From an optimization exercise on the open Yosys and OpenROAD flow, aimed at small area; shortcuts taken in it are not production practice. RTL that was checked went through simulation tests only; none was proved equivalent to the original. The series may have gaps, and a smaller design here may also do less where the tests do not look. Only the layout flow was run in runs 2 to 4; the RTL was not checked for function there.

==> design/flow/design.v <==
package R2SdfDefinesPkg;
  localparam int DW = 16, FW = DW - 1;
endpackage
module Rca #(
    parameter int W  = 8,
    parameter int FS = 1000
) (
    input  wire [W-1:0] a,
    input  wire [W-1:0] b,
    input  wire         cin,
    output wire [W-1:0] s
);
  wire [W:0] c;
  assign c[0] = cin;
  for (genvar i = 0; i < W; i++) begin : g_bit
    assign s[i] = a[i] ^ (b[i] ^ c[i]);
    if (i >= FS + 3 && (i - FS) % 4 == 3) begin : g_la
      wire [3:0] gg = a[i:i-3] & b[i:i-3];
      wire [3:0] pp = a[i:i-3] | b[i:i-3];
      assign c[i+1] = gg[3] | (pp[3] & gg[2]) | (pp[3] & pp[2] & gg[1]) |
                      (pp[3] & pp[2] & pp[1] & gg[0]) | (&pp & c[i-3]);
    end else begin : g_rc
      assign c[i+1] = (a[i] & b[i]) | (a[i] & c[i]) | (b[i] & c[i]);
    end
  end
endmodule
module ShAdd #(
    parameter int WA = 8,
    parameter int WB = 8,
    parameter int SH = 0,
    parameter int WO = 8,
    parameter int FA = 1000    
) (
    input  wire signed [WA-1:0] a,
    input  wire signed [WB-1:0] b,
    input  wire                 neg,
    output wire        [WO-1:0] y
);
  wire signed [WO-1:0] ae = a;
  wire signed [WO-SH-1:0] bx = b;
  wire [WO-SH-1:0] be = bx ^ {(WO - SH) {neg}};
  if (FA < 0) begin : g_ks
    assign y[WO-1:SH] = ae[WO-1:SH] + be + neg;
  end else begin : g_rc
    Rca #(WO - SH, (FA > SH) ? FA - SH : 0) u_add (
        .a  (ae[WO-1:SH]),
        .b  (be),
        .cin(neg),
        .s  (y[WO-1:SH])
    );
  end
  if (SH > 0) begin : g_lo
    assign y[SH-1:0] = ae[SH-1:0];
  end
endmodule
module DelayChain #(
    parameter int DW  = 8,
    parameter int LEN = 4
) (
    input  wire             clk,
    input  wire             rst_n,
    input  wire             en,
    input  wire  [DW-1 : 0] in,
    output logic [DW-1 : 0] out
);
  generate
    if (LEN == 0) begin : g_wire
      assign out = in;
    end else begin : g_chain
      logic [DW-1 : 0] dly[LEN];
      always_ff @(posedge clk, negedge rst_n) begin
        if (!rst_n) begin
          for (int i = 0; i < LEN; i++) dly[i] <= '0;
        end else if (en) begin
          dly[0] <= in;
          for (int i = 1; i < LEN; i++) dly[i] <= dly[i-1];
        end
      end
      assign out = dly[LEN-1];
    end
  endgenerate
endmodule
module DelayChainMem #(
    parameter int DW  = 8,
    parameter int LEN = 4
) (
    input  wire             clk,
    input  wire             rst_n,
    input  wire             en,
    input  wire  [DW-1 : 0] din,
    output logic [DW-1 : 0] dout
);
  logic [DW-1 : 0] dly[LEN];
  always_ff @(posedge clk) begin
    if (en) begin
      dly[0] <= din;
      for (int i = 1; i < LEN; i++) dly[i] <= dly[i-1];
    end
  end
  assign dout = dly[LEN-1];
endmodule
module Triv1 (
    input  wire [15:0] x,
    input  wire        neg,
    output wire [15:0] y
);
  wire pos = ~x[15];
  wire nz = |x;
  wire d = neg ? pos : (pos & nz);
  wire [16:0] b;
  wire [15:0] dec;
  assign b[0] = d;
  for (genvar i = 0; i < 16; i++) begin : g_dec
    assign dec[i] = x[i] ^ b[i];
    assign b[i+1] = b[i] & ~x[i];
  end
  wire fix = ~neg & x[15] & ~(|x[14:0]);
  assign y = neg ? ~dec : {dec[15:1], dec[0] | fix};
endmodule
module RotTriv (
    input  wire [15:0] ar,
    input  wire [15:0] ai,
    input  wire        j,
    input  wire        inv,
    output wire [15:0] re,
    output wire [15:0] im
);
  Triv1 u_re (
      .x  (j ? ai : ar),
      .neg(j & ~inv),
      .y  (re)
  );
  Triv1 u_im (
      .x  (j ? ar : ai),
      .neg(j & inv),
      .y  (im)
  );
endmodule
module Rot1 (
    input  wire [15:0] ar,
    input  wire [15:0] ai,
    input  wire        k,
    input  wire        inv,
    output wire [15:0] re,
    output wire [15:0] im
);
  RotTriv u_t (
      .ar (ar),
      .ai (ai),
      .j  (k),
      .inv(inv),
      .re (re),
      .im (im)
  );
endmodule
module Mul23170 (
    input  wire [16:0] u,
    output wire [15:0] p,
    output wire        lz
);
  wire [19:0] u5;
  wire [23:0] u65;
  wire [22:0] u45;
  wire [29:0] u11585;
  ShAdd #(17, 17, 2, 20, 12) a5 (.a(u), .b(u), .neg(1'b0), .y(u5));
  ShAdd #(17, 17, 6, 24, 12) a65 (.a(u), .b(u), .neg(1'b0), .y(u65));
  ShAdd #(20, 20, 3, 23, 12) a45 (.a(u5), .b(u5), .neg(1'b0), .y(u45));
  ShAdd #(24, 23, 8, 30, 12) a11585 (.a(u65), .b(u45), .neg(1'b0), .y(u11585));
  assign p  = u11585[29:14];
  assign lz = ~(|u11585[13:0]);
endmodule
module Rot2 (
    input  wire [15:0] ar,
    input  wire [15:0] ai,
    input  wire [ 1:0] k,
    input  wire        inv,
    output wire [15:0] re,
    output wire [15:0] im,
    output wire        zre,
    output wire        zim
);
  wire [15:0] t_re, t_im;
  RotTriv u_t (
      .ar (ar),
      .ai (ai),
      .j  (k[1]),
      .inv(inv),
      .re (t_re),
      .im (t_im)
  );
  wire [16:0] us, ud;
  Rca #(17, 12) u_s (
      .a  ({ar[15], ar}),
      .b  ({ai[15], ai}),
      .cin(1'b0),
      .s  (us)
  );
  Rca #(17, 12) u_d (
      .a  ({ar[15], ar}),
      .b  (~{ai[15], ai}),
      .cin(1'b1),
      .s  (ud)
  );
  wire [15:0] ms, md;
  wire zs, zd;
  Mul23170 u_ms (
      .u (us),
      .p (ms),
      .lz(zs)
  );
  Mul23170 u_md (
      .u (ud),
      .p (md),
      .lz(zd)
  );
  wire re_d = (k[1] == inv);
  wire re_n = k[1];
  wire im_n = inv;
  wire [15:0] m_re = re_d ? md : ms;
  wire [15:0] m_im = re_d ? ms : md;
  wire l_re = re_d ? zd : zs;
  wire l_im = re_d ? zs : zd;
  assign re = k[0] ? (m_re ^ {16{re_n}}) : t_re;
  assign im = k[0] ? (m_im ^ {16{im_n}}) : t_im;
  assign zre = k[0] & re_n & l_re;
  assign zim = k[0] & im_n & l_im;
endmodule
module Mcm3 (
    input  wire [15:0] x,
    output wire [30:0] p30273,
    output wire [30:0] n12539,
    output wire [30:0] p23170
);
  wire [18:0] x5;
  wire [22:0] x65;
  wire [21:0] x45;
  wire [27:0] t;
  wire [21:0] x49;
  wire [29:0] n12, x11585;
  ShAdd #(16, 16, 2, 19, 1000) a5 (.a(x), .b(x), .neg(1'b0), .y(x5));
  ShAdd #(16, 16, 6, 23, 1000) a65 (.a(x), .b(x), .neg(1'b0), .y(x65));
  ShAdd #(19, 19, 3, 22, 1000) a45 (.a(x5), .b(x5), .neg(1'b0), .y(x45));
  ShAdd #(23, 19, 9, 28, 1000) at (.a(x65), .b(x5), .neg(1'b1), .y(t));
  ShAdd #(28, 16, 15, 31, 1000) a30273 (.a(t), .b(x), .neg(1'b0), .y(p30273));
  ShAdd #(23, 16, 4, 22, 1000) a49 (.a(x65), .b(x), .neg(1'b1), .y(x49));
  ShAdd #(19, 22, 8, 30, 1000) a12539 (.a(x5), .b(x49), .neg(1'b1), .y(n12));
  ShAdd #(23, 22, 8, 30, 1000) a11585 (.a(x65), .b(x45), .neg(1'b0), .y(x11585));
  assign n12539 = {n12[29], n12};
  assign p23170 = {x11585, 1'b0};
endmodule
module Rot3Part (
    input  wire [30:0] xa0,   
    input  wire [30:0] xa1,   
    input  wire [30:0] xa2,   
    input  wire [15:0] xt,    
    input  wire [30:0] yb0,
    input  wire [30:0] yb1,
    input  wire [30:0] yb2,
    input  wire [15:0] yt,    
    input  wire [ 3:0] xs,    
    input  wire [ 3:0] ys,
    input  wire        nx,
    input  wire        ny,
    output wire [15:0] y,     
    output wire        z
);
  wire [30:0] xv = ({31{xs[0]}} & xa0) | ({31{xs[1]}} & xa1) | ({31{xs[2]}} & xa2) |
                   ({31{xs[3]}} & {{15{xt[15]}}, xt});
  wire [30:0] yv = ({31{ys[0]}} & yb0) | ({31{ys[1]}} & yb1) | ({31{ys[2]}} & yb2) |
                   ({31{ys[3]}} & {yt, 15'd0});
  wire b = nx ^ ny;
  wire c = ~nx & ny;
  wire both = nx & ny;
  wire [30:0] p;
  Rca #(31, 8) u_add (
      .a  (xv),
      .b  (yv ^ {31{b}}),
      .cin(c),
      .s  (p)
  );
  assign y = p[30:15] ^ {16{nx}};
  assign z = both & ~(|p[14:0]);
endmodule
module Rot3 (
    input  wire [15:0] ar,
    input  wire [15:0] ai,
    input  wire [ 2:0] k,
    input  wire        inv,
    output wire [15:0] re,
    output wire [15:0] im,
    output wire        zre,
    output wire        zim
);
  wire [30:0] a30, a12, a23, b30, b12, b23;
  Mcm3 u_ma (
      .x(ar),
      .p30273(a30),
      .n12539(a12),
      .p23170(a23)
  );
  Mcm3 u_mb (
      .x(ai),
      .p30273(b30),
      .n12539(b12),
      .p23170(b23)
  );
  logic [3:0] xs_re, ys_re, xs_im, ys_im;
  logic nx_re, ny_re, nx_im, ny_im;
  logic [15:0] xt_re, yt_re, xt_im, yt_im;
  logic [3:0] cm, sm;   
  always_comb begin
    case (k)
      3'd1, 3'd7: begin cm = 4'b0001; sm = 4'b0010; end
      3'd3, 3'd5: begin cm = 4'b0010; sm = 4'b0001; end
      3'd2, 3'd6: begin cm = 4'b0100; sm = 4'b0100; end
      default:    begin cm = 4'b1000; sm = 4'b1000; end
    endcase
    xt_re = ar; yt_re = ar; xt_im = ai; yt_im = ai;
    if (k[1:0] == 2'd0) begin
      if (!k[2]) begin
        xt_re = ar; yt_re = ar; nx_re = 1'b1; ny_re = 1'b0;
        xt_im = ai; yt_im = ai; nx_im = 1'b1; ny_im = 1'b0;
      end else begin
        xt_re = ai; yt_re = ai; nx_re = inv; ny_re = ~inv;
        xt_im = ar; yt_im = ar; nx_im = ~inv; ny_im = inv;
      end
      xs_re = 4'b1000; ys_re = 4'b1000; xs_im = 4'b1000; ys_im = 4'b1000;
    end else begin
      xs_re = cm; nx_re = k[2] ^ cm[1];
      ys_re = sm; ny_re = ~inv ^ sm[1];
      xs_im = sm; nx_im = inv ^ sm[1];
      ys_im = cm; ny_im = k[2] ^ cm[1];
    end
  end
  Rot3Part u_re (
      .xa0(a30), .xa1(a12), .xa2(a23), .xt(xt_re),
      .yb0(b30), .yb1(b12), .yb2(b23), .yt(yt_re),
      .xs(xs_re), .ys(ys_re), .nx(nx_re), .ny(ny_re), .y(re), .z(zre)
  );
  Rot3Part u_im (
      .xa0(a30), .xa1(a12), .xa2(a23), .xt(xt_im),
      .yb0(b30), .yb1(b12), .yb2(b23), .yt(yt_im),
      .xs(xs_im), .ys(ys_im), .nx(nx_im), .ny(ny_im), .y(im), .z(zim)
  );
endmodule
module Bf2Part (
    input  wire [15:0] x0,
    input  wire [15:0] x1v,   
    input  wire        x1z,
    input  wire        sel,
    input  wire        sc,
    output wire [15:0] z0,
    output wire [15:0] z1
);
  wire [16:0] x0e = {x0[15], x0};
  wire [16:0] x1e = {x1v[15], x1v};
  wire ov = sel & x1z & (x1v == 16'h7fff);
  wire [16:0] s, d;
  Rca #(17) u_sum (
      .a  (x0e),
      .b  (x1e & {17{sel}}),
      .cin(x1z & sel),
      .s  (s)
  );
  Rca #(17) u_dif (
      .a  (x0e & {17{sel}}),
      .b  (x1e ^ {17{sel}}),
      .cin(x1z ^ sel),
      .s  (d)
  );
  wire sh = sel & sc;
  assign z0 = sh ? {s[16] ^ ov, s[15:1]} : s[15:0];
  assign z1 = sh ? {d[16] ^ ov, d[15:1]} : d[15:0];
endmodule
module Bf2 (
    input  wire  signed [15:0] x0_re,
    input  wire  signed [15:0] x0_im,
    input  wire  signed [15:0] x1_re,
    input  wire  signed [15:0] x1_im,
    input  wire                x1z_re,
    input  wire                x1z_im,
    output logic signed [15:0] z0_re,
    output logic signed [15:0] z0_im,
    output logic signed [15:0] z1_re,
    output logic signed [15:0] z1_im,
    input  wire                sel,
    input  wire                scale
);
  Bf2Part u_re (
      .x0 (x0_re),
      .x1v(x1_re),
      .x1z(x1z_re),
      .sel(sel),
      .sc (scale),
      .z0 (z0_re),
      .z1 (z1_re)
  );
  Bf2Part u_im (
      .x0 (x0_im),
      .x1v(x1_im),
      .x1z(x1z_im),
      .sel(sel),
      .sc (scale),
      .z0 (z0_im),
      .z1 (z1_im)
  );
endmodule
module R2Sdf #(
    parameter int STG = 4
) (
    input  wire                clk,
    input  wire                rst_n,
    input  wire                en,
    input  wire                scale,
    input  wire                invexp,
    input  wire  signed [15:0] in_re,
    input  wire  signed [15:0] in_im,
    input  wire                in_sync,
    output logic signed [15:0] out_re,
    output logic signed [15:0] out_im,
    output logic               out_sync
);
  logic [3:0] ccnt, ccnt_next;
  assign ccnt_next = in_sync ? '0 : ccnt + 1'b1;
  always_ff @(posedge clk, negedge rst_n) begin
    if (!rst_n) ccnt <= '0;
    else if (en) ccnt <= ccnt_next;
  end
  always_ff @(posedge clk, negedge rst_n) begin
    if (!rst_n) out_sync <= '0;
    else if (en) out_sync <= ccnt == 4'd4;
  end
  logic [5:0] c0d;
  logic [3:0] c1d;
  logic [1:0] c2d;
  always_ff @(posedge clk, negedge rst_n) begin
    if (!rst_n) begin
      c0d <= '0;
      c1d <= '0;
      c2d <= '0;
    end else if (en) begin
      c0d <= {c0d[4:0], ccnt[0]};
      c1d <= {c1d[2:0], ccnt[1]};
      c2d <= {c2d[0], ccnt[2]};
    end
  end
  logic [15:0] x0_3re, x0_3im, z0_3re, z0_3im, z1_3re, z1_3im;
  Bf2 bf3 (
      .x0_re(x0_3re), .x0_im(x0_3im), .x1_re(in_re), .x1_im(in_im), .x1z_re(1'b0), .x1z_im(1'b0),
      .z0_re(z0_3re), .z0_im(z0_3im), .z1_re(z1_3re), .z1_im(z1_3im),
      .sel(ccnt[3]), .scale(scale)
  );
  DelayChainMem #(.DW(32), .LEN(8)) dl3 (
      .clk(clk), .rst_n(rst_n), .en(en),
      .din({z1_3re, z1_3im}), .dout({x0_3re, x0_3im})
  );
  logic [15:0] mi2_re, mi2_im, p2_re, p2_im, x1_2re, x1_2im;
  logic [2:0] k2;
  always_ff @(posedge clk) begin
    if (en) begin
      mi2_re <= z0_3re;
      mi2_im <= z0_3im;
      k2 <= ccnt[3] ? 3'd0 : ccnt[2:0];
    end
  end
  logic p2z_re, p2z_im, x1z_2re, x1z_2im;
  Rot3 rot2 (.ar(mi2_re), .ai(mi2_im), .k(k2), .inv(invexp), .re(p2_re), .im(p2_im),
             .zre(p2z_re), .zim(p2z_im));
  always_ff @(posedge clk) begin
    if (en) begin
      x1_2re <= p2_re;
      x1_2im <= p2_im;
      x1z_2re <= p2z_re;
      x1z_2im <= p2z_im;
    end
  end
  logic [15:0] x0_2re, x0_2im, z0_2re, z0_2im, z1_2re, z1_2im;
  Bf2 bf2 (
      .x0_re(x0_2re), .x0_im(x0_2im), .x1_re(x1_2re), .x1_im(x1_2im), .x1z_re(x1z_2re), .x1z_im(x1z_2im),
      .z0_re(z0_2re), .z0_im(z0_2im), .z1_re(z1_2re), .z1_im(z1_2im),
      .sel(c2d[1]), .scale(scale)
  );
  DelayChainMem #(.DW(32), .LEN(4)) dl2 (
      .clk(clk), .rst_n(rst_n), .en(en),
      .din({z1_2re, z1_2im}), .dout({x0_2re, x0_2im})
  );
  logic [15:0] mi1_re, mi1_im, p1_re, p1_im, x1_1re, x1_1im;
  logic [1:0] k1;
  always_ff @(posedge clk) begin
    if (en) begin
      mi1_re <= z0_2re;
      mi1_im <= z0_2im;
      k1 <= c2d[1] ? 2'd0 : {c1d[1], c0d[1]};
    end
  end
  logic p1z_re, p1z_im, x1z_1re, x1z_1im;
  Rot2 rot1 (.ar(mi1_re), .ai(mi1_im), .k(k1), .inv(invexp), .re(p1_re), .im(p1_im),
             .zre(p1z_re), .zim(p1z_im));
  always_ff @(posedge clk) begin
    if (en) begin
      x1_1re <= p1_re;
      x1_1im <= p1_im;
      x1z_1re <= p1z_re;
      x1z_1im <= p1z_im;
    end
  end
  logic [15:0] x0_1re, x0_1im, z0_1re, z0_1im, z1_1re, z1_1im;
  Bf2 bf1 (
      .x0_re(x0_1re), .x0_im(x0_1im), .x1_re(x1_1re), .x1_im(x1_1im), .x1z_re(x1z_1re), .x1z_im(x1z_1im),
      .z0_re(z0_1re), .z0_im(z0_1im), .z1_re(z1_1re), .z1_im(z1_1im),
      .sel(c1d[3]), .scale(scale)
  );
  DelayChainMem #(.DW(32), .LEN(2)) dl1 (
      .clk(clk), .rst_n(rst_n), .en(en),
      .din({z1_1re, z1_1im}), .dout({x0_1re, x0_1im})
  );
  logic [15:0] mi0_re, mi0_im, p0_re, p0_im, x1_0re, x1_0im;
  logic k0;
  always_ff @(posedge clk) begin
    if (en) begin
      mi0_re <= z0_1re;
      mi0_im <= z0_1im;
      k0 <= c1d[3] ? 1'b0 : c0d[3];
    end
  end
  Rot1 rot0 (.ar(mi0_re), .ai(mi0_im), .k(k0), .inv(invexp), .re(p0_re), .im(p0_im));
  always_ff @(posedge clk) begin
    if (en) begin
      x1_0re <= p0_re;
      x1_0im <= p0_im;
    end
  end
  logic [15:0] x0_0re, x0_0im, z0_0re, z0_0im, z1_0re, z1_0im;
  Bf2 bf0 (
      .x0_re(x0_0re), .x0_im(x0_0im), .x1_re(x1_0re), .x1_im(x1_0im), .x1z_re(1'b0), .x1z_im(1'b0),
      .z0_re(z0_0re), .z0_im(z0_0im), .z1_re(z1_0re), .z1_im(z1_0im),
      .sel(c0d[5]), .scale(scale)
  );
  DelayChainMem #(.DW(32), .LEN(1)) dl0 (
      .clk(clk), .rst_n(rst_n), .en(en),
      .din({z1_0re, z1_0im}), .dout({x0_0re, x0_0im})
  );
  always_ff @(posedge clk) begin
    if (en) begin
      out_re <= z0_0re;
      out_im <= z0_0im;
    end
  end
endmodule
==> design/flow/run.sh <==
#!/bin/bash
# synth_recipe.tcl (not shown) runs the flow's synth.tcl, then flattens the netlist and writes it again
# the make line also repeats each setting of config.mk as NAME=value (left out here)
make -C /OpenROAD-flow-scripts/flow DESIGN_CONFIG=/design/flow/config.mk WORK_HOME=/design/flow/orfs CLKGATE_MAP_FILE= SYNTH_SCRIPT=/design/flow/synth_recipe.tcl finish
==> design/flow/config.mk <==
export PLATFORM = sky130hd
export DESIGN_NAME = R2Sdf
export DESIGN_NICKNAME = R2Sdf
export VERILOG_FILES = /design/flow/design.v
export SDC_FILE = /design/flow/constraint.sdc
export NUM_CORES = 4
export LEC_CHECK = 0
export CAP_MARGIN = 20
export CORE_MARGIN = 2
export CORE_UTILIZATION = 40
export SLEW_MARGIN = 20
==> design/flow/constraint.sdc <==
create_clock -name core_clock -period 12.0 [get_ports {clk}]
set_input_delay 2.4000 -clock core_clock [delete_from_list [all_inputs] [get_ports {clk}]]
set_output_delay 2.4000 -clock core_clock [all_outputs]
set_load 0.01 [all_outputs]
Figure 1. Metal 3 (run 1).
Cells faint in the background.
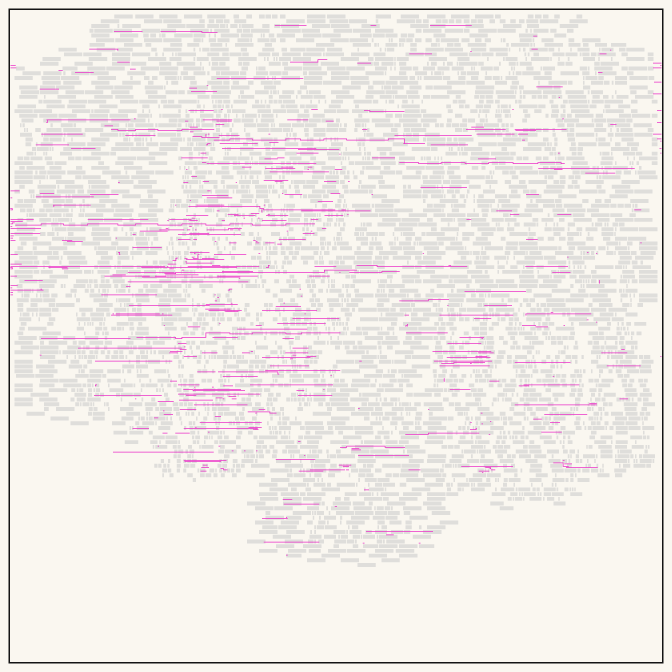
share of all routed wire = 4.4%
nets with wire on the layer = 266
longest straight run = 88.6 microns
wire length on this layer = 5750 microns
vias post-DR: 32500
drt total wl: 131 mm
met3 Use GR: 2.55%

Figure 2. Sequential cells coloured by netlist name (run 1).
Other sequential cells in the stronger grey, the rest of the logic in the fainter grey.
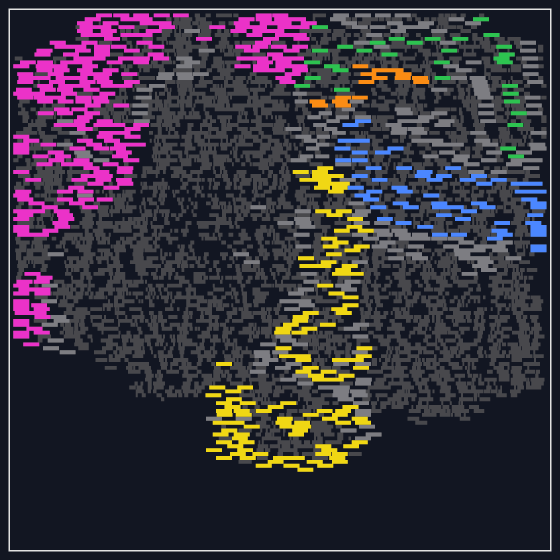
green -> `dl0.dly`  # sequential cells 32, where upper right
yellow -> `dl2.dly`  # sequential cells 128
blue -> `dl1.dly`  # sequential cells 64
orange -> `x1_0im`  # sequential cells 16
magenta -> `dl3.dly`  # sequential cells 256
Seq. cell area: 21900 sq um
register share of the cell area: 35.2%

==> results.txt, run 1 <==
Unrepaired setup endpoints after global routing = true
CP peak stage delay = 0.59 ns
Least-Margin Pin Slew = 1.06 ns
Area contributors post-synth = edfxtp_1, fa_1, ha_1
Initial DRC Count = 2277
CP Depth = 32
Mapped cell area = 55100 sq um
Well Taps = 1794
Ys flop type = edfxtp_1
Status = no timing/DRC/antenna violations
Endpoints failing setup = 0
Post-CTS Resized = 42
Cell mode on critical path = fa_1
Hold slack = 0.395 ns
Registers with the most flip-flops = dl3.dly: 256 flops, dl2.dly: 128 flops, dl1.dly: 64 flops
Synthesis warning total = 10
Min Tclk post-route = 11.78 ns
Die area = 141000 sq um
FFs w/ async S/R, synth = 2.33%
All-Layer GR Usage = 19.1%
Finished Layout Cells = 6312
CTS root buf = clkbuf_16
Diode count = 1
First-pass GRT wire length = 206 mm
Buffering overhead = 3.75%
GR Util met1 = 25.8%
Initial Utilization = 40.2%
Site Rows = 136
Core region area = 137000 sq um
R2R Setup Slk = 0.22 ns
H-Tree Level Count = 3
DP Worst Slack = -0.349 ns
Post-synthesis adder-cell area fraction = 32.2%
Main combinational cell family by area after synthesis = adder cells
Most numerous cell in the Yosys netlist = edfxtp_1
Top cell category = multi-input gates
Simple-gate share of the synthesized area = 5.57%
Figure 3. M2 wires (run 1).
The bar under the picture is 100 microns long.
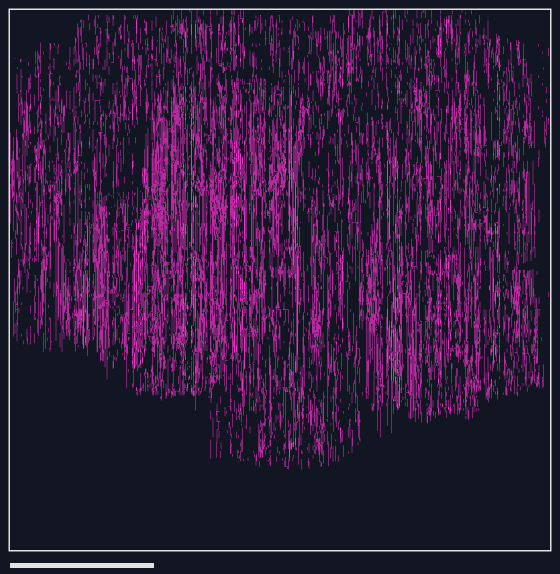
longest straight run = 140 microns
wire length on this layer = 62.4 mm
share of all routed wire = 47%
met2 usage: 31.2%

Figure 4. Signal routing as the flow saved it (run 1).
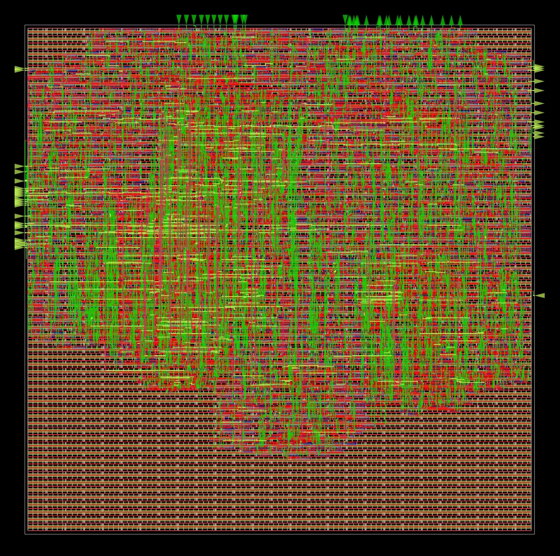

## Run 2: what changed since run 1
--- a/design/flow/design.v
+++ b/design/flow/design.v
@@ -272,7 +272,7 @@
   wire c = ~nx & ny;
   wire both = nx & ny;
   wire [30:0] p;
-  Rca #(31, 8) u_add (
+  Rca #(31, 12) u_add (
       .a  (xv),
       .b  (yv ^ {31{b}}),
       .cin(c),
--- a/design/flow/config.mk
+++ b/design/flow/config.mk
@@ -5,6 +5,7 @@
 export SDC_FILE = /design/flow/constraint.sdc
 export NUM_CORES = 4
 export LEC_CHECK = 0
+export ABC_AREA = 1
 export CAP_MARGIN = 20
 export CORE_MARGIN = 2
 export CORE_UTILIZATION = 40
Figure 5. Signal routing as the flow saved it (run 2).
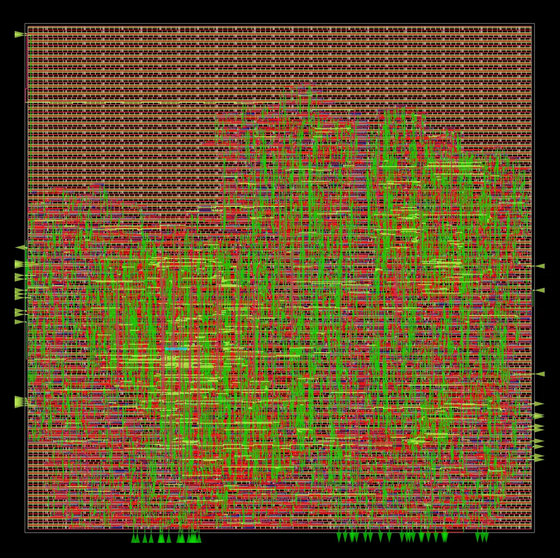
All-Layer GR Usage: 19.0%
wire length on met3: 5.82 mm
met1 wire length: 56.2 mm

Figure 6. Drive-strength map (run 2).
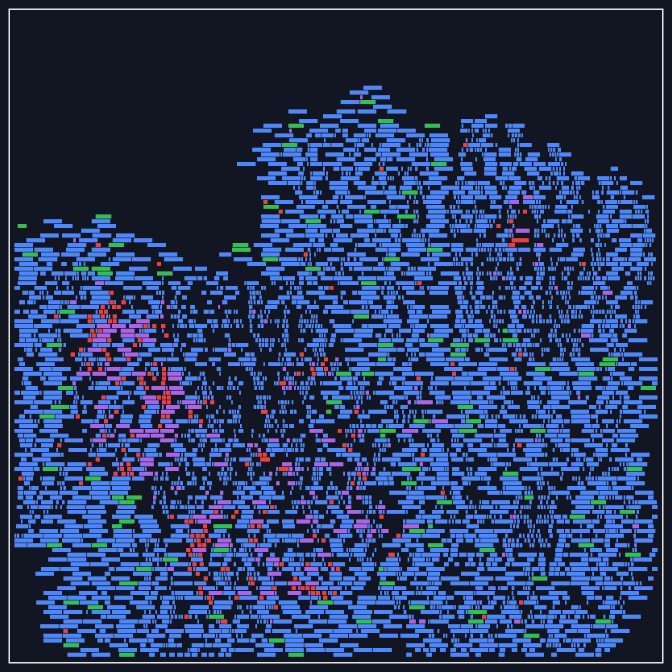
purple -> _2 cells  # cells 201
blue -> _0 and _1 cells  # cells 4460
green -> _6 and larger  # cells 102
red -> _3 and _4 cells  # cells 193
post-route worst setup slack: 0.207 ns
design area: 60800 sq um
non-clock buffer count: 250

==> run 2 against run 1 <==
Compared with the run above:
- maximum frequency down 0.15%
- via count up 3.7%
- cell area down 2.3%
- clock-buffer cell count up 8
- still clean on timing, DRC and antenna
- critical path depth up 17
- die area down 1.5%
- non-clock buffer count down 36
- worst setup slack worse by 0.017 ns
- largest cell class unchanged
==> results.txt, run 2 <==
Mapped cell area = 54200 sq um (-1.6%)
Register share of the cell area = 36.0% (+0.83 points)
Initial Utilization = 40.2% (about the same)
Endpoints failing setup = 0 (unchanged)
FFs w/ async S/R, synth = 2.33% (unchanged)
CP peak stage delay = 0.51 ns (-0.08 ns)
Top cell category = multi-input gates
Status = no timing/DRC/antenna violations
Post-CTS Resized = 52 (+24%)
Die area = 138000 sq um (-1.5%)
CP Depth = 49 (+53%)
Cell mode on critical path = fa_2
GR Util met1 = 25.7% (-0.14 points)
Met2 usage = 31.1% (-0.11 points)
Met3 Use GR = 2.81% (+0.25 points)
Simple-gate share of the synthesized area = 10.1% (+4.5 points)
Min Tclk post-route = 11.79 ns (+0.0172 ns)
Drt total wl = 128 mm (-2.4%)
Unrepaired setup endpoints after global routing = true
Hold slack = 0.393 ns (-0.00189 ns)
R2R Setup Slk = 0.21 ns (-0.02 ns)
Initial DRC Count = 2632 (+16%)
Main combinational cell family by area after synthesis = adder cells
Seq. cell area = 21900 sq um (unchanged)
Finished Layout Cells = 6738 (+6.7%)
Site Rows = 135 (-0.74%)
Post-synthesis adder-cell area fraction = 32.0% (-0.22 points)
Diode count = 1 (unchanged)
Area contributors post-synth = edfxtp_1, fa_1, ha_1
Figure 7. Sequential cells coloured by netlist name (run 2).
Other sequential cells in the stronger grey, the rest of the logic in the fainter grey.
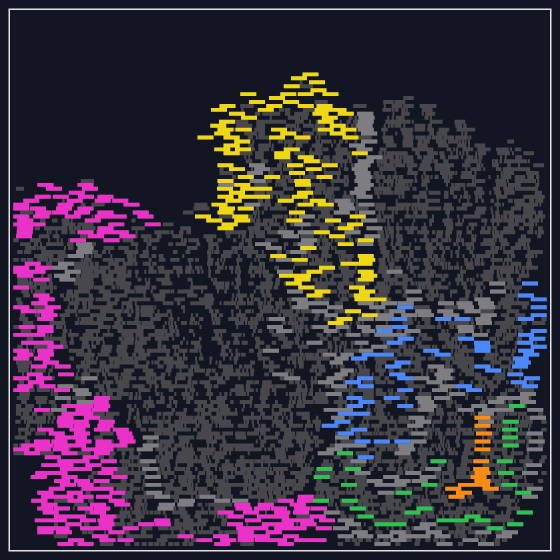

## Run 3: what changed since run 2
--- a/design/flow/config.mk
+++ b/design/flow/config.mk
@@ -8,5 +8,5 @@
 export ABC_AREA = 1
 export CAP_MARGIN = 20
 export CORE_MARGIN = 2
-export CORE_UTILIZATION = 40
+export CORE_UTILIZATION = 60
 export SLEW_MARGIN = 20
Figure 8. Sequential cells coloured by netlist name (run 3).
Other sequential cells in the stronger grey, the rest of the logic in the fainter grey.
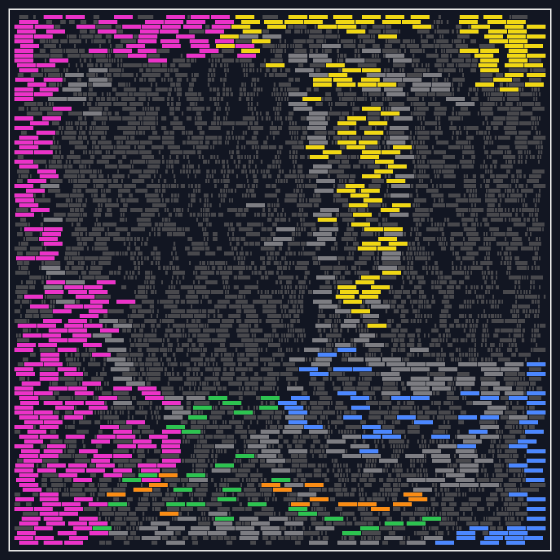
yellow -> `dl2.dly`  # sequential cells 128
orange -> `x1_0im`  # sequential cells 16
green -> `dl0.dly`  # sequential cells 32
magenta -> `dl3.dly`  # sequential cells 256
blue -> `dl1.dly`  # sequential cells 64, where lower right
final core occ: 67.0%
register share of the cell area: 36.4%

Figure 9. M2 wires (run 3).
The bar under the picture is 100 microns long.
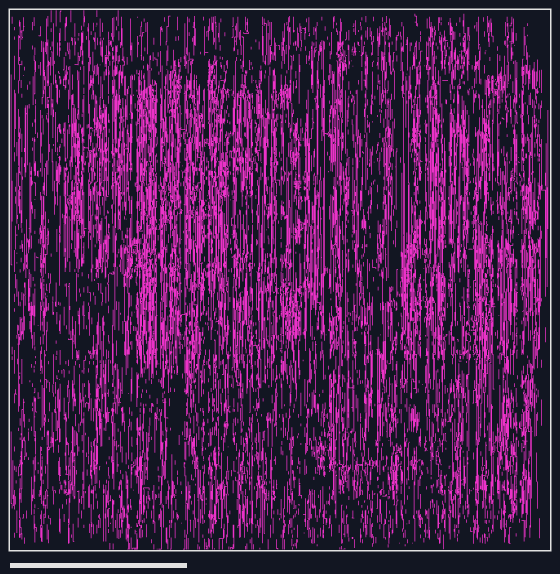
drt total wl: 129 mm
vias post-DR: 34300
met2 usage: 45.6%

==> run 3 against run 2 <==
Compared with the run above:
- global-route usage grew 9.7 points
- critical path type unchanged
- final cell count shrank 9.1%
- maximum frequency shrank 0.12%
- largest cell class unchanged
- still clean
==> results.txt, run 3 <==
Met1 wire length = 55.0 mm (-2.1%)
Hold slack = 0.391 ns (-0.00221 ns)
Diode count = 1 (unchanged)
Unrepaired setup endpoints after global routing = true
Post-Synth XOR/XNOR Area = 3.84%
Post-synthesis adder-cell area fraction = 32.0% (unchanged)
R2R Setup Slk = 0.19 ns (about the same)
Non-clock buffer count = 242 (-3.2%)
Post-CTS Resized = 54 (+3.8%)
Status = no timing/DRC/antenna violations
Mean routed wirelength per cell = 21.0 microns
Top cell category = multi-input gates
Grt total ovfl = 0
FFs w/ async S/R, synth = 2.33% (unchanged)
FF-to-FF Start = mi2_im[0]
CP peak stage delay = 0.55 ns (+0.04 ns)
Fill cells = 6908
Synthesis warning total = 10
Mux contribution to synthesized area = 1.90%
CP Depth = 49 (unchanged)
Simple-gate share of the synthesized area = 10.1% (unchanged)
Crit-path slowest cell = fa_1
Post-route worst setup slack = 0.192 ns (-0.0144 ns)
Seq. cell area = 21900 sq um (unchanged)
Commonest non-fill, non-tap cell in the layout = nand2_1
Endpoints failing setup = 0 (unchanged)
Initial DRC Count = 2679 (+1.8%)
Area contributors post-synth = edfxtp_1, fa_1, ha_1
Wire length on met3 = 6.87 mm (+18%)
All-Layer GR Usage = 28.7% (+9.7 points)
Met3 Use GR = 3.29% (+0.48 points)
Share of cells above drive strength 1 = 10.3%
Initial Utilization = 60.4% (+20 points)
Most numerous cell in the Yosys netlist = nand2_1
Hold_sp = dl1.dly[0][14]
Die area = 92800 sq um (-33%)
Mapped cell area = 54200 sq um (unchanged)
Finished Layout Cells = 6128 (-9.1%)
Main combinational cell family by area after synthesis = adder cells
Min Tclk post-route = 11.81 ns (+0.0144 ns)
Seq cells = 731
P&R area growth vs syn = 10.9%
Design area = 60100 sq um (-1.0%)
Synth Register Bits = 731
Hold Path Cell Cnt = 0
Site Rows = 110 (-19%)
Cell mode on critical path = fa_2
GR Util met1 = 40.1% (+14 points)
Delay-heaviest family, CP = adder cells
Figure 10. Metal 3 (run 3).
Cells faint in the background.
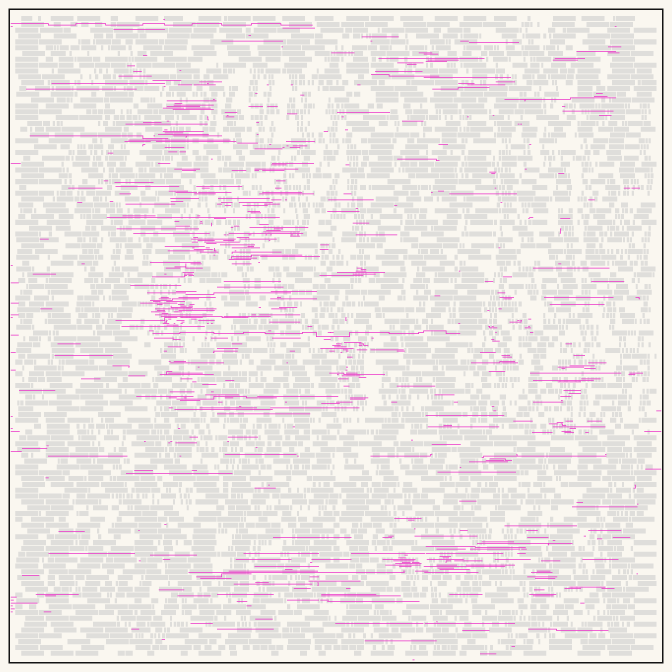

## Run 4: what changed since run 3
--- a/design/flow/config.mk
+++ b/design/flow/config.mk
@@ -6,7 +6,7 @@
 export NUM_CORES = 4
 export LEC_CHECK = 0
 export ABC_AREA = 1
-export CAP_MARGIN = 20
+export CAP_MARGIN = 0
 export CORE_MARGIN = 2
-export CORE_UTILIZATION = 60
-export SLEW_MARGIN = 20
+export CORE_UTILIZATION = 40
+export SLEW_MARGIN = 0
Figure 11. Metal 3 (run 4).
Cells faint in the background.
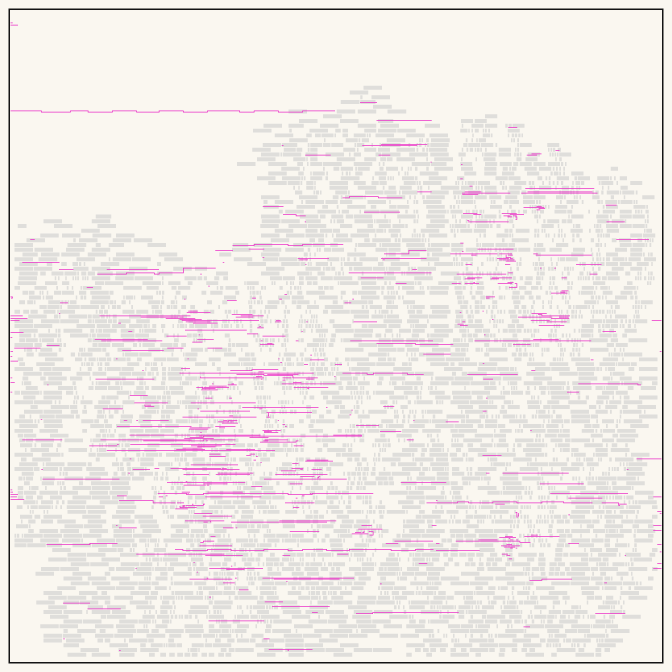
longest straight run = 95.7 microns
main direction = horizontal
met3 Use GR: 2.81%
vias post-DR: 33700
drt total wl: 128 mm

Figure 12. Sequential cells coloured by netlist name (run 4).
Other sequential cells in the stronger grey, the rest of the logic in the fainter grey.
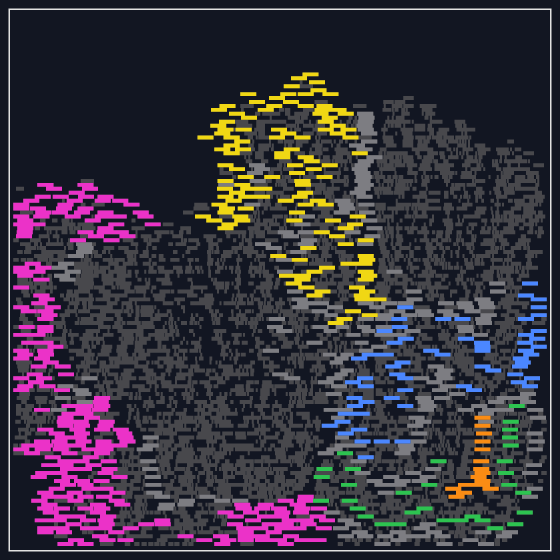
final core occ: 45.0%
register share of the cell area: 36.0%

==> run 4 against run 3 <==
Compared with the run above:
- final cell count up 9.9%
- critical path type unchanged
- highest routed layer is now met5
- clock-buffer cell count up 9
- critical path depth did not move
- flip-flop and latch count unchanged
- cell area rose by 1.0%
- sequential share of layout area fell by 0.37 points
- still clean
- largest cell class unchanged
==> results.txt, run 4 <==
Wire length on met3 = 5.94 mm (-14%)
FF-to-FF Start = mi2_im[0]
Main combinational cell family by area after synthesis = adder cells
Initial Utilization = 40.2% (-20 points)
Endpoints failing setup = 0 (unchanged)
FFs w/ async S/R, synth = 2.33% (unchanged)
Post-CTS Resized = 52 (-3.7%)
Delay-heaviest family, CP = adder cells
Status = no timing/DRC/antenna violations
Non-clock buffer count = 249 (+2.9%)
Post-synthesis adder-cell area fraction = 32.0% (unchanged)
Met2 usage = 31.1% (-15 points)
Mux contribution to synthesized area = 1.90% (unchanged)
Grt total ovfl = 0 (unchanged)
R2R Setup Slk = 0.20 ns (about the same)
Hold Path Cell Cnt = 0 (unchanged)
Diode count = 1 (unchanged)
Design area = 60700 sq um (+1.0%)
Finished Layout Cells = 6737 (+9.9%)
P&R area growth vs syn = 12.1%
Site Rows = 135 (+23%)
Crit-path slowest cell = fa_1
All-Layer GR Usage = 19.0% (-9.7 points)
Min Tclk post-route = 11.80 ns (-0.00669 ns)
Top cell category = multi-input gates
Die area = 138000 sq um (+49%)
Unrepaired setup endpoints after global routing = true
Hold slack = 0.394 ns (+0.00274 ns)
CP Depth = 49 (unchanged)
Figure 13. M2 wires (run 4).
The bar under the picture is 100 microns long.
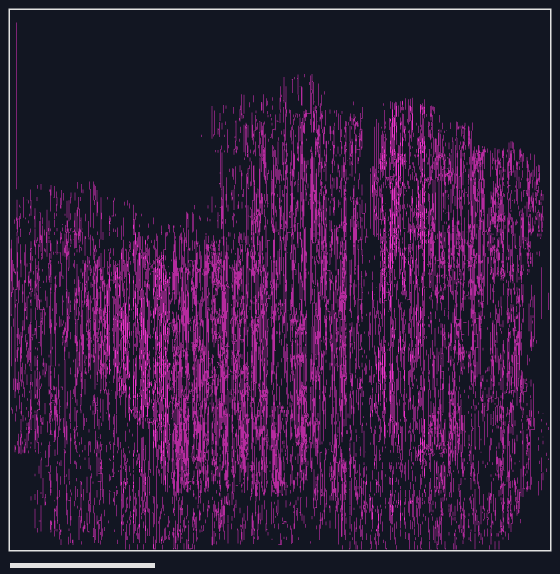

## Run 5: what changed since run 4
--- a/design/flow/design.v
+++ b/design/flow/design.v
@@ -362,12 +362,14 @@
       .cin(x1z & sel),
       .s  (s)
   );
+  wire [16:0] nd;
   Rca #(17) u_dif (
-      .a  (x0e & {17{sel}}),
-      .b  (x1e ^ {17{sel}}),
-      .cin(x1z ^ sel),
-      .s  (d)
+      .a  (~(x0e & {17{sel}})),
+      .b  (~(x1e ^ {17{sel}})),
+      .cin(~(x1z ^ sel)),
+      .s  (nd)
   );
+  assign d = ~nd;
   wire sh = sel & sc;
   assign z0 = sh ? {s[16] ^ ov, s[15:1]} : s[15:0];
   assign z1 = sh ? {d[16] ^ ov, d[15:1]} : d[15:0];
--- a/design/flow/config.mk
+++ b/design/flow/config.mk
@@ -6,7 +6,8 @@
 export NUM_CORES = 4
 export LEC_CHECK = 0
 export ABC_AREA = 1
-export CAP_MARGIN = 0
+export CAP_MARGIN = 20
 export CORE_MARGIN = 2
 export CORE_UTILIZATION = 40
-export SLEW_MARGIN = 0
+export CTS_BUF_LIST = sky130_fd_sc_hd__clkbuf_4
+export SLEW_MARGIN = 20
Figure 14. M2 wires (run 5).
The bar under the picture is 100 microns long.
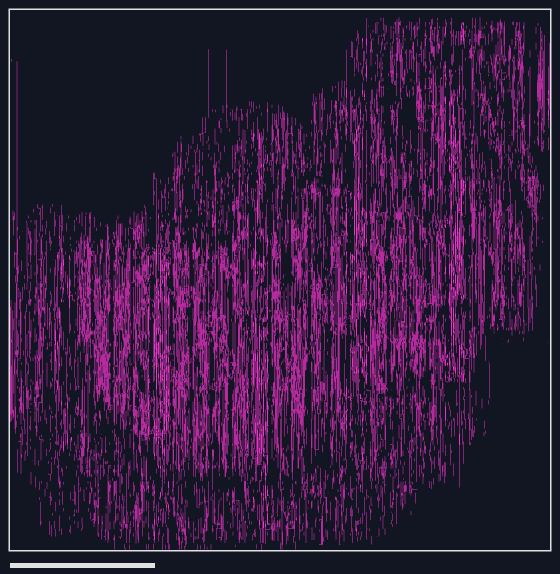
vias post-DR: 34600
drt total wl: 136 mm
met2 usage: 33.8%

Figure 15. Sequential cells coloured by netlist name (run 5).
Other sequential cells in the stronger grey, the rest of the logic in the fainter grey.
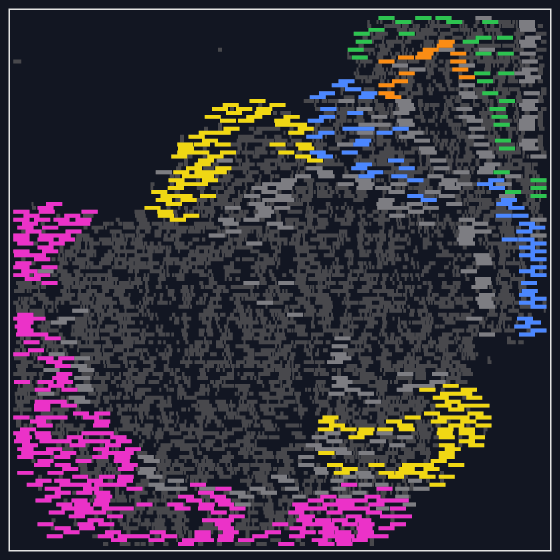
green -> `dl0.dly`  # sequential cells 32, where upper right
blue -> `dl1.dly`  # sequential cells 64
orange -> `x1_0im`  # sequential cells 16, where upper right
magenta -> `dl3.dly`  # sequential cells 256
yellow -> `dl2.dly`  # sequential cells 128
not coloured = 235
final core occ: 45.3%
register share of the cell area: 36.2%

==> run 5 against run 4 <==
Compared with the run above:
- die area is 0.41% lower
- final cell count increased by 2.5%
- critical path depth down 1
- global-route usage increased by 1.3 points
- sequential share of layout area rose by 0.15 points
- non-clock buffer count fell by 1
- register-to-register slack improved by 0.04 ns
- area after synthesis shrank 0.42%
- clock skew grew 0.056 ns
- worst setup slack better by 0.041 ns
- utilization is 0.27 points higher
==> results.txt, run 5 <==
Post-synthesis adder-cell area fraction = 31.9% (-0.14 points)
Non-clock buffer count = 248 (-0.40%)
Endpoints failing setup = 0 (unchanged)
Synthesis warning total = 10
Buffers & Inverters on Critical Path = 8
CP Depth = 48 (-2.0%)
FF-to-FF Start = mi2_im[0]
Mux contribution to synthesized area = 1.77% (-0.13 points)
CP Max Fanout = 3
Detailed placer's ending HPWL = 105 mm
Met3 Use GR = 3.17% (+0.36 points)
Top cell category = multi-input gates
Hold Path Cell Cnt = 0 (unchanged)
R2R Setup Slk = 0.24 ns (+0.04 ns)
Site Rows = 134 (-0.74%)
Unrepaired setup endpoints after global routing = true
FFs w/ async S/R, synth = 2.33% (unchanged)
Initial Utilization = 40.4% (+0.23 points)
Delay-heaviest family, CP = adder cells
Diode count = 6 (+5)
Crit-path slowest cell = fa_1
All-Layer GR Usage = 20.3% (+1.3 points)
Post-CTS Setup Inserts = 2
Registers with the most flip-flops = dl3.dly: 256 flops, dl2.dly: 128 flops, dl1.dly: 64 flops
Hold slack = 0.346 ns (-0.0473 ns)
Max-cap check violation count = 0
Post-CTS Resized = 58 (+12%)
Status = no timing/DRC/antenna violations
Commonest non-fill, non-tap cell in the layout = nand2_1
Die area = 138000 sq um (-0.41%)
Finished Layout Cells = 6905 (+2.5%)
P&R area growth vs syn = 12.1% (about the same)
Post-route setup TNS = 0 ns
Wire length on met3 = 6.52 mm (+9.9%)
Slew headroom = 29.9%
Design area = 60500 sq um (-0.40%)
Figure 16. Signal routing as the flow saved it (run 5).
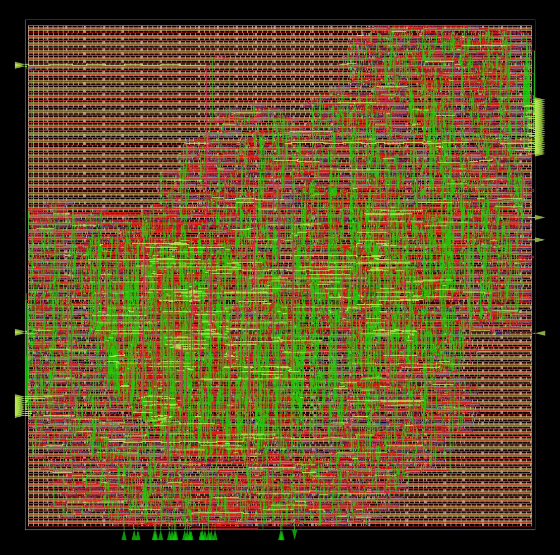

## Run 6: what changed since run 5
--- a/design/flow/config.mk
+++ b/design/flow/config.mk
@@ -9,5 +9,5 @@
 export CAP_MARGIN = 20
 export CORE_MARGIN = 2
 export CORE_UTILIZATION = 40
-export CTS_BUF_LIST = sky130_fd_sc_hd__clkbuf_4
+export CTS_BUF_LIST = sky130_fd_sc_hd__clkbuf_8
 export SLEW_MARGIN = 20
Figure 17. Signal routing as the flow saved it (run 6).
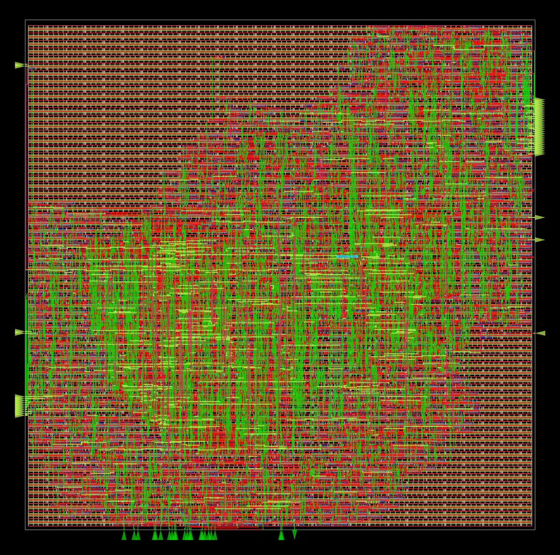
All-Layer GR Usage: 20.2%
vias post-DR: 34200

==> run 6 against run 5 <==
Compared with the run above:
- sequential share of layout area increased by 0.082 points
- utilization is 0.10 points lower
- clock skew shrank 0.073 ns
- die area unchanged
- worst setup slack worse by 0.051 ns
- final cell count shrank 1.8%
- highest routed layer is now met5
- largest cell class unchanged
- via count is 1.2% lower
- still clean on timing, DRC and antenna
==> results.txt, run 6 <==
Initial Utilization = 40.4% (unchanged)
Drt total wl = 135 mm (-0.21%)
FFs w/ async S/R, synth = 2.33% (unchanged)
Endpoints failing setup = 0 (unchanged)
Slew headroom = 28.7% (-1.2 points)
Site Rows = 134 (unchanged)
CP Max Fanout = 3 (unchanged)
Register share of the cell area = 36.2% (+0.082 points)
Status = no timing/DRC/antenna violations
Leading area contributor after synthesis = edfxtp_1
Max-cap check violation count = 0 (unchanged)
Final core occ = 45.2% (-0.10 points)
Clock buffers = 137
Hold Path Cell Cnt = 0 (unchanged)
Crit-path slowest cell = fa_2
Detailed placer's ending HPWL = 105 mm (unchanged)
Finished Layout Cells = 6780 (-1.8%)
Delay-heaviest family, CP = adder cells
R2r endpoint = x1_2im[15]
FF-to-FF Start = mi2_re[0]
Synthesis warning total = 10 (unchanged)
Buffers & Inverters on Critical Path = 4 (-4)
Met2 usage = 33.7% (-0.14 points)
Hold worst-path end = dl2.dly[2][23]
Fin crit share = 98.4%
Post-synthesis adder-cell area fraction = 31.9% (unchanged)
Cts hold-fix bufs = 0
Mux contribution to synthesized area = 1.77% (unchanged)
Hold slack = 0.392 ns (+0.0457 ns)
Post-CTS Resized = 61 (+5.2%)
Layout Nets = 5907
Met1 wire length = 59.2 mm
CP Depth = 35 (-27%)
Top cell category = multi-input gates
Registers with the most flip-flops = dl3.dly: 256 flops, dl2.dly: 128 flops, dl1.dly: 64 flops
Non-clock buffer count = 248 (unchanged)
Diode count = 3 (-3)
Compound-Gate Fraction of Synth Area = 5.45%
Post-route setup TNS = 0 ns (unchanged)
Post-CTS Setup Inserts = 2 (unchanged)
Die area = 138000 sq um (unchanged)
Met3 Use GR = 3.37% (+0.21 points)
Commonest non-fill, non-tap cell in the layout = nand2_1
R2R Setup Slk = 0.19 ns (-0.05 ns)
Clock Path Buffers = 3
Figure 18. Drive-strength map (run 6).
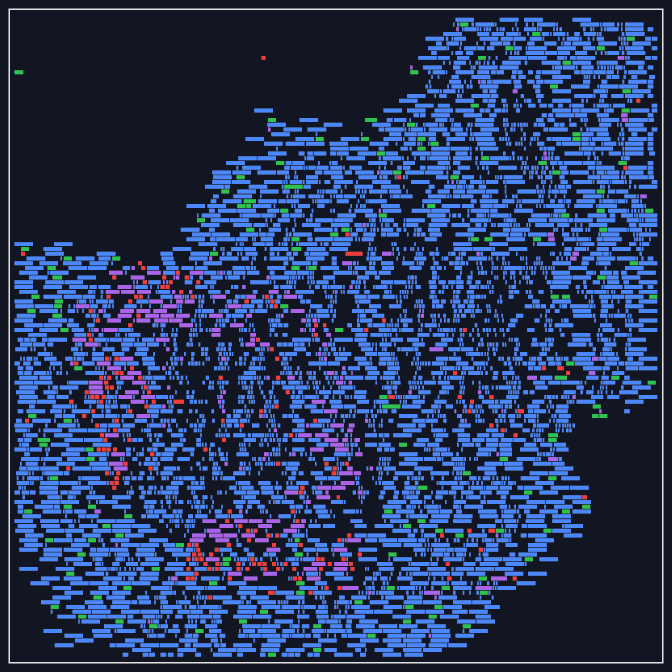
green -> _6 and larger  # cells 153
red -> _3 and _4 cells  # cells 191
purple -> _2 cells  # cells 235
blue -> _0 and _1 cells  # cells 4430
P&R area growth vs syn: 11.8%
design area: 60400 sq um

Figure 19. M2 wires (run 6).
The bar under the picture is 100 microns long.
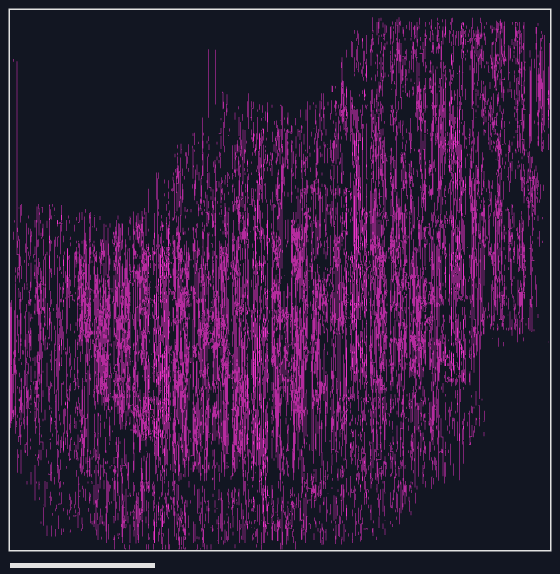

## Run 7: what changed since run 6
--- a/design/flow/config.mk
+++ b/design/flow/config.mk
@@ -9,5 +9,7 @@
 export CAP_MARGIN = 20
 export CORE_MARGIN = 2
 export CORE_UTILIZATION = 40
-export CTS_BUF_LIST = sky130_fd_sc_hd__clkbuf_8
+export CTS_CLUSTER_DIAMETER = 100
+export CTS_CLUSTER_SIZE = 20
+export SETUP_SLACK_MARGIN = 0.3
 export SLEW_MARGIN = 20
Figure 20. M2 wires (run 7).
The bar under the picture is 100 microns long.
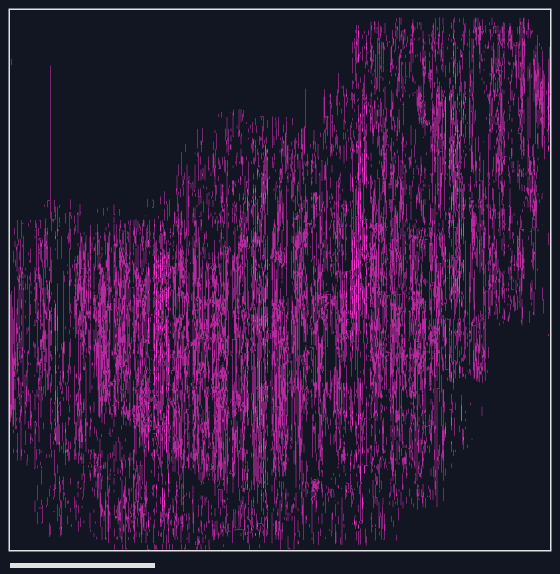
main direction = vertical
wire length on this layer = 63.8 mm
longest straight run = 93.5 microns
nets with wire on the layer = 4857
vias post-DR: 33600
met2 usage: 32.8%
drt total wl: 131 mm

Figure 21. Signal routing as the flow saved it (run 7).
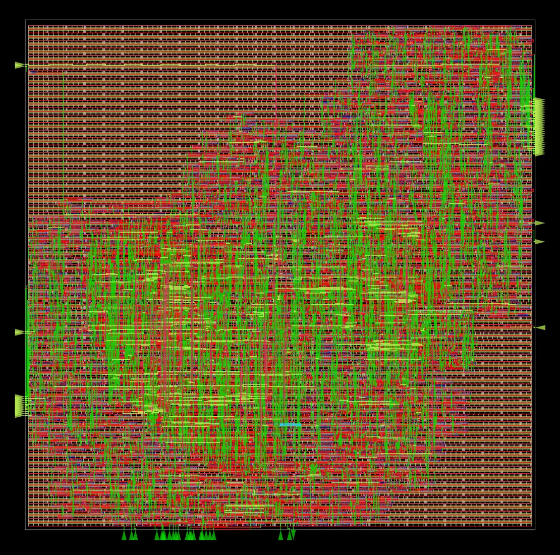
Top Metal Used: met5
mean routed wirelength per cell: 19.9 microns

==> run 7 against run 6 <==
Compared with the run above:
- area after synthesis unchanged
- flip-flop and latch count did not move
- cell area decreased by 1.5%
==> results.txt, run 7 <==
Crit-path slowest cell = fa_2
Detailed placer's ending HPWL = 104 mm (-0.92%)
R2r endpoint = x1_2re[15]
Compound-Gate Fraction of Synth Area = 5.45% (unchanged)
Hold Path Cell Cnt = 0 (unchanged)
Finished Layout Cells = 6605 (-2.6%)
FF-to-FF Start = mi2_im[0]
Register share of the cell area = 36.8% (+0.54 points)
Layout Nets = 5802 (-1.8%)
Buffers & Inverters on Critical Path = 7 (+3)
Cts hold-fix bufs = 0 (unchanged)
Final core occ = 44.5% (-0.66 points)
Clock buffers = 64 (-53%)
CP Max Fanout = 3 (unchanged)
Post-CTS Resized = 51 (-16%)
Status = no timing/DRC/antenna violations
Commonest non-fill, non-tap cell in the layout = nand2_1
Post-synthesis adder-cell area fraction = 31.9% (unchanged)
Hold worst-path end = dl3.dly[4][6]
All-Layer GR Usage = 19.4% (-0.83 points)
Delay-heaviest family, CP = adder cells
Non-clock buffer count = 229 (-7.7%)
Max-cap check violation count = 0 (unchanged)
CP Depth = 47 (+34%)
Die area = 138000 sq um (unchanged)
Leading area contributor after synthesis = edfxtp_1
Figure 22. Sequential cells coloured by netlist name (run 7).
Other sequential cells in the stronger grey, the rest of the logic in the fainter grey.
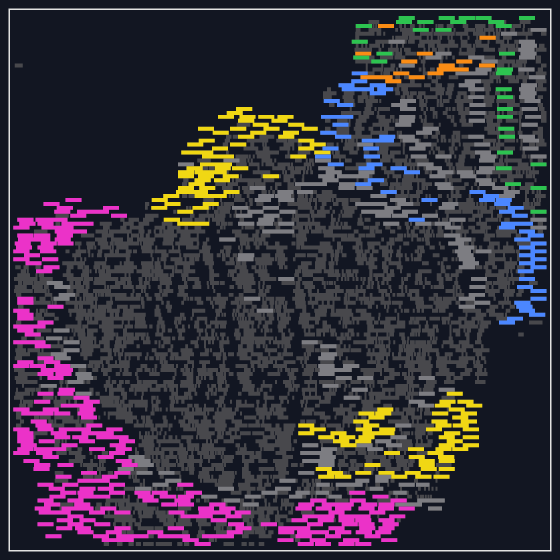

## Run 8: what changed since run 7
--- a/design/flow/design.v
+++ b/design/flow/design.v
@@ -272,7 +272,7 @@
   wire c = ~nx & ny;
   wire both = nx & ny;
   wire [30:0] p;
-  Rca #(31, 12) u_add (
+  Rca #(31, 24) u_add (
       .a  (xv),
       .b  (yv ^ {31{b}}),
       .cin(c),
--- a/design/flow/config.mk
+++ b/design/flow/config.mk
@@ -9,7 +9,7 @@
 export CAP_MARGIN = 20
 export CORE_MARGIN = 2
 export CORE_UTILIZATION = 40
-export CTS_CLUSTER_DIAMETER = 100
-export CTS_CLUSTER_SIZE = 20
+export CTS_CLUSTER_DIAMETER = 120
+export CTS_CLUSTER_SIZE = 25
 export SETUP_SLACK_MARGIN = 0.3
 export SLEW_MARGIN = 20
Figure 23. Sequential cells coloured by netlist name (run 8).
Other sequential cells in the stronger grey, the rest of the logic in the fainter grey.
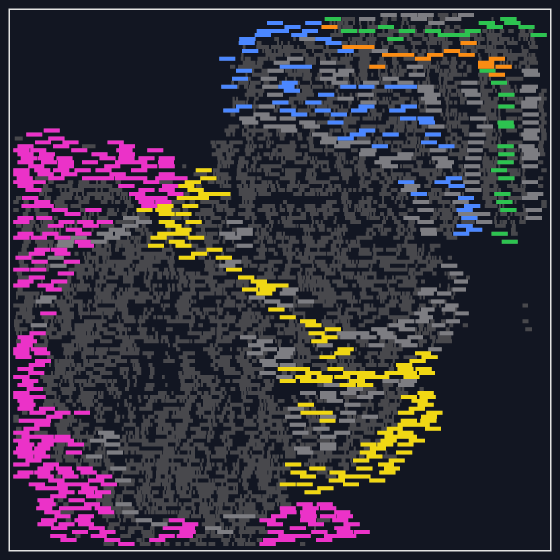
green -> `dl0.dly`  # sequential cells 32
yellow -> `dl2.dly`  # sequential cells 128
blue -> `dl1.dly`  # sequential cells 64
orange -> `x1_0im`  # sequential cells 16, where upper right
magenta -> `dl3.dly`  # sequential cells 256
not coloured = 235
Seq. cell area: 21900 sq um
register share of the cell area: 36.9%
final core occ: 44.6%

==> run 8 against run 7 <==
Compared with the run above:
- clock skew decreased by 0.038 ns
- sequential share of layout area increased by 0.14 points
- synthesized cell count decreased by 4.1%
- final cell count decreased by 2.3%
- via count decreased by 3.7%
- critical path depth decreased by 3
- utilization increased by 0.066 points
- global-route usage decreased by 0.70 points
- cell area decreased by 0.36%
- register-to-register slack improved by 0.12 ns
- highest routed layer unchanged
==> results.txt, run 8 <==
Compound-Gate Fraction of Synth Area = 5.76% (+0.31 points)
Crit-path slowest cell = fa_2
Status = no timing/DRC/antenna violations
Layout Nets = 5665 (-2.4%)
Multi-input combinational area share = 49.2%
Avg Cell Area, Syn = 11.9 sq um
Buffers & Inverters on Critical Path = 7 (unchanged)
Clock buffers = 52 (-19%)
Post-synthesis adder-cell area fraction = 32.5% (+0.58 points)
All-Layer GR Usage = 18.7% (-0.70 points)
Max-cap check violation count = 0 (unchanged)
Non-clock buffer count = 281 (+23%)
Finished Layout Cells = 6455 (-2.3%)
Area of the multi-input gates = 29100 sq um
Drt total wl = 125 mm (-4.6%)
Delay-heaviest family, CP = adder cells
Top Metal Used = met5
FF-to-FF Start = mi2_re[0]
Post-CTS Resized = 88 (+73%)
Commonest non-fill, non-tap cell in the layout = edfxtp_1
Detailed placer's ending HPWL = 99.8 mm (-4.2%)
CP Max Fanout = 4 (+1)
Met2 usage = 30.8% (-2.0 points)
Most numerous cell in the Yosys netlist = edfxtp_1
Die area = 136000 sq um (-1.1%)
Cts hold-fix bufs = 0 (unchanged)
Hold Path Cell Cnt = 0 (unchanged)
R2r endpoint = x1_2im[15]
Wire length on met3 = 6.09 mm
CTS root buf = clkbuf_16
Hold worst-path end = dl2.dly[3][31]
Leading area contributor after synthesis = edfxtp_1
Figure 24. Signal routing as the flow saved it (run 8).
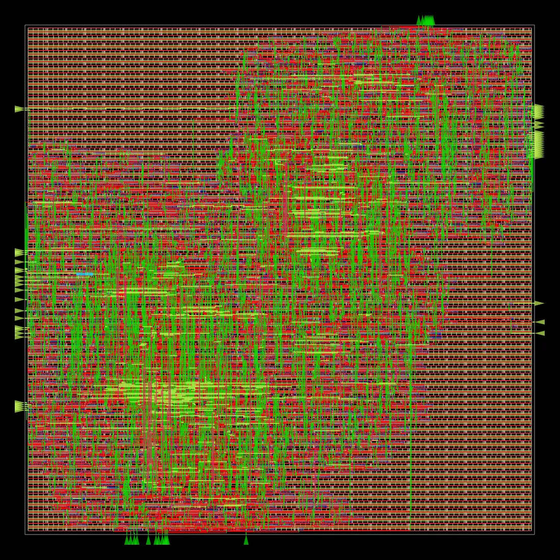
met2 wire length: 59.8 mm
met1 wire length: 56.0 mm
vias post-DR: 32400
mean routed wirelength per cell: 19.4 microns

Figure 25. Drive-strength map (run 8).
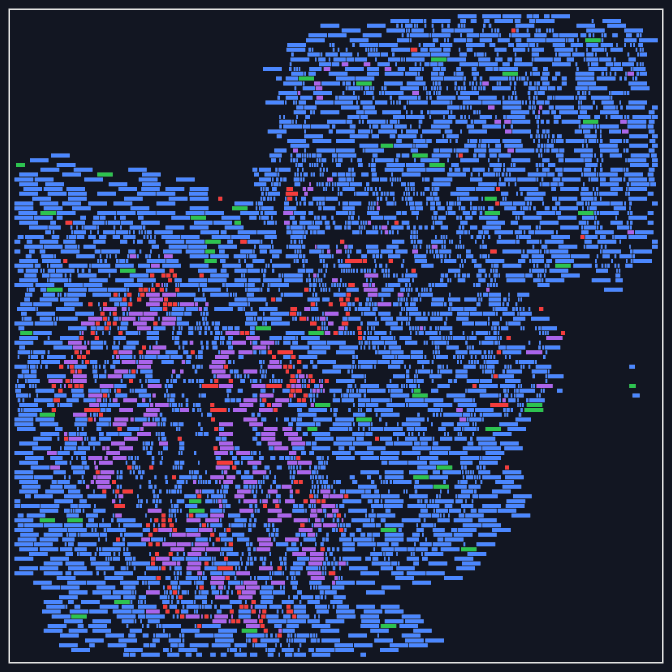

## Run 9: what changed since run 8
--- a/design/flow/config.mk
+++ b/design/flow/config.mk
@@ -11,5 +11,5 @@
 export CORE_UTILIZATION = 40
 export CTS_CLUSTER_DIAMETER = 120
 export CTS_CLUSTER_SIZE = 25
-export SETUP_SLACK_MARGIN = 0.3
+export SETUP_SLACK_MARGIN = 0.05
 export SLEW_MARGIN = 20
Figure 26. Drive-strength map (run 9).
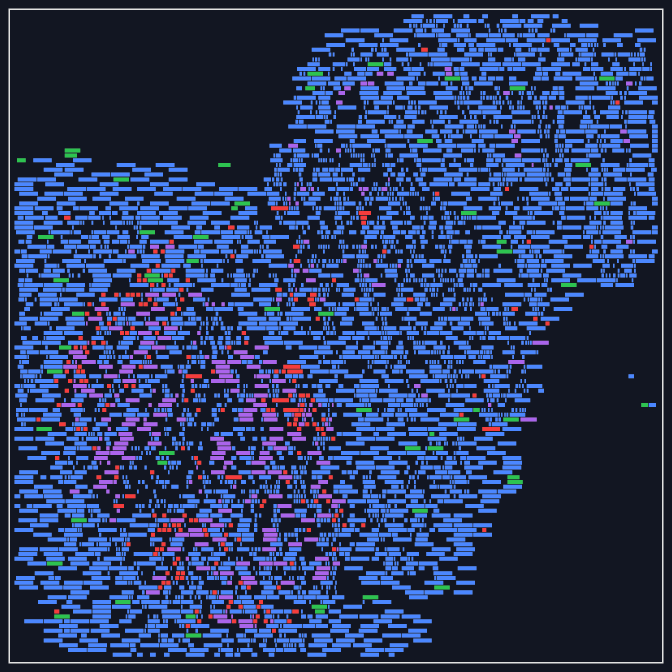
red -> _3 and _4 cells  # cells 231
blue -> _0 and _1 cells  # cells 4114
green -> _6 and larger  # cells 56
purple -> _2 cells  # cells 275
design area: 59100 sq um
post-route worst setup slack: 0.135 ns

==> run 9 against run 8 <==
Compared with the run above:
- still clean on timing, DRC and antenna
- area after synthesis unchanged
- critical path depth unchanged
- cell area down 0.34%
- die area unchanged
- utilization down 0.15 points
- non-clock buffer count shrank 7
- clock-buffer cell count decreased by 6
- highest routed layer is now met4
==> results.txt, run 9 <==
Post-synthesis adder-cell area fraction = 32.5% (unchanged)
Max-cap check violation count = 0 (unchanged)
Mean routed wirelength per cell = 19.3 microns (-0.59%)
Cts hold-fix bufs = 0 (unchanged)
Most numerous cell in the Yosys netlist = edfxtp_1
CTS root buf = clkbuf_16
Met1 wire length = 55.7 mm (-0.43%)
Post-CTS Resized = 68 (-23%)
R2r endpoint = x1_2re[15]
Crit-path slowest cell = fa_2
Leading area contributor after synthesis = edfxtp_1
Area of the multi-input gates = 28900 sq um (-0.69%)
Buffers & Inverters on Critical Path = 8 (+1)
Layout Nets = 5660 (-0.088%)
Status = no timing/DRC/antenna violations
Commonest non-fill, non-tap cell in the layout = edfxtp_1
Met2 wire length = 59.9 mm (about the same)
Die area = 136000 sq um (unchanged)
Figure 27. Sequential cells coloured by netlist name (run 9).
Other sequential cells in the stronger grey, the rest of the logic in the fainter grey.
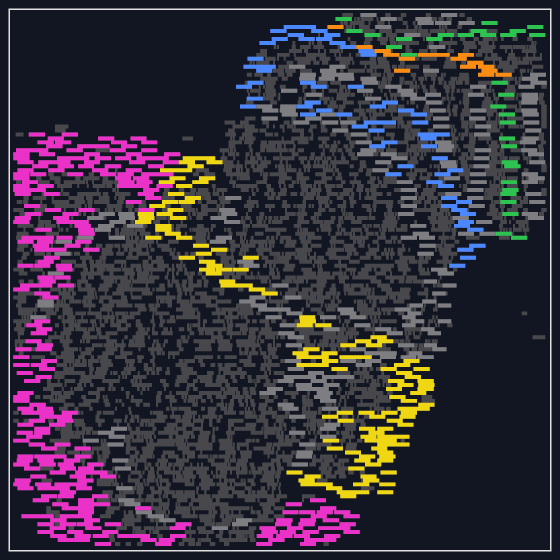
register share of the cell area: 37.0%
final core occ: 44.4%

Figure 28. Metal 3 (run 9).
Cells faint in the background.
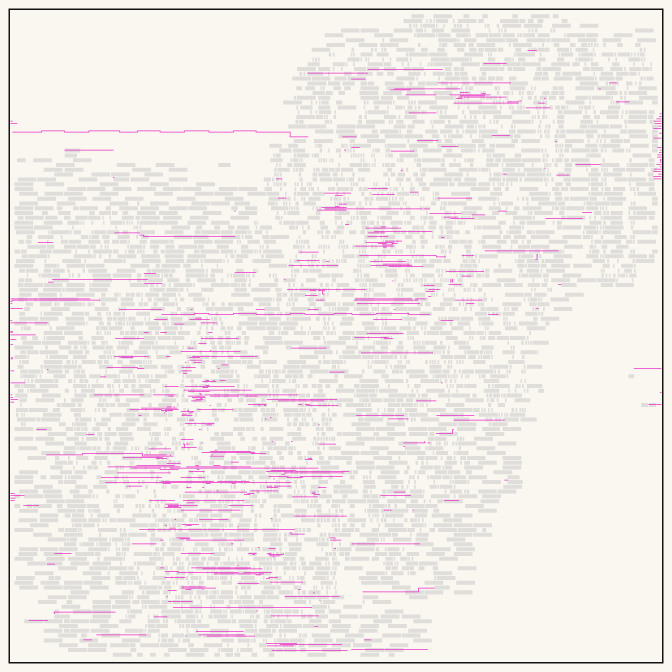

## Run 10: what changed since run 9
--- a/design/flow/design.v
+++ b/design/flow/design.v
@@ -272,7 +272,7 @@
   wire c = ~nx & ny;
   wire both = nx & ny;
   wire [30:0] p;
-  Rca #(31, 24) u_add (
+  Rca #(31, 12) u_add (
       .a  (xv),
       .b  (yv ^ {31{b}}),
       .cin(c),
--- a/design/flow/config.mk
+++ b/design/flow/config.mk
@@ -11,5 +11,5 @@
 export CORE_UTILIZATION = 40
 export CTS_CLUSTER_DIAMETER = 120
 export CTS_CLUSTER_SIZE = 25
-export SETUP_SLACK_MARGIN = 0.05
+export SETUP_SLACK_MARGIN = 0.3
 export SLEW_MARGIN = 20
Figure 29. Metal 3 (run 10).
Cells faint in the background.
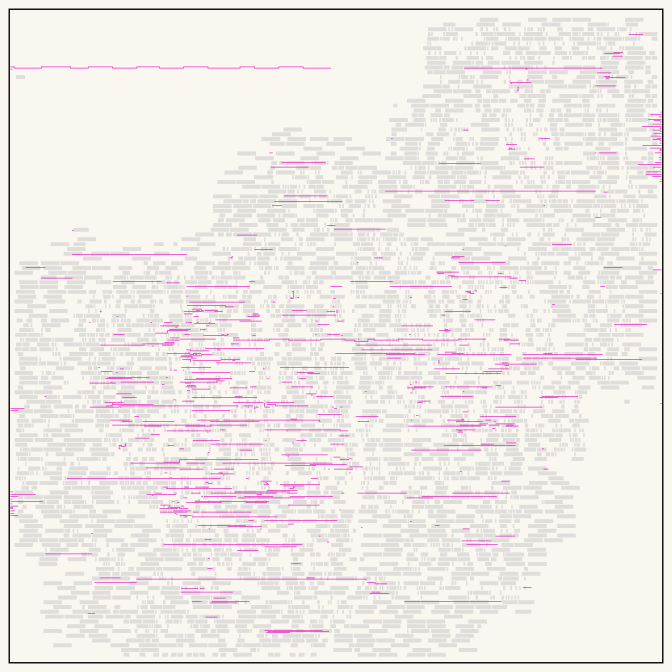
share of all routed wire = 4.4%
nets with wire on the layer = 336
wire length on this layer = 5820 microns
longest straight run = 131 microns
met3 Use GR: 2.00%
vias post-DR: 33500
drt total wl: 131 mm

==> run 10 against run 9 <==
Compared with the run above:
- final cell count up 2.2%
- clock-buffer cell count up 4
- largest cell class unchanged
- still clean
- maximum frequency up 1.2%
- routed wire length up 5.3%
- non-clock buffer count down 47
- clock skew up 0.0055 ns
==> results.txt, run 10 <==
Post-synthesis adder-cell area fraction = 31.9% (-0.58 points)
Die area = 138000 sq um (+1.1%)
Least-Margin Pin Slew = 0.981 ns
Most numerous cell in the Yosys netlist = nand2_1
Met1 wire length = 56.9 mm (+2.1%)
Buffering overhead = 3.23%
CTS root buf = clkbuf_16
Post-route worst setup slack = 0.272 ns (+0.137 ns)
Multi-input comb cells = 3099
Mean routed wirelength per cell = 19.9 microns (+3.0%)
Min Tclk post-route = 11.73 ns
Seq cells = 731
GR Util met1 = 26.5%
Via/cell ratio = 5.09
Distinct cells, synth = 60
Commonest non-fill, non-tap cell in the layout = nand2_1
Avg Cell Area, Syn = 11.5 sq um
P&R area growth vs syn = 9.75%
Leading area contributor after synthesis = edfxtp_1
Crit-path slowest cell = fa_2
R2r endpoint = x1_2im[15]
Crit path capture type = flop
Post-CTS Resized = 52 (-24%)
Cts hold-fix bufs = 0 (unchanged)
Worst Skew = 0.0440 ns
CTS sink cnt = 731
Endpoints failing setup = 0
Clock buffers = 50
Mux contribution to synthesized area = 1.77%
Clock Path Buffers = 3
Buffers & Inverters on Critical Path = 3 (-5)
Layout Nets = 5793 (+2.3%)
Register share of the cell area = 36.9% (-0.11 points)
Hold slack = 0.410 ns
CTS tree = yes
Most flop-heavy register = dl3.dly
Multi-input combinational area share = 49.5%
Max-slew violations = 0
Compound-Gate Fraction of Synth Area = 5.45%
Fin. Hold Viols = 0
Max-cap check violation count = 0 (unchanged)
Mapped cell area = 54000 sq um
Post-Syn Nets = 5679
Area of the multi-input gates = 29300 sq um (+1.3%)
DIE WIDTH = 371 microns
Design area = 59200 sq um (+0.30%)
Final core occ = 44.3% (-0.091 points)
Status = no timing/DRC/antenna violations
Figure 30. Signal routing as the flow saved it (run 10).
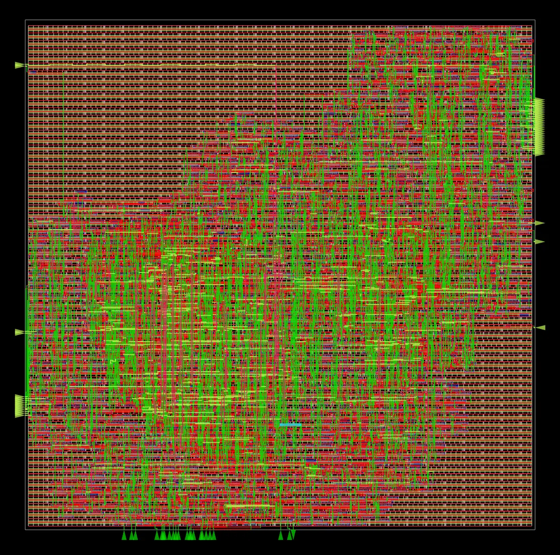
met2 wire length: 63.7 mm
All-Layer GR Usage: 19.4%

Figure 31. M2 wires (run 10).
The bar under the picture is 100 microns long.
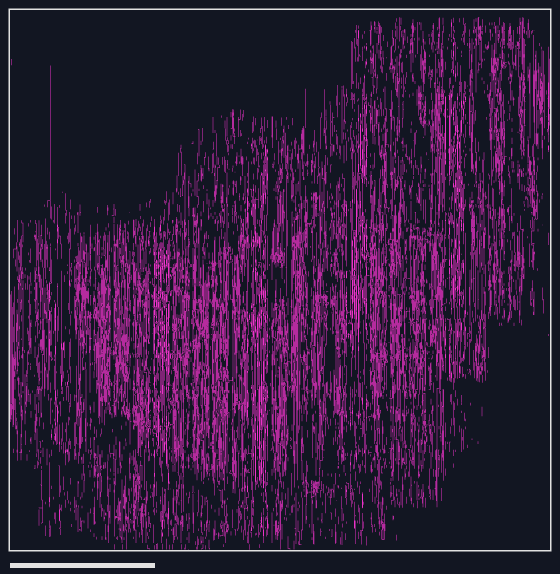

## Run 11: what changed since run 10
==> design/flow/flow/run.sh (new file) <==
#!/bin/bash
# Own flow: the standard layout (standard.sh, standard synthesis unchanged) with two
# changes: the port buffers use the smallest buffer cell, and CTS adds no dummy loads.
# Clustering is the same as config.mk's CTS_CLUSTER_SIZE / CTS_CLUSTER_DIAMETER.
export BUFFER_PORTS_ARGS="-buffer_cell sky130_fd_sc_hd__buf_1"
export CTS_ARGS="-sink_clustering_enable -repair_clock_nets -sink_clustering_size 25 -sink_clustering_max_diameter 120 -dont_use_dummy_load"
bash standard.sh > standard.log 2>&1
==> design/flow/standard.sh (new file) <==
#!/bin/bash
# synth_recipe.tcl (not shown) runs the flow's synth.tcl, then flattens the netlist and writes it again
# the make line also repeats each setting of config.mk as NAME=value (left out here)
make -C /OpenROAD-flow-scripts/flow DESIGN_CONFIG=/design/flow/config.mk WORK_HOME=/design/flow/orfs CLKGATE_MAP_FILE= SYNTH_SCRIPT=/design/flow/synth_recipe.tcl "${@:-finish}"
removed: design/flow/run.sh
Figure 32. M2 wires (run 11).
The bar under the picture is 100 microns long.
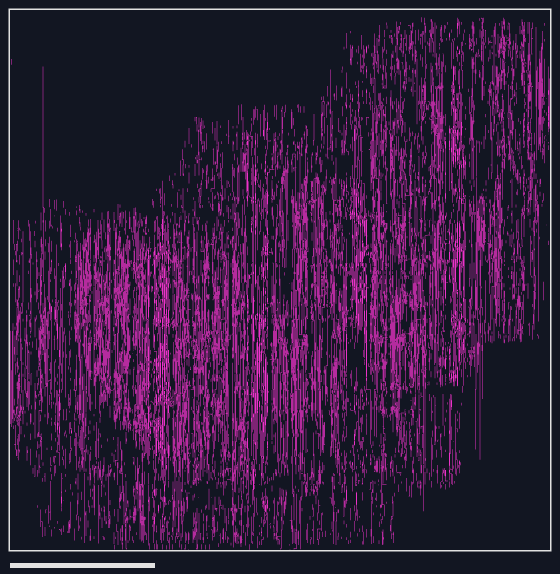
met2 usage: 33.7%
vias post-DR: 33400
drt total wl: 133 mm

==> run 11 against run 10 <==
Compared with the run above:
- still clean
- sequential share of layout area is 0.39 points higher
- first-iteration DRC count is 13% lower
- flip-flop and latch count stayed put
==> results.txt, run 11 <==
Final core occ = 43.9% (-0.46 points)
Die area = 138000 sq um (unchanged)
Compound-Gate Fraction of Synth Area = 5.45% (unchanged)
Avg Cell Area, Syn = 11.5 sq um (unchanged)
Max-cap check violation count = 0 (unchanged)
Seq cells = 731 (unchanged)
Hold slack = 0.364 ns (-0.0460 ns)
Met2 wire length = 65.0 mm (+2.0%)
Multi-input comb cells = 3099 (unchanged)
Layout Nets = 5795 (+0.035%)
Buffers & Inverters on Critical Path = 3 (unchanged)
Met1 wire length = 58.4 mm (+2.7%)
CTS tree = yes
Register share of the cell area = 37.3% (+0.39 points)
Clock Path Buffers = 3 (unchanged)
Fin. Hold Viols = 0 (unchanged)
Clock buffers = 39 (-22%)
Crit path capture type = flop
Mean routed wirelength per cell = 20.2 microns (+1.6%)
CTS sink cnt = 731 (unchanged)
DIE WIDTH = 371 microns (unchanged)
Endpoints failing setup = 0 (unchanged)
Largest net degree at the start of global routing = 163
P&R area growth vs syn = 8.61%
Max-slew violations = 0 (unchanged)
Worst Skew = 0.100 ns (+0.0560 ns)
Status = no timing/DRC/antenna violations
Post-CTS Resized = 46 (-12%)
Post-synthesis adder-cell area fraction = 31.9% (unchanged)
Leading area contributor after synthesis = edfxtp_1
Min Tclk post-route = 11.84 ns (+0.115 ns)
Post-Syn Nets = 5679 (unchanged)
Cell mode on critical path = fa_2
Mapped cell area = 54000 sq um (unchanged)
Commonest non-fill, non-tap cell in the layout = nand2_1
Via/cell ratio = 5.08 (-0.19%)
Mux contribution to synthesized area = 1.77% (unchanged)
Most flop-heavy register = dl3.dly
Crit-path slowest cell = fa_2
Distinct cells, synth = 60 (unchanged)
Design area = 58600 sq um (-1.0%)
Buffering overhead = 2.58% (-0.65 points)
Met3 Use GR = 2.24% (+0.24 points)
Figure 33. Signal routing as the flow saved it (run 11).
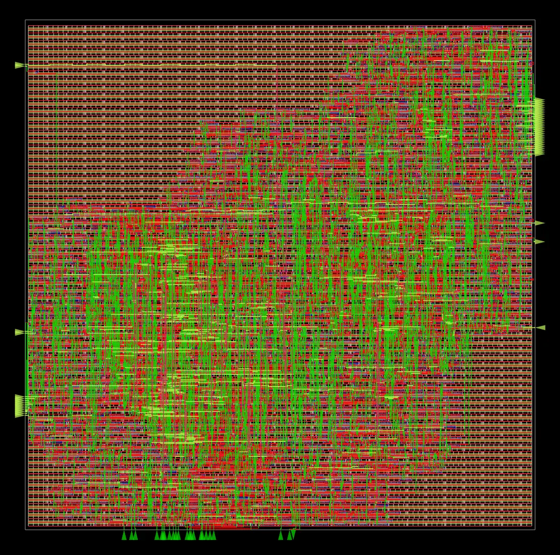
All-Layer GR Usage: 19.7%
wire length on met3: 5.41 mm

Figure 34. Drive-strength map (run 11).
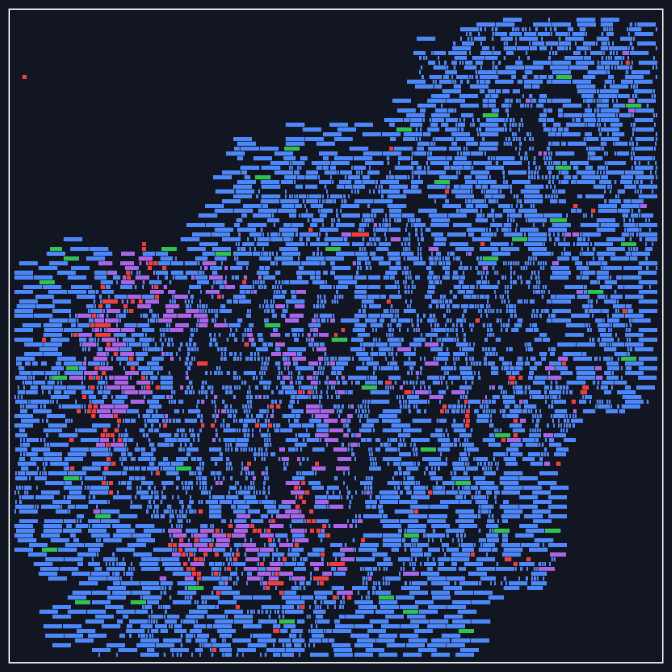

## Run 12: what changed since run 11
--- a/design/flow/design.v
+++ b/design/flow/design.v
@@ -272,7 +272,7 @@
   wire c = ~nx & ny;
   wire both = nx & ny;
   wire [30:0] p;
-  Rca #(31, 12) u_add (
+  Rca #(31, 24) u_add (
       .a  (xv),
       .b  (yv ^ {31{b}}),
       .cin(c),
Figure 35. Drive-strength map (run 12).
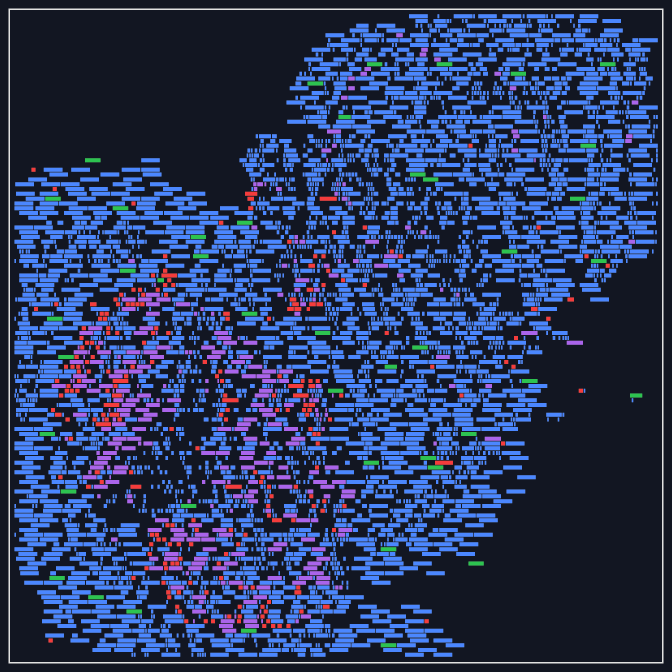
blue -> _0 and _1 cells  # cells 4058
purple -> _2 cells  # cells 317
red -> _3 and _4 cells  # cells 234
green -> _6 and larger  # cells 43
design area: 58500 sq um
P&R area growth vs syn: 9.67%
non-clock buffer count: 268
post-route worst setup slack: 0.319 ns

Figure 36. Sequential cells coloured by netlist name (run 12).
Other sequential cells in the stronger grey, the rest of the logic in the fainter grey.
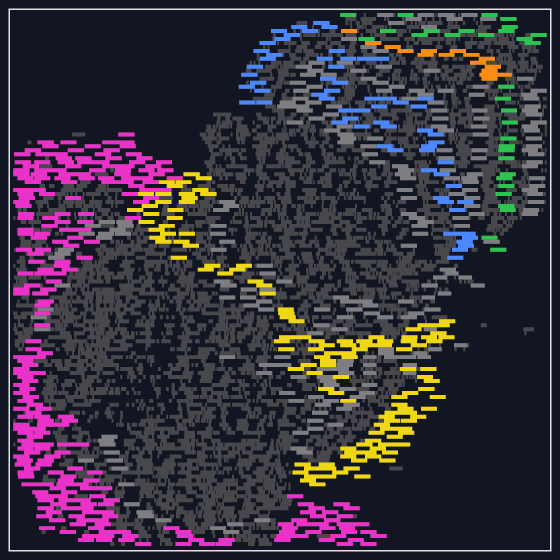
magenta -> `dl3.dly`  # sequential cells 256
orange -> `x1_0im`  # sequential cells 16, where upper right
green -> `dl0.dly`  # sequential cells 32, where upper right
blue -> `dl1.dly`  # sequential cells 64
yellow -> `dl2.dly`  # sequential cells 128
register share of the cell area: 37.4%

==> run 12 against run 11 <==
Compared with the run above:
- still clean on timing, DRC and antenna
- utilization grew 0.16 points
- flip-flop and latch count is the same
- worst hold slack gained 0.0040 ns
- via count shrank 2.8%
==> results.txt, run 12 <==
Crit-path slowest cell = fa_2
Worst Skew = 0.0755 ns (-0.0244 ns)
Post-CTS Resized = 68 (+48%)
Met1 wire length = 56.6 mm (-3.1%)
Core region area = 133000 sq um
Distinct cells, synth = 62 (+3.3%)
Multi-input comb cells = 2932 (-5.4%)
Final core occ = 44.0% (+0.16 points)
Synthesis warning total = 10
Leading area contributor after synthesis = edfxtp_1
Buffering overhead = 3.06% (+0.48 points)
Clock buffers = 39 (unchanged)
Met2 wire length = 59.1 mm (-9.0%)
Compound-Gate Fraction of Synth Area = 5.76% (+0.31 points)
Avg Cell Area, Syn = 11.9 sq um (+3.1%)
Most flop-heavy register = dl3.dly
Post-Syn Nets = 5494 (-3.3%)
Layout Nets = 5654 (-2.4%)
Mux contribution to synthesized area = 2.04% (+0.27 points)
Max-slew violations = 0 (unchanged)
Delay-heaviest family, CP = adder cells
Die area = 136000 sq um (-1.1%)
Mapped cell area = 53400 sq um (-1.1%)
CTS sink cnt = 731 (unchanged)
Cell mode on critical path = fa_2
Seq cells = 731 (unchanged)
Buffers & Inverters on Critical Path = 8 (+5)
Fin. Hold Viols = 0 (unchanged)
Largest net degree at the start of global routing = 185 (+13%)
Crit path capture type = flop
Met2 usage = 30.3% (-3.4 points)
Via/cell ratio = 5.05 (-0.55%)
Max-cap check violation count = 0 (unchanged)
Drt total wl = 125 mm (-5.7%)
Multi-input combinational area share = 49.7%
Endpoints failing setup = 0 (unchanged)
Met3 Use GR = 2.10% (-0.14 points)
Clock Path Buffers = 3 (unchanged)
Hold slack = 0.368 ns (+0.00402 ns)
Mean routed wirelength per cell = 19.5 microns (-3.5%)
All-Layer GR Usage = 18.7% (-0.96 points)
Status = no timing/DRC/antenna violations
Vias post-DR = 32400 (-2.8%)
DIE WIDTH = 369 microns (-0.54%)
Figure 37. Signal routing as the flow saved it (run 12).
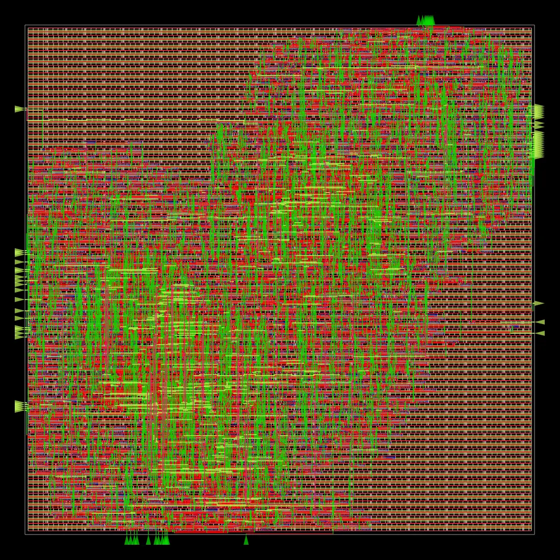

## Run 13: what changed since run 12
--- a/design/flow/design.v
+++ b/design/flow/design.v
@@ -162,10 +162,10 @@
   wire [23:0] u65;
   wire [22:0] u45;
   wire [29:0] u11585;
-  ShAdd #(17, 17, 2, 20, 12) a5 (.a(u), .b(u), .neg(1'b0), .y(u5));
-  ShAdd #(17, 17, 6, 24, 12) a65 (.a(u), .b(u), .neg(1'b0), .y(u65));
-  ShAdd #(20, 20, 3, 23, 12) a45 (.a(u5), .b(u5), .neg(1'b0), .y(u45));
-  ShAdd #(24, 23, 8, 30, 12) a11585 (.a(u65), .b(u45), .neg(1'b0), .y(u11585));
+  ShAdd #(17, 17, 2, 20, 20) a5 (.a(u), .b(u), .neg(1'b0), .y(u5));
+  ShAdd #(17, 17, 6, 24, 20) a65 (.a(u), .b(u), .neg(1'b0), .y(u65));
+  ShAdd #(20, 20, 3, 23, 20) a45 (.a(u5), .b(u5), .neg(1'b0), .y(u45));
+  ShAdd #(24, 23, 8, 30, 20) a11585 (.a(u65), .b(u45), .neg(1'b0), .y(u11585));
   assign p  = u11585[29:14];
   assign lz = ~(|u11585[13:0]);
 endmodule
@@ -189,13 +189,13 @@
       .im (t_im)
   );
   wire [16:0] us, ud;
-  Rca #(17, 12) u_s (
+  Rca #(17, 20) u_s (
       .a  ({ar[15], ar}),
       .b  ({ai[15], ai}),
       .cin(1'b0),
       .s  (us)
   );
-  Rca #(17, 12) u_d (
+  Rca #(17, 20) u_d (
       .a  ({ar[15], ar}),
       .b  (~{ai[15], ai}),
       .cin(1'b1),
--- a/design/flow/config.mk
+++ b/design/flow/config.mk
@@ -11,5 +11,5 @@
 export CORE_UTILIZATION = 40
 export CTS_CLUSTER_DIAMETER = 120
 export CTS_CLUSTER_SIZE = 25
-export SETUP_SLACK_MARGIN = 0.3
+export SETUP_SLACK_MARGIN = 0.15
 export SLEW_MARGIN = 20
Figure 38. Signal routing as the flow saved it (run 13).
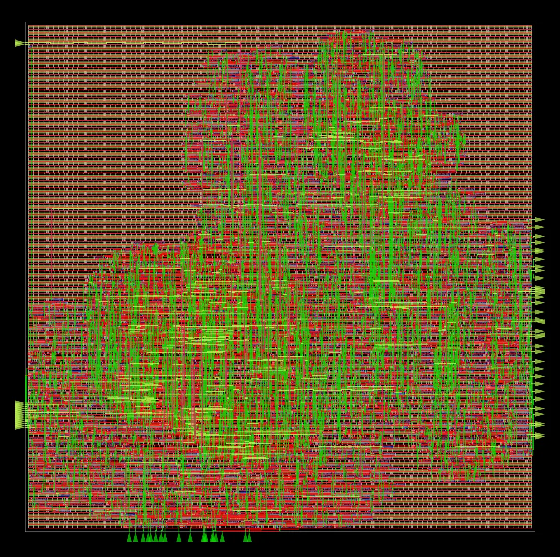
drt total wl: 122 mm
Top Metal Used: met4
mean routed wirelength per cell: 19.3 microns

==> run 13 against run 12 <==
Compared with the run above:
- final cell count is 1.3% lower
- area after synthesis is 1.2% lower
- via count is 2.5% lower
- maximum frequency hardly changed
- clock skew is 0.034 ns higher
- highest routed layer unchanged
- register-to-register slack hardly changed
- global-route usage is 0.16 points lower
- routed wire length is 2.4% lower
- largest cell class unchanged
- critical path type unchanged
- utilization is 0.30 points higher
- sequential share of layout area is 0.26 points higher
- still clean
==> results.txt, run 13 <==
Post-route worst setup slack = 0.320 ns (+0.00181 ns)
Max-slew violations = 0 (unchanged)
Largest net degree at the start of global routing = 187 (+1.1%)
Mux contribution to synthesized area = 1.88% (-0.16 points)
Seq cells = 731 (unchanged)
Die area = 135000 sq um (-1.2%)
Clock Path Buffers = 3 (unchanged)
Buffers & Inverters on Critical Path = 4 (-4)
Status = no timing/DRC/antenna violations
Compound-Gate Fraction of Synth Area = 5.30% (-0.46 points)
Layout Nets = 5595 (-1.0%)
Register share of the cell area = 37.6% (+0.26 points)
Mapped cell area = 52700 sq um (-1.2%)
Buffering overhead = 3.46% (+0.40 points)
Cell mode on critical path = fa_2
Non-clock buffer count = 298 (+11%)
Endpoints failing setup = 0 (unchanged)
Worst Skew = 0.109 ns (+0.0338 ns)
Most flop-heavy register = dl3.dly
Via/cell ratio = 4.99 (-1.2%)
Met2 wire length = 60.4 mm (+2.2%)
Design area = 58100 sq um (-0.70%)
Clock buffers = 38 (-2.6%)
Distinct cells, synth = 47 (-24%)
Synthesis warning total = 10 (unchanged)
P&R area growth vs syn = 10.2%
Crit path capture type = flop
Core region area = 131000 sq um (-1.4%)
Leading area contributor after synthesis = edfxtp_1
Hold slack = 0.376 ns (+0.00752 ns)
Multi-input combinational area share = 49.1% (-0.60 points)
Figure 39. Metal 3 (run 13).
Cells faint in the background.
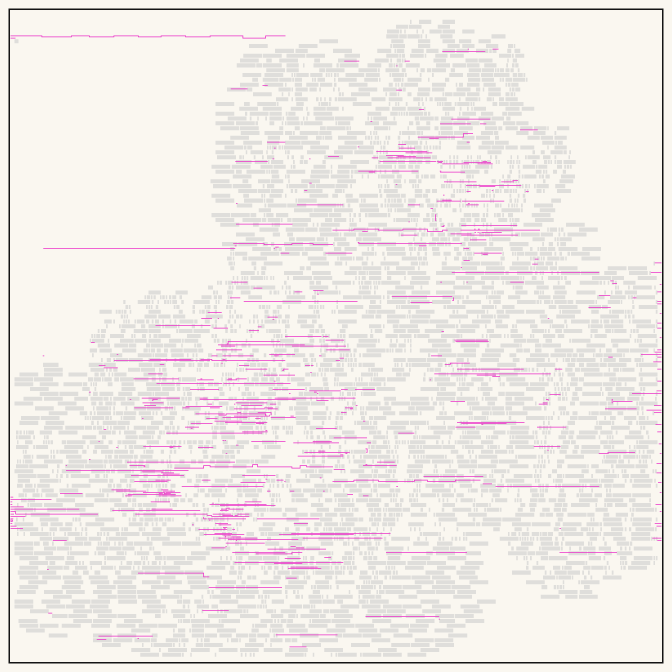
main direction = horizontal
share of all routed wire = 4.5%
met3 Use GR: 2.53%
vias post-DR: 31600

Figure 40. Sequential cells coloured by netlist name (run 13).
Other sequential cells in the stronger grey, the rest of the logic in the fainter grey.
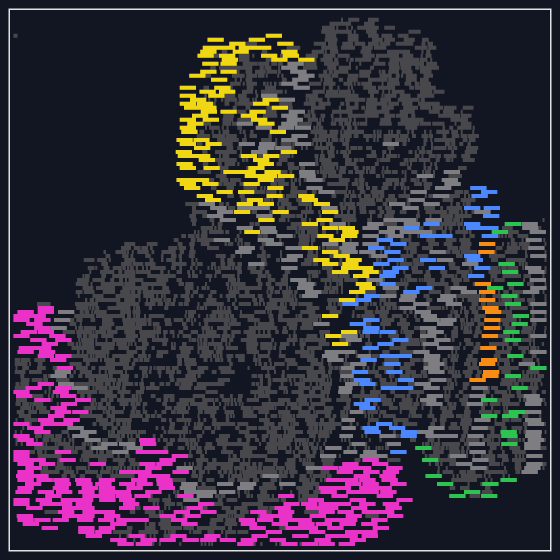

## Run 14: what changed since run 13
--- a/design/flow/config.mk
+++ b/design/flow/config.mk
@@ -11,5 +11,5 @@
 export CORE_UTILIZATION = 40
 export CTS_CLUSTER_DIAMETER = 120
 export CTS_CLUSTER_SIZE = 25
-export SETUP_SLACK_MARGIN = 0.15
+export SETUP_SLACK_MARGIN = 0.3
 export SLEW_MARGIN = 20
Figure 41. Sequential cells coloured by netlist name (run 14).
Other sequential cells in the stronger grey, the rest of the logic in the fainter grey.
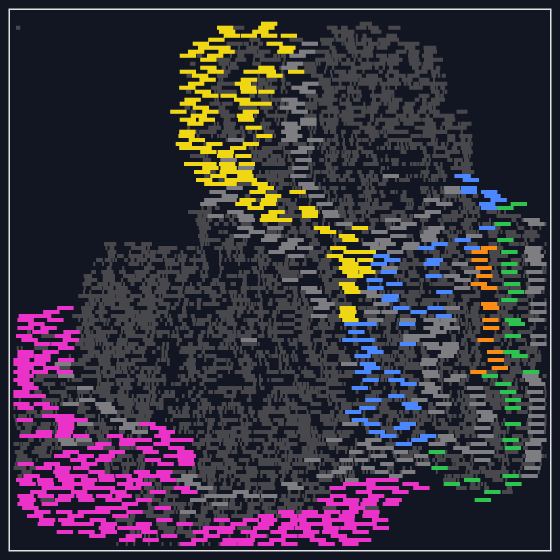
register share of the cell area: 37.5%
final core occ: 44.4%
Seq. cell area: 21900 sq um

==> run 14 against run 13 <==
Compared with the run above:
- still clean on timing, DRC and antenna
- global-route usage increased by 0.19 points
- worst setup slack improved by 0.035 ns
- via count is 0.21% higher
- area after synthesis stayed put
- maximum frequency grew 0.30%
- cell area is 0.22% higher
- final cell count hardly changed
- first-iteration DRC count increased by 4.4%
- sequential share of layout area down 0.084 points
==> results.txt, run 14 <==
Status = no timing/DRC/antenna violations
Buffering overhead = 3.43% (-0.038 points)
Leading area contributor after synthesis = edfxtp_1
Most flop-heavy register = dl3.dly
Clock Path Buffers = 3 (unchanged)
Design area = 58300 sq um (+0.22%)
Crit path capture type = flop
P&R area growth vs syn = 10.5%
Post-route worst setup slack = 0.356 ns (+0.0352 ns)
Multi-input combinational area share = 49.3% (+0.19 points)
Vias post-DR = 31700 (+0.21%)
Seq cells = 731 (unchanged)
Cell count after synthesis = 4392
Mapped cell area = 52700 sq um (unchanged)
Mux contribution to synthesized area = 1.88% (unchanged)
Distinct cells, synth = 47 (unchanged)
Worst Skew = 0.0500 ns (-0.0593 ns)
Via/cell ratio = 5.00 (+0.29%)
Largest net degree at the start of global routing = 177 (-5.3%)
Max-slew violations = 0 (unchanged)
Endpoints failing setup = 0 (unchanged)
Synthesis warning total = 10 (unchanged)
Top Metal Used = met4
Hold slack = 0.373 ns (-0.00289 ns)
Buffers & Inverters on Critical Path = 6 (+2)
Non-clock buffer count = 295 (-1.0%)
Met3 Use GR = 2.73% (+0.21 points)
Layout Nets = 5591 (-0.071%)
Core region area = 131000 sq um (unchanged)
Figure 42. Signal routing as the flow saved it (run 14).
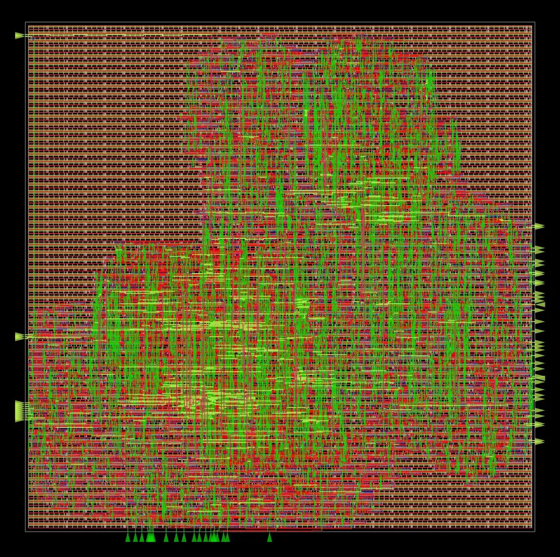
met2 wire length: 61.4 mm
mean routed wirelength per cell: 19.6 microns

Figure 43. Metal 3 (run 14).
Cells faint in the background.
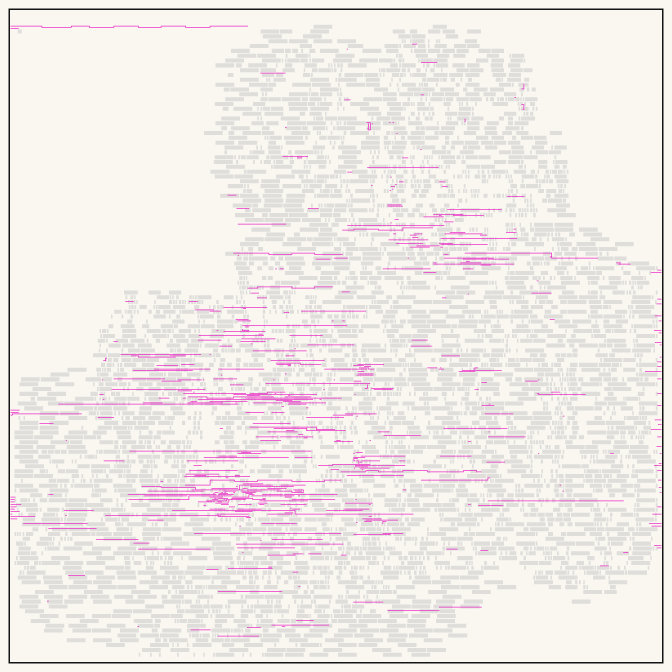

## Run 15: what changed since run 14
--- a/design/flow/design.v
+++ b/design/flow/design.v
@@ -162,10 +162,10 @@
   wire [23:0] u65;
   wire [22:0] u45;
   wire [29:0] u11585;
-  ShAdd #(17, 17, 2, 20, 20) a5 (.a(u), .b(u), .neg(1'b0), .y(u5));
-  ShAdd #(17, 17, 6, 24, 20) a65 (.a(u), .b(u), .neg(1'b0), .y(u65));
-  ShAdd #(20, 20, 3, 23, 20) a45 (.a(u5), .b(u5), .neg(1'b0), .y(u45));
-  ShAdd #(24, 23, 8, 30, 20) a11585 (.a(u65), .b(u45), .neg(1'b0), .y(u11585));
+  ShAdd #(17, 17, 2, 20, 16) a5 (.a(u), .b(u), .neg(1'b0), .y(u5));
+  ShAdd #(17, 17, 6, 24, 16) a65 (.a(u), .b(u), .neg(1'b0), .y(u65));
+  ShAdd #(20, 20, 3, 23, 16) a45 (.a(u5), .b(u5), .neg(1'b0), .y(u45));
+  ShAdd #(24, 23, 8, 30, 16) a11585 (.a(u65), .b(u45), .neg(1'b0), .y(u11585));
   assign p  = u11585[29:14];
   assign lz = ~(|u11585[13:0]);
 endmodule
@@ -189,13 +189,13 @@
       .im (t_im)
   );
   wire [16:0] us, ud;
-  Rca #(17, 20) u_s (
+  Rca #(17, 16) u_s (
       .a  ({ar[15], ar}),
       .b  ({ai[15], ai}),
       .cin(1'b0),
       .s  (us)
   );
-  Rca #(17, 20) u_d (
+  Rca #(17, 16) u_d (
       .a  ({ar[15], ar}),
       .b  (~{ai[15], ai}),
       .cin(1'b1),
Figure 44. Metal 3 (run 15).
Cells faint in the background.
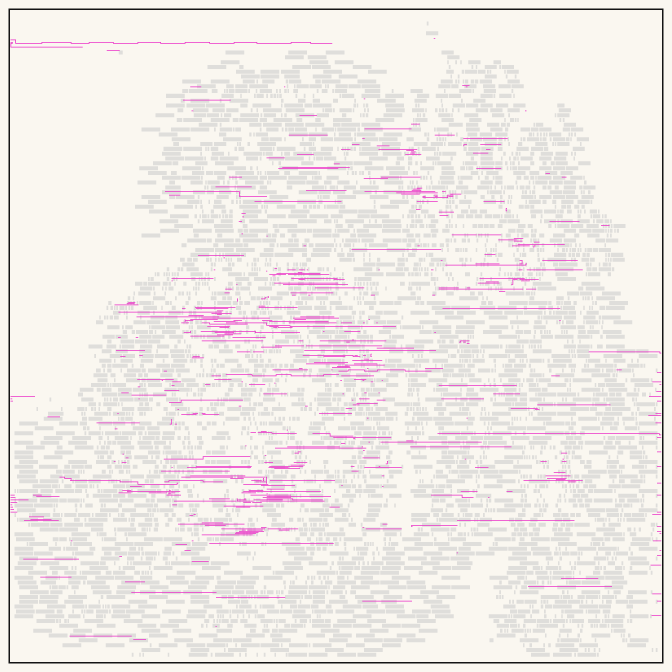
longest straight run = 125 microns
nets with wire on the layer = 313
main direction = horizontal
met3 Use GR: 2.27%
vias post-DR: 32400

Figure 45. M2 wires (run 15).
The bar under the picture is 100 microns long.
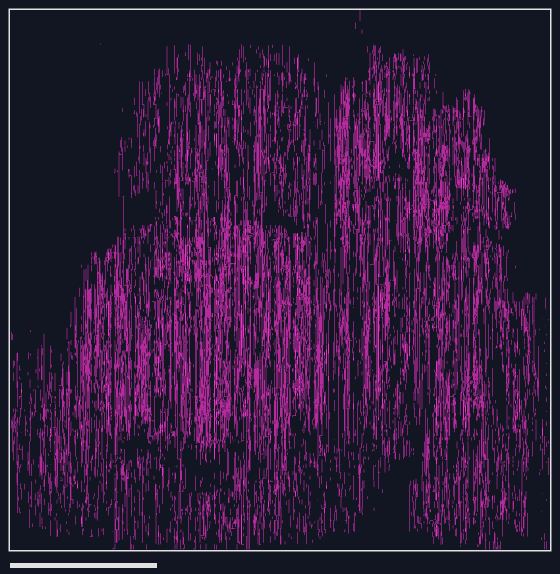
share of all routed wire = 48%
longest straight run = 99.3 microns
main direction = vertical
wire length on this layer = 61.3 mm
drt total wl: 127 mm
met2 usage: 31.7%

==> run 15 against run 14 <==
Compared with the run above:
- worst setup slack worse by 0.031 ns
- critical endpoint is now x1_2re[15]
- highest routed layer is now met5
- via count is 2.4% higher
- routed wire length is 2.7% higher
==> results.txt, run 15 <==
Non-clock buffer count = 282 (-4.4%)
Top Metal Used = met5
Fin. Hold Viols = 0
Mean routed wirelength per cell = 19.8 microns (+1.1%)
Initial Utilization = 40.3%
Crit path capture type = flop
Core region area = 131000 sq um (+0.25%)
Seq. cell area = 21900 sq um (unchanged)
P&R area growth vs syn = 9.90%
Status = no timing/DRC/antenna violations
Endpoints failing setup = 0 (unchanged)
Synthesis warning total = 10 (unchanged)
Distinct cells, synth = 47 (unchanged)
Buffers & Inverters on Critical Path = 9 (+3)
Mapped cell area = 53000 sq um (+0.54%)
Final core occ = 44.3% (-0.11 points)
Clock Path Buffers = 3 (unchanged)
Initial antenna violation count = 4
Max Fclk = 0.0856 GHz
Via/cell ratio = 5.04 (+0.71%)
Register share of the cell area = 37.5% (about the same)
Most flop-heavy register = dl3.dly
Largest net degree at the start of global routing = 191 (+7.9%)
Seq cells = 731 (unchanged)
Area of the multi-input gates = 28800 sq um
Layout Nets = 5695 (+1.9%)
Max-slew violations = 0 (unchanged)
Figure 46. Drive-strength map (run 15).
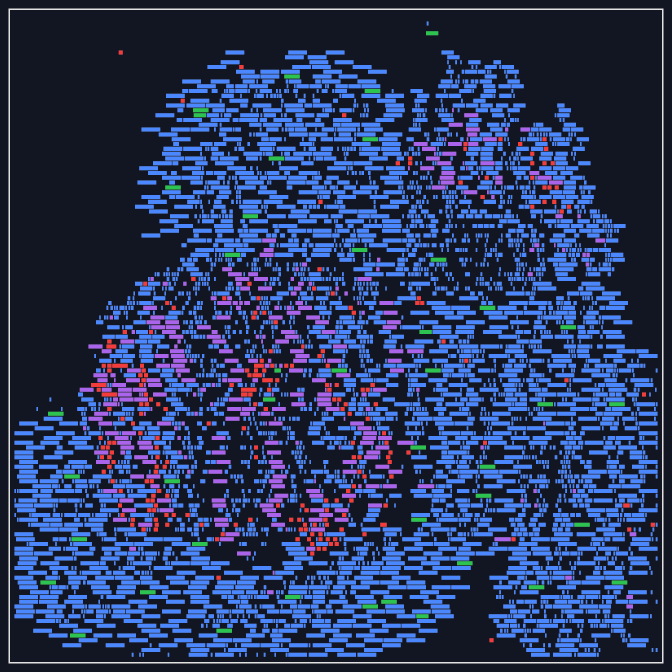

## Run 16: what changed since run 15
--- a/design/flow/config.mk
+++ b/design/flow/config.mk
@@ -11,5 +11,5 @@
 export CORE_UTILIZATION = 40
 export CTS_CLUSTER_DIAMETER = 120
 export CTS_CLUSTER_SIZE = 25
-export SETUP_SLACK_MARGIN = 0.3
+export SETUP_SLACK_MARGIN = 0.05
 export SLEW_MARGIN = 20
Figure 47. Drive-strength map (run 16).
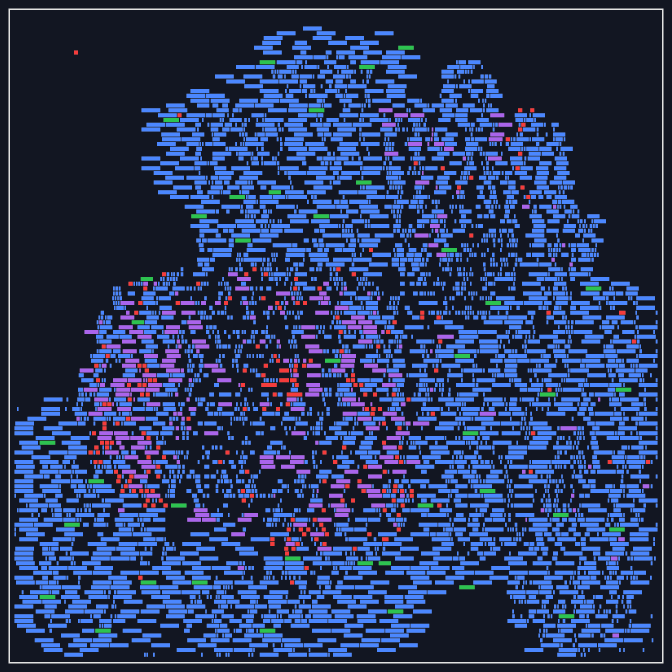
green -> _6 and larger  # cells 40
red -> _3 and _4 cells  # cells 210
purple -> _2 cells  # cells 274
blue -> _0 and _1 cells  # cells 4150
design area: 58000 sq um
P&R area growth vs syn: 9.43%
non-clock buffer count: 275
post-route worst setup slack: 0.330 ns

==> run 16 against run 15 <==
Compared with the run above:
- area after synthesis is the same
- routed wire length shrank 0.16%
- flip-flop and latch count is the same
- critical path depth shrank 1
- critical endpoint is now x1_2im[15]
- largest cell class unchanged
==> results.txt, run 16 <==
Status = no timing/DRC/antenna violations
Distinct cells, synth = 47 (unchanged)
Core region area = 131000 sq um (unchanged)
Area of the multi-input gates = 28600 sq um (-0.66%)
CTS sink cnt = 731
Initial Utilization = 40.3% (unchanged)
Max-slew violations = 0 (unchanged)
Crit path capture type = flop
Final core occ = 44.1% (-0.19 points)
Clock buffers = 36
Crit-path slowest cell = fa_1
Seq cells = 731 (unchanged)
Mean routed wirelength per cell = 19.8 microns (about the same)
Initial antenna violation count = 4 (unchanged)
Synthesis warning total = 10 (unchanged)
Clock Path Buffers = 3 (unchanged)
Worst setup path start = invexp
Endpoints failing setup = 0 (unchanged)
Share of cells above drive strength 1 = 11.2%
Top Metal Used = met5
Site Rows = 133
Most flop-heavy register = dl3.dly
Largest net degree at the start of global routing = 155 (-19%)
Register share of the cell area = 37.7% (+0.16 points)
Post-Syn Nets = 5520
Met2 usage = 32.1% (+0.36 points)
Mapped cell area = 53000 sq um (unchanged)
Buffers & Inverters on Critical Path = 7 (-2)
Layout Nets = 5688 (-0.12%)
Seq. cell area = 21900 sq um (unchanged)
Fin. Hold Viols = 0 (unchanged)
Figure 48. Metal 3 (run 16).
Cells faint in the background.
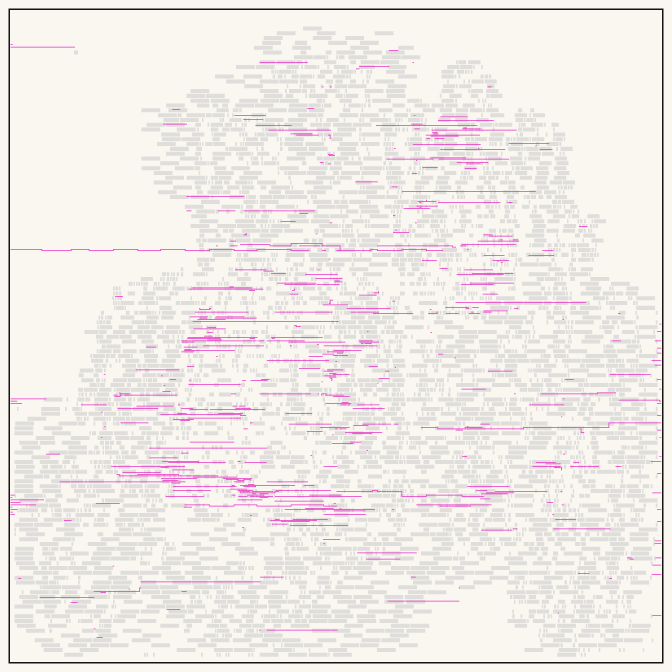
main direction = horizontal
longest straight run = 82.3 microns
share of all routed wire = 4.6%
met3 Use GR: 2.08%
drt total wl: 127 mm

Figure 49. Signal routing as the flow saved it (run 16).
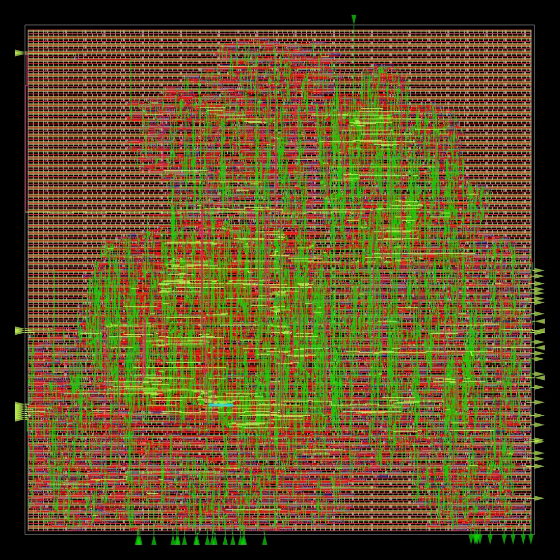

## Run 17: what changed since run 16
--- a/design/flow/config.mk
+++ b/design/flow/config.mk
@@ -11,5 +11,6 @@
 export CORE_UTILIZATION = 40
 export CTS_CLUSTER_DIAMETER = 120
 export CTS_CLUSTER_SIZE = 25
-export SETUP_SLACK_MARGIN = 0.05
+export PLACE_DENSITY = 0.7
+export SETUP_SLACK_MARGIN = 0.15
 export SLEW_MARGIN = 20
Figure 50. Signal routing as the flow saved it (run 17).
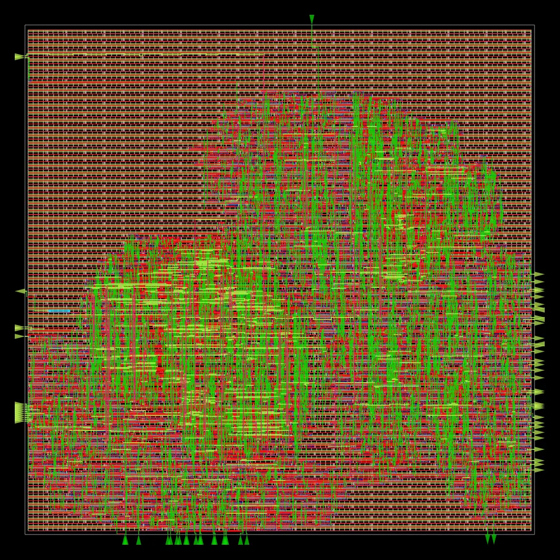
drt total wl: 123 mm
mean routed wirelength per cell: 19.2 microns

==> run 17 against run 16 <==
Compared with the run above:
- worst hold slack got worse by 0.062 ns
- non-clock buffer count shrank 27
- global-route usage is 0.69 points lower
- highest routed layer unchanged
- area after synthesis stayed put
- final cell count down 0.42%
- first-iteration DRC count is 5.5% higher
- routed wire length is 3.4% lower
- flip-flop and latch count did not move
- critical path depth decreased by 12
- die area did not move
- maximum frequency hardly changed
==> results.txt, run 17 <==
Status = no timing/DRC/antenna violations
Distinct cells, synth = 47 (unchanged)
Share of cells above drive strength 1 = 11.4% (+0.21 points)
Die Span Y = 368 microns
Fin. Hold Viols = 0 (unchanged)
CTS sink cnt = 731 (unchanged)
Seq cells = 731 (unchanged)
Cell mode on critical path = fa_1
Initial Utilization = 40.3% (unchanged)
Met2 usage = 31.6% (-0.51 points)
Most flop-heavy register = dl3.dly
Post-Syn Nets = 5520 (unchanged)
Multi-input combinational area share = 49.5%
Clock buffers = 37 (+2.8%)
FF-to-FF Start = mi2_re[0]
Top Metal Used = met5
Crit-path slowest cell = fa_1
Avg Cell Area, Syn = 11.8 sq um
Register-to-Register Path Depth = 35
Design area = 57900 sq um (-0.18%)
P&R area growth vs syn = 9.23%
Post-route worst setup slack = 0.337 ns (+0.00779 ns)
Worst setup path start = mi2_re[0]
Post-Synth XOR/XNOR Area = 3.42%
Largest net degree at the start of global routing = 177 (+14%)
Layout Nets = 5662 (-0.46%)
Initial antenna violation count = 3 (-1)
Slew headroom = 29.2%
Synthesis warning total = 10 (unchanged)
Vias in the first global route = 34000
Seq. cell area = 21900 sq um (unchanged)
Max FFs per register = 256
Endpoints failing setup = 0 (unchanged)
Clock Path Buffers = 3 (unchanged)
GR Util met1 = 24.1%
Site Rows = 133 (unchanged)
Post-CTS Resized = 71
Crit path capture type = flop
Area of the multi-input gates = 28700 sq um (+0.31%)
Mapped cell area = 53000 sq um (unchanged)
Final clock-cell share = 1.60%
Non-clock buffer count = 248 (-9.8%)
Met1 wire length = 51.1 mm
Buffers & Inverters on Critical Path = 3 (-4)
Max-slew violations = 0 (unchanged)
Register share of the cell area = 37.8% (+0.068 points)
Fill cells = 12000
Top cell category = multi-input gates
Final core occ = 44.1% (-0.079 points)
Core region area = 131000 sq um (unchanged)
Post-synth EDFFs = 714
DR DRC count = 0
Figure 51. Metal 3 (run 17).
Cells faint in the background.
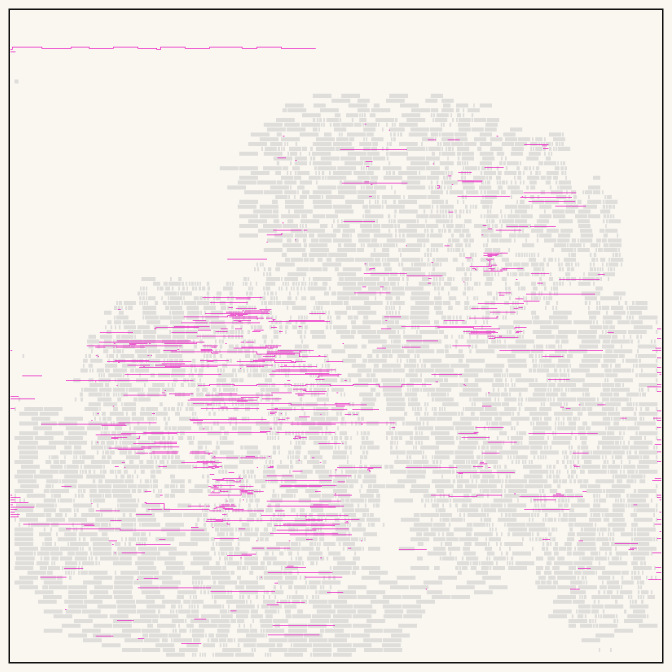
wire length on this layer = 6250 microns
longest straight run = 114 microns
vias post-DR: 32500
met3 Use GR: 2.08%

[what the ideal ports hide]
The results above use ideal ports. As a check the final layouts listed here were re-extracted and re-timed, cells and wires unchanged.
Step 1, drivers: a clkbuf_16 drives clk and a buf_2 each remaining input, both assumed.
Step 2 moves the port delays by t, midway between the first and last clock arrival at a register: inputs arrive t later, outputs are due t later. That takes back most of the time a late clock gives input paths.
a / b / c = no drivers / after step 1 / after step 2; a / b = the first two.
| run | t, ns | slack for setup (ns) | worst hold slack (ns) | pins driven straight from the clock port |
|---|---|---|---|---|
| run 1 | 0.755 | 0.224 / 0.224 / 0.224 | 0.395 / 0.395 / 0.395 | 1 |
| run 2 | 0.754 | 0.207 / 0.207 / 0.207 | 0.393 / 0.393 / 0.393 | 1 |
| run 3 | 0.738 | 0.192 / 0.192 / 0.192 | 0.391 / 0.391 / 0.391 | 1 |
| run 4 | 0.752 | 0.199 / 0.199 / 0.199 | 0.394 / 0.394 / 0.394 | 1 |
| run 5 | 1.191 | 0.240 / 0.240 / 0.240 | 0.346 / 0.346 / 0.346 | 1 |
| run 6 | 0.887 | 0.189 / 0.189 / 0.189 | 0.392 / 0.392 / 0.392 | 1 |
| run 7 | 0.722 | 0.293 / 0.293 / 0.293 | 0.373 / 0.373 / 0.373 | 1 |
| run 8 | 0.692 | 0.414 / 0.414 / -0.098 | 0.403 / 0.403 / 0.403 | 1 |
| run 9 | 0.683 | 0.135 / 0.135 / -0.124 | 0.413 / 0.413 / 0.413 | 1 |
| run 10 | 0.712 | 0.272 / 0.272 / 0.272 | 0.410 / 0.410 / 0.410 | 1 |
| run 11 | 0.679 | 0.157 / 0.157 / 0.157 | 0.364 / 0.364 / 0.364 | 1 |
| run 12 | 0.668 | 0.319 / 0.319 / -0.164 | 0.368 / 0.368 / 0.368 | 1 |
| run 13 | 0.684 | 0.320 / 0.320 / -0.303 | 0.376 / 0.376 / 0.376 | 1 |
| run 14 | 0.685 | 0.356 / 0.356 / -0.072 | 0.373 / 0.373 / 0.373 | 1 |
| run 15 | 0.682 | 0.324 / 0.324 / -0.172 | 0.369 / 0.369 / 0.369 | 1 |
| run 16 | 0.669 | 0.330 / 0.307 / -0.363 | 0.388 / 0.388 / 0.388 | 1 |
| run 17 | 0.656 | 0.337 / 0.337 / -0.272 | 0.325 / 0.325 / 0.325 | 1 |
Met with ideal ports but missed after step 2: setup timing in 8 of these runs. For run 16, which loses most, drivers alone change the setup slack by -0.023 ns; drivers and shift together by -0.693 ns.
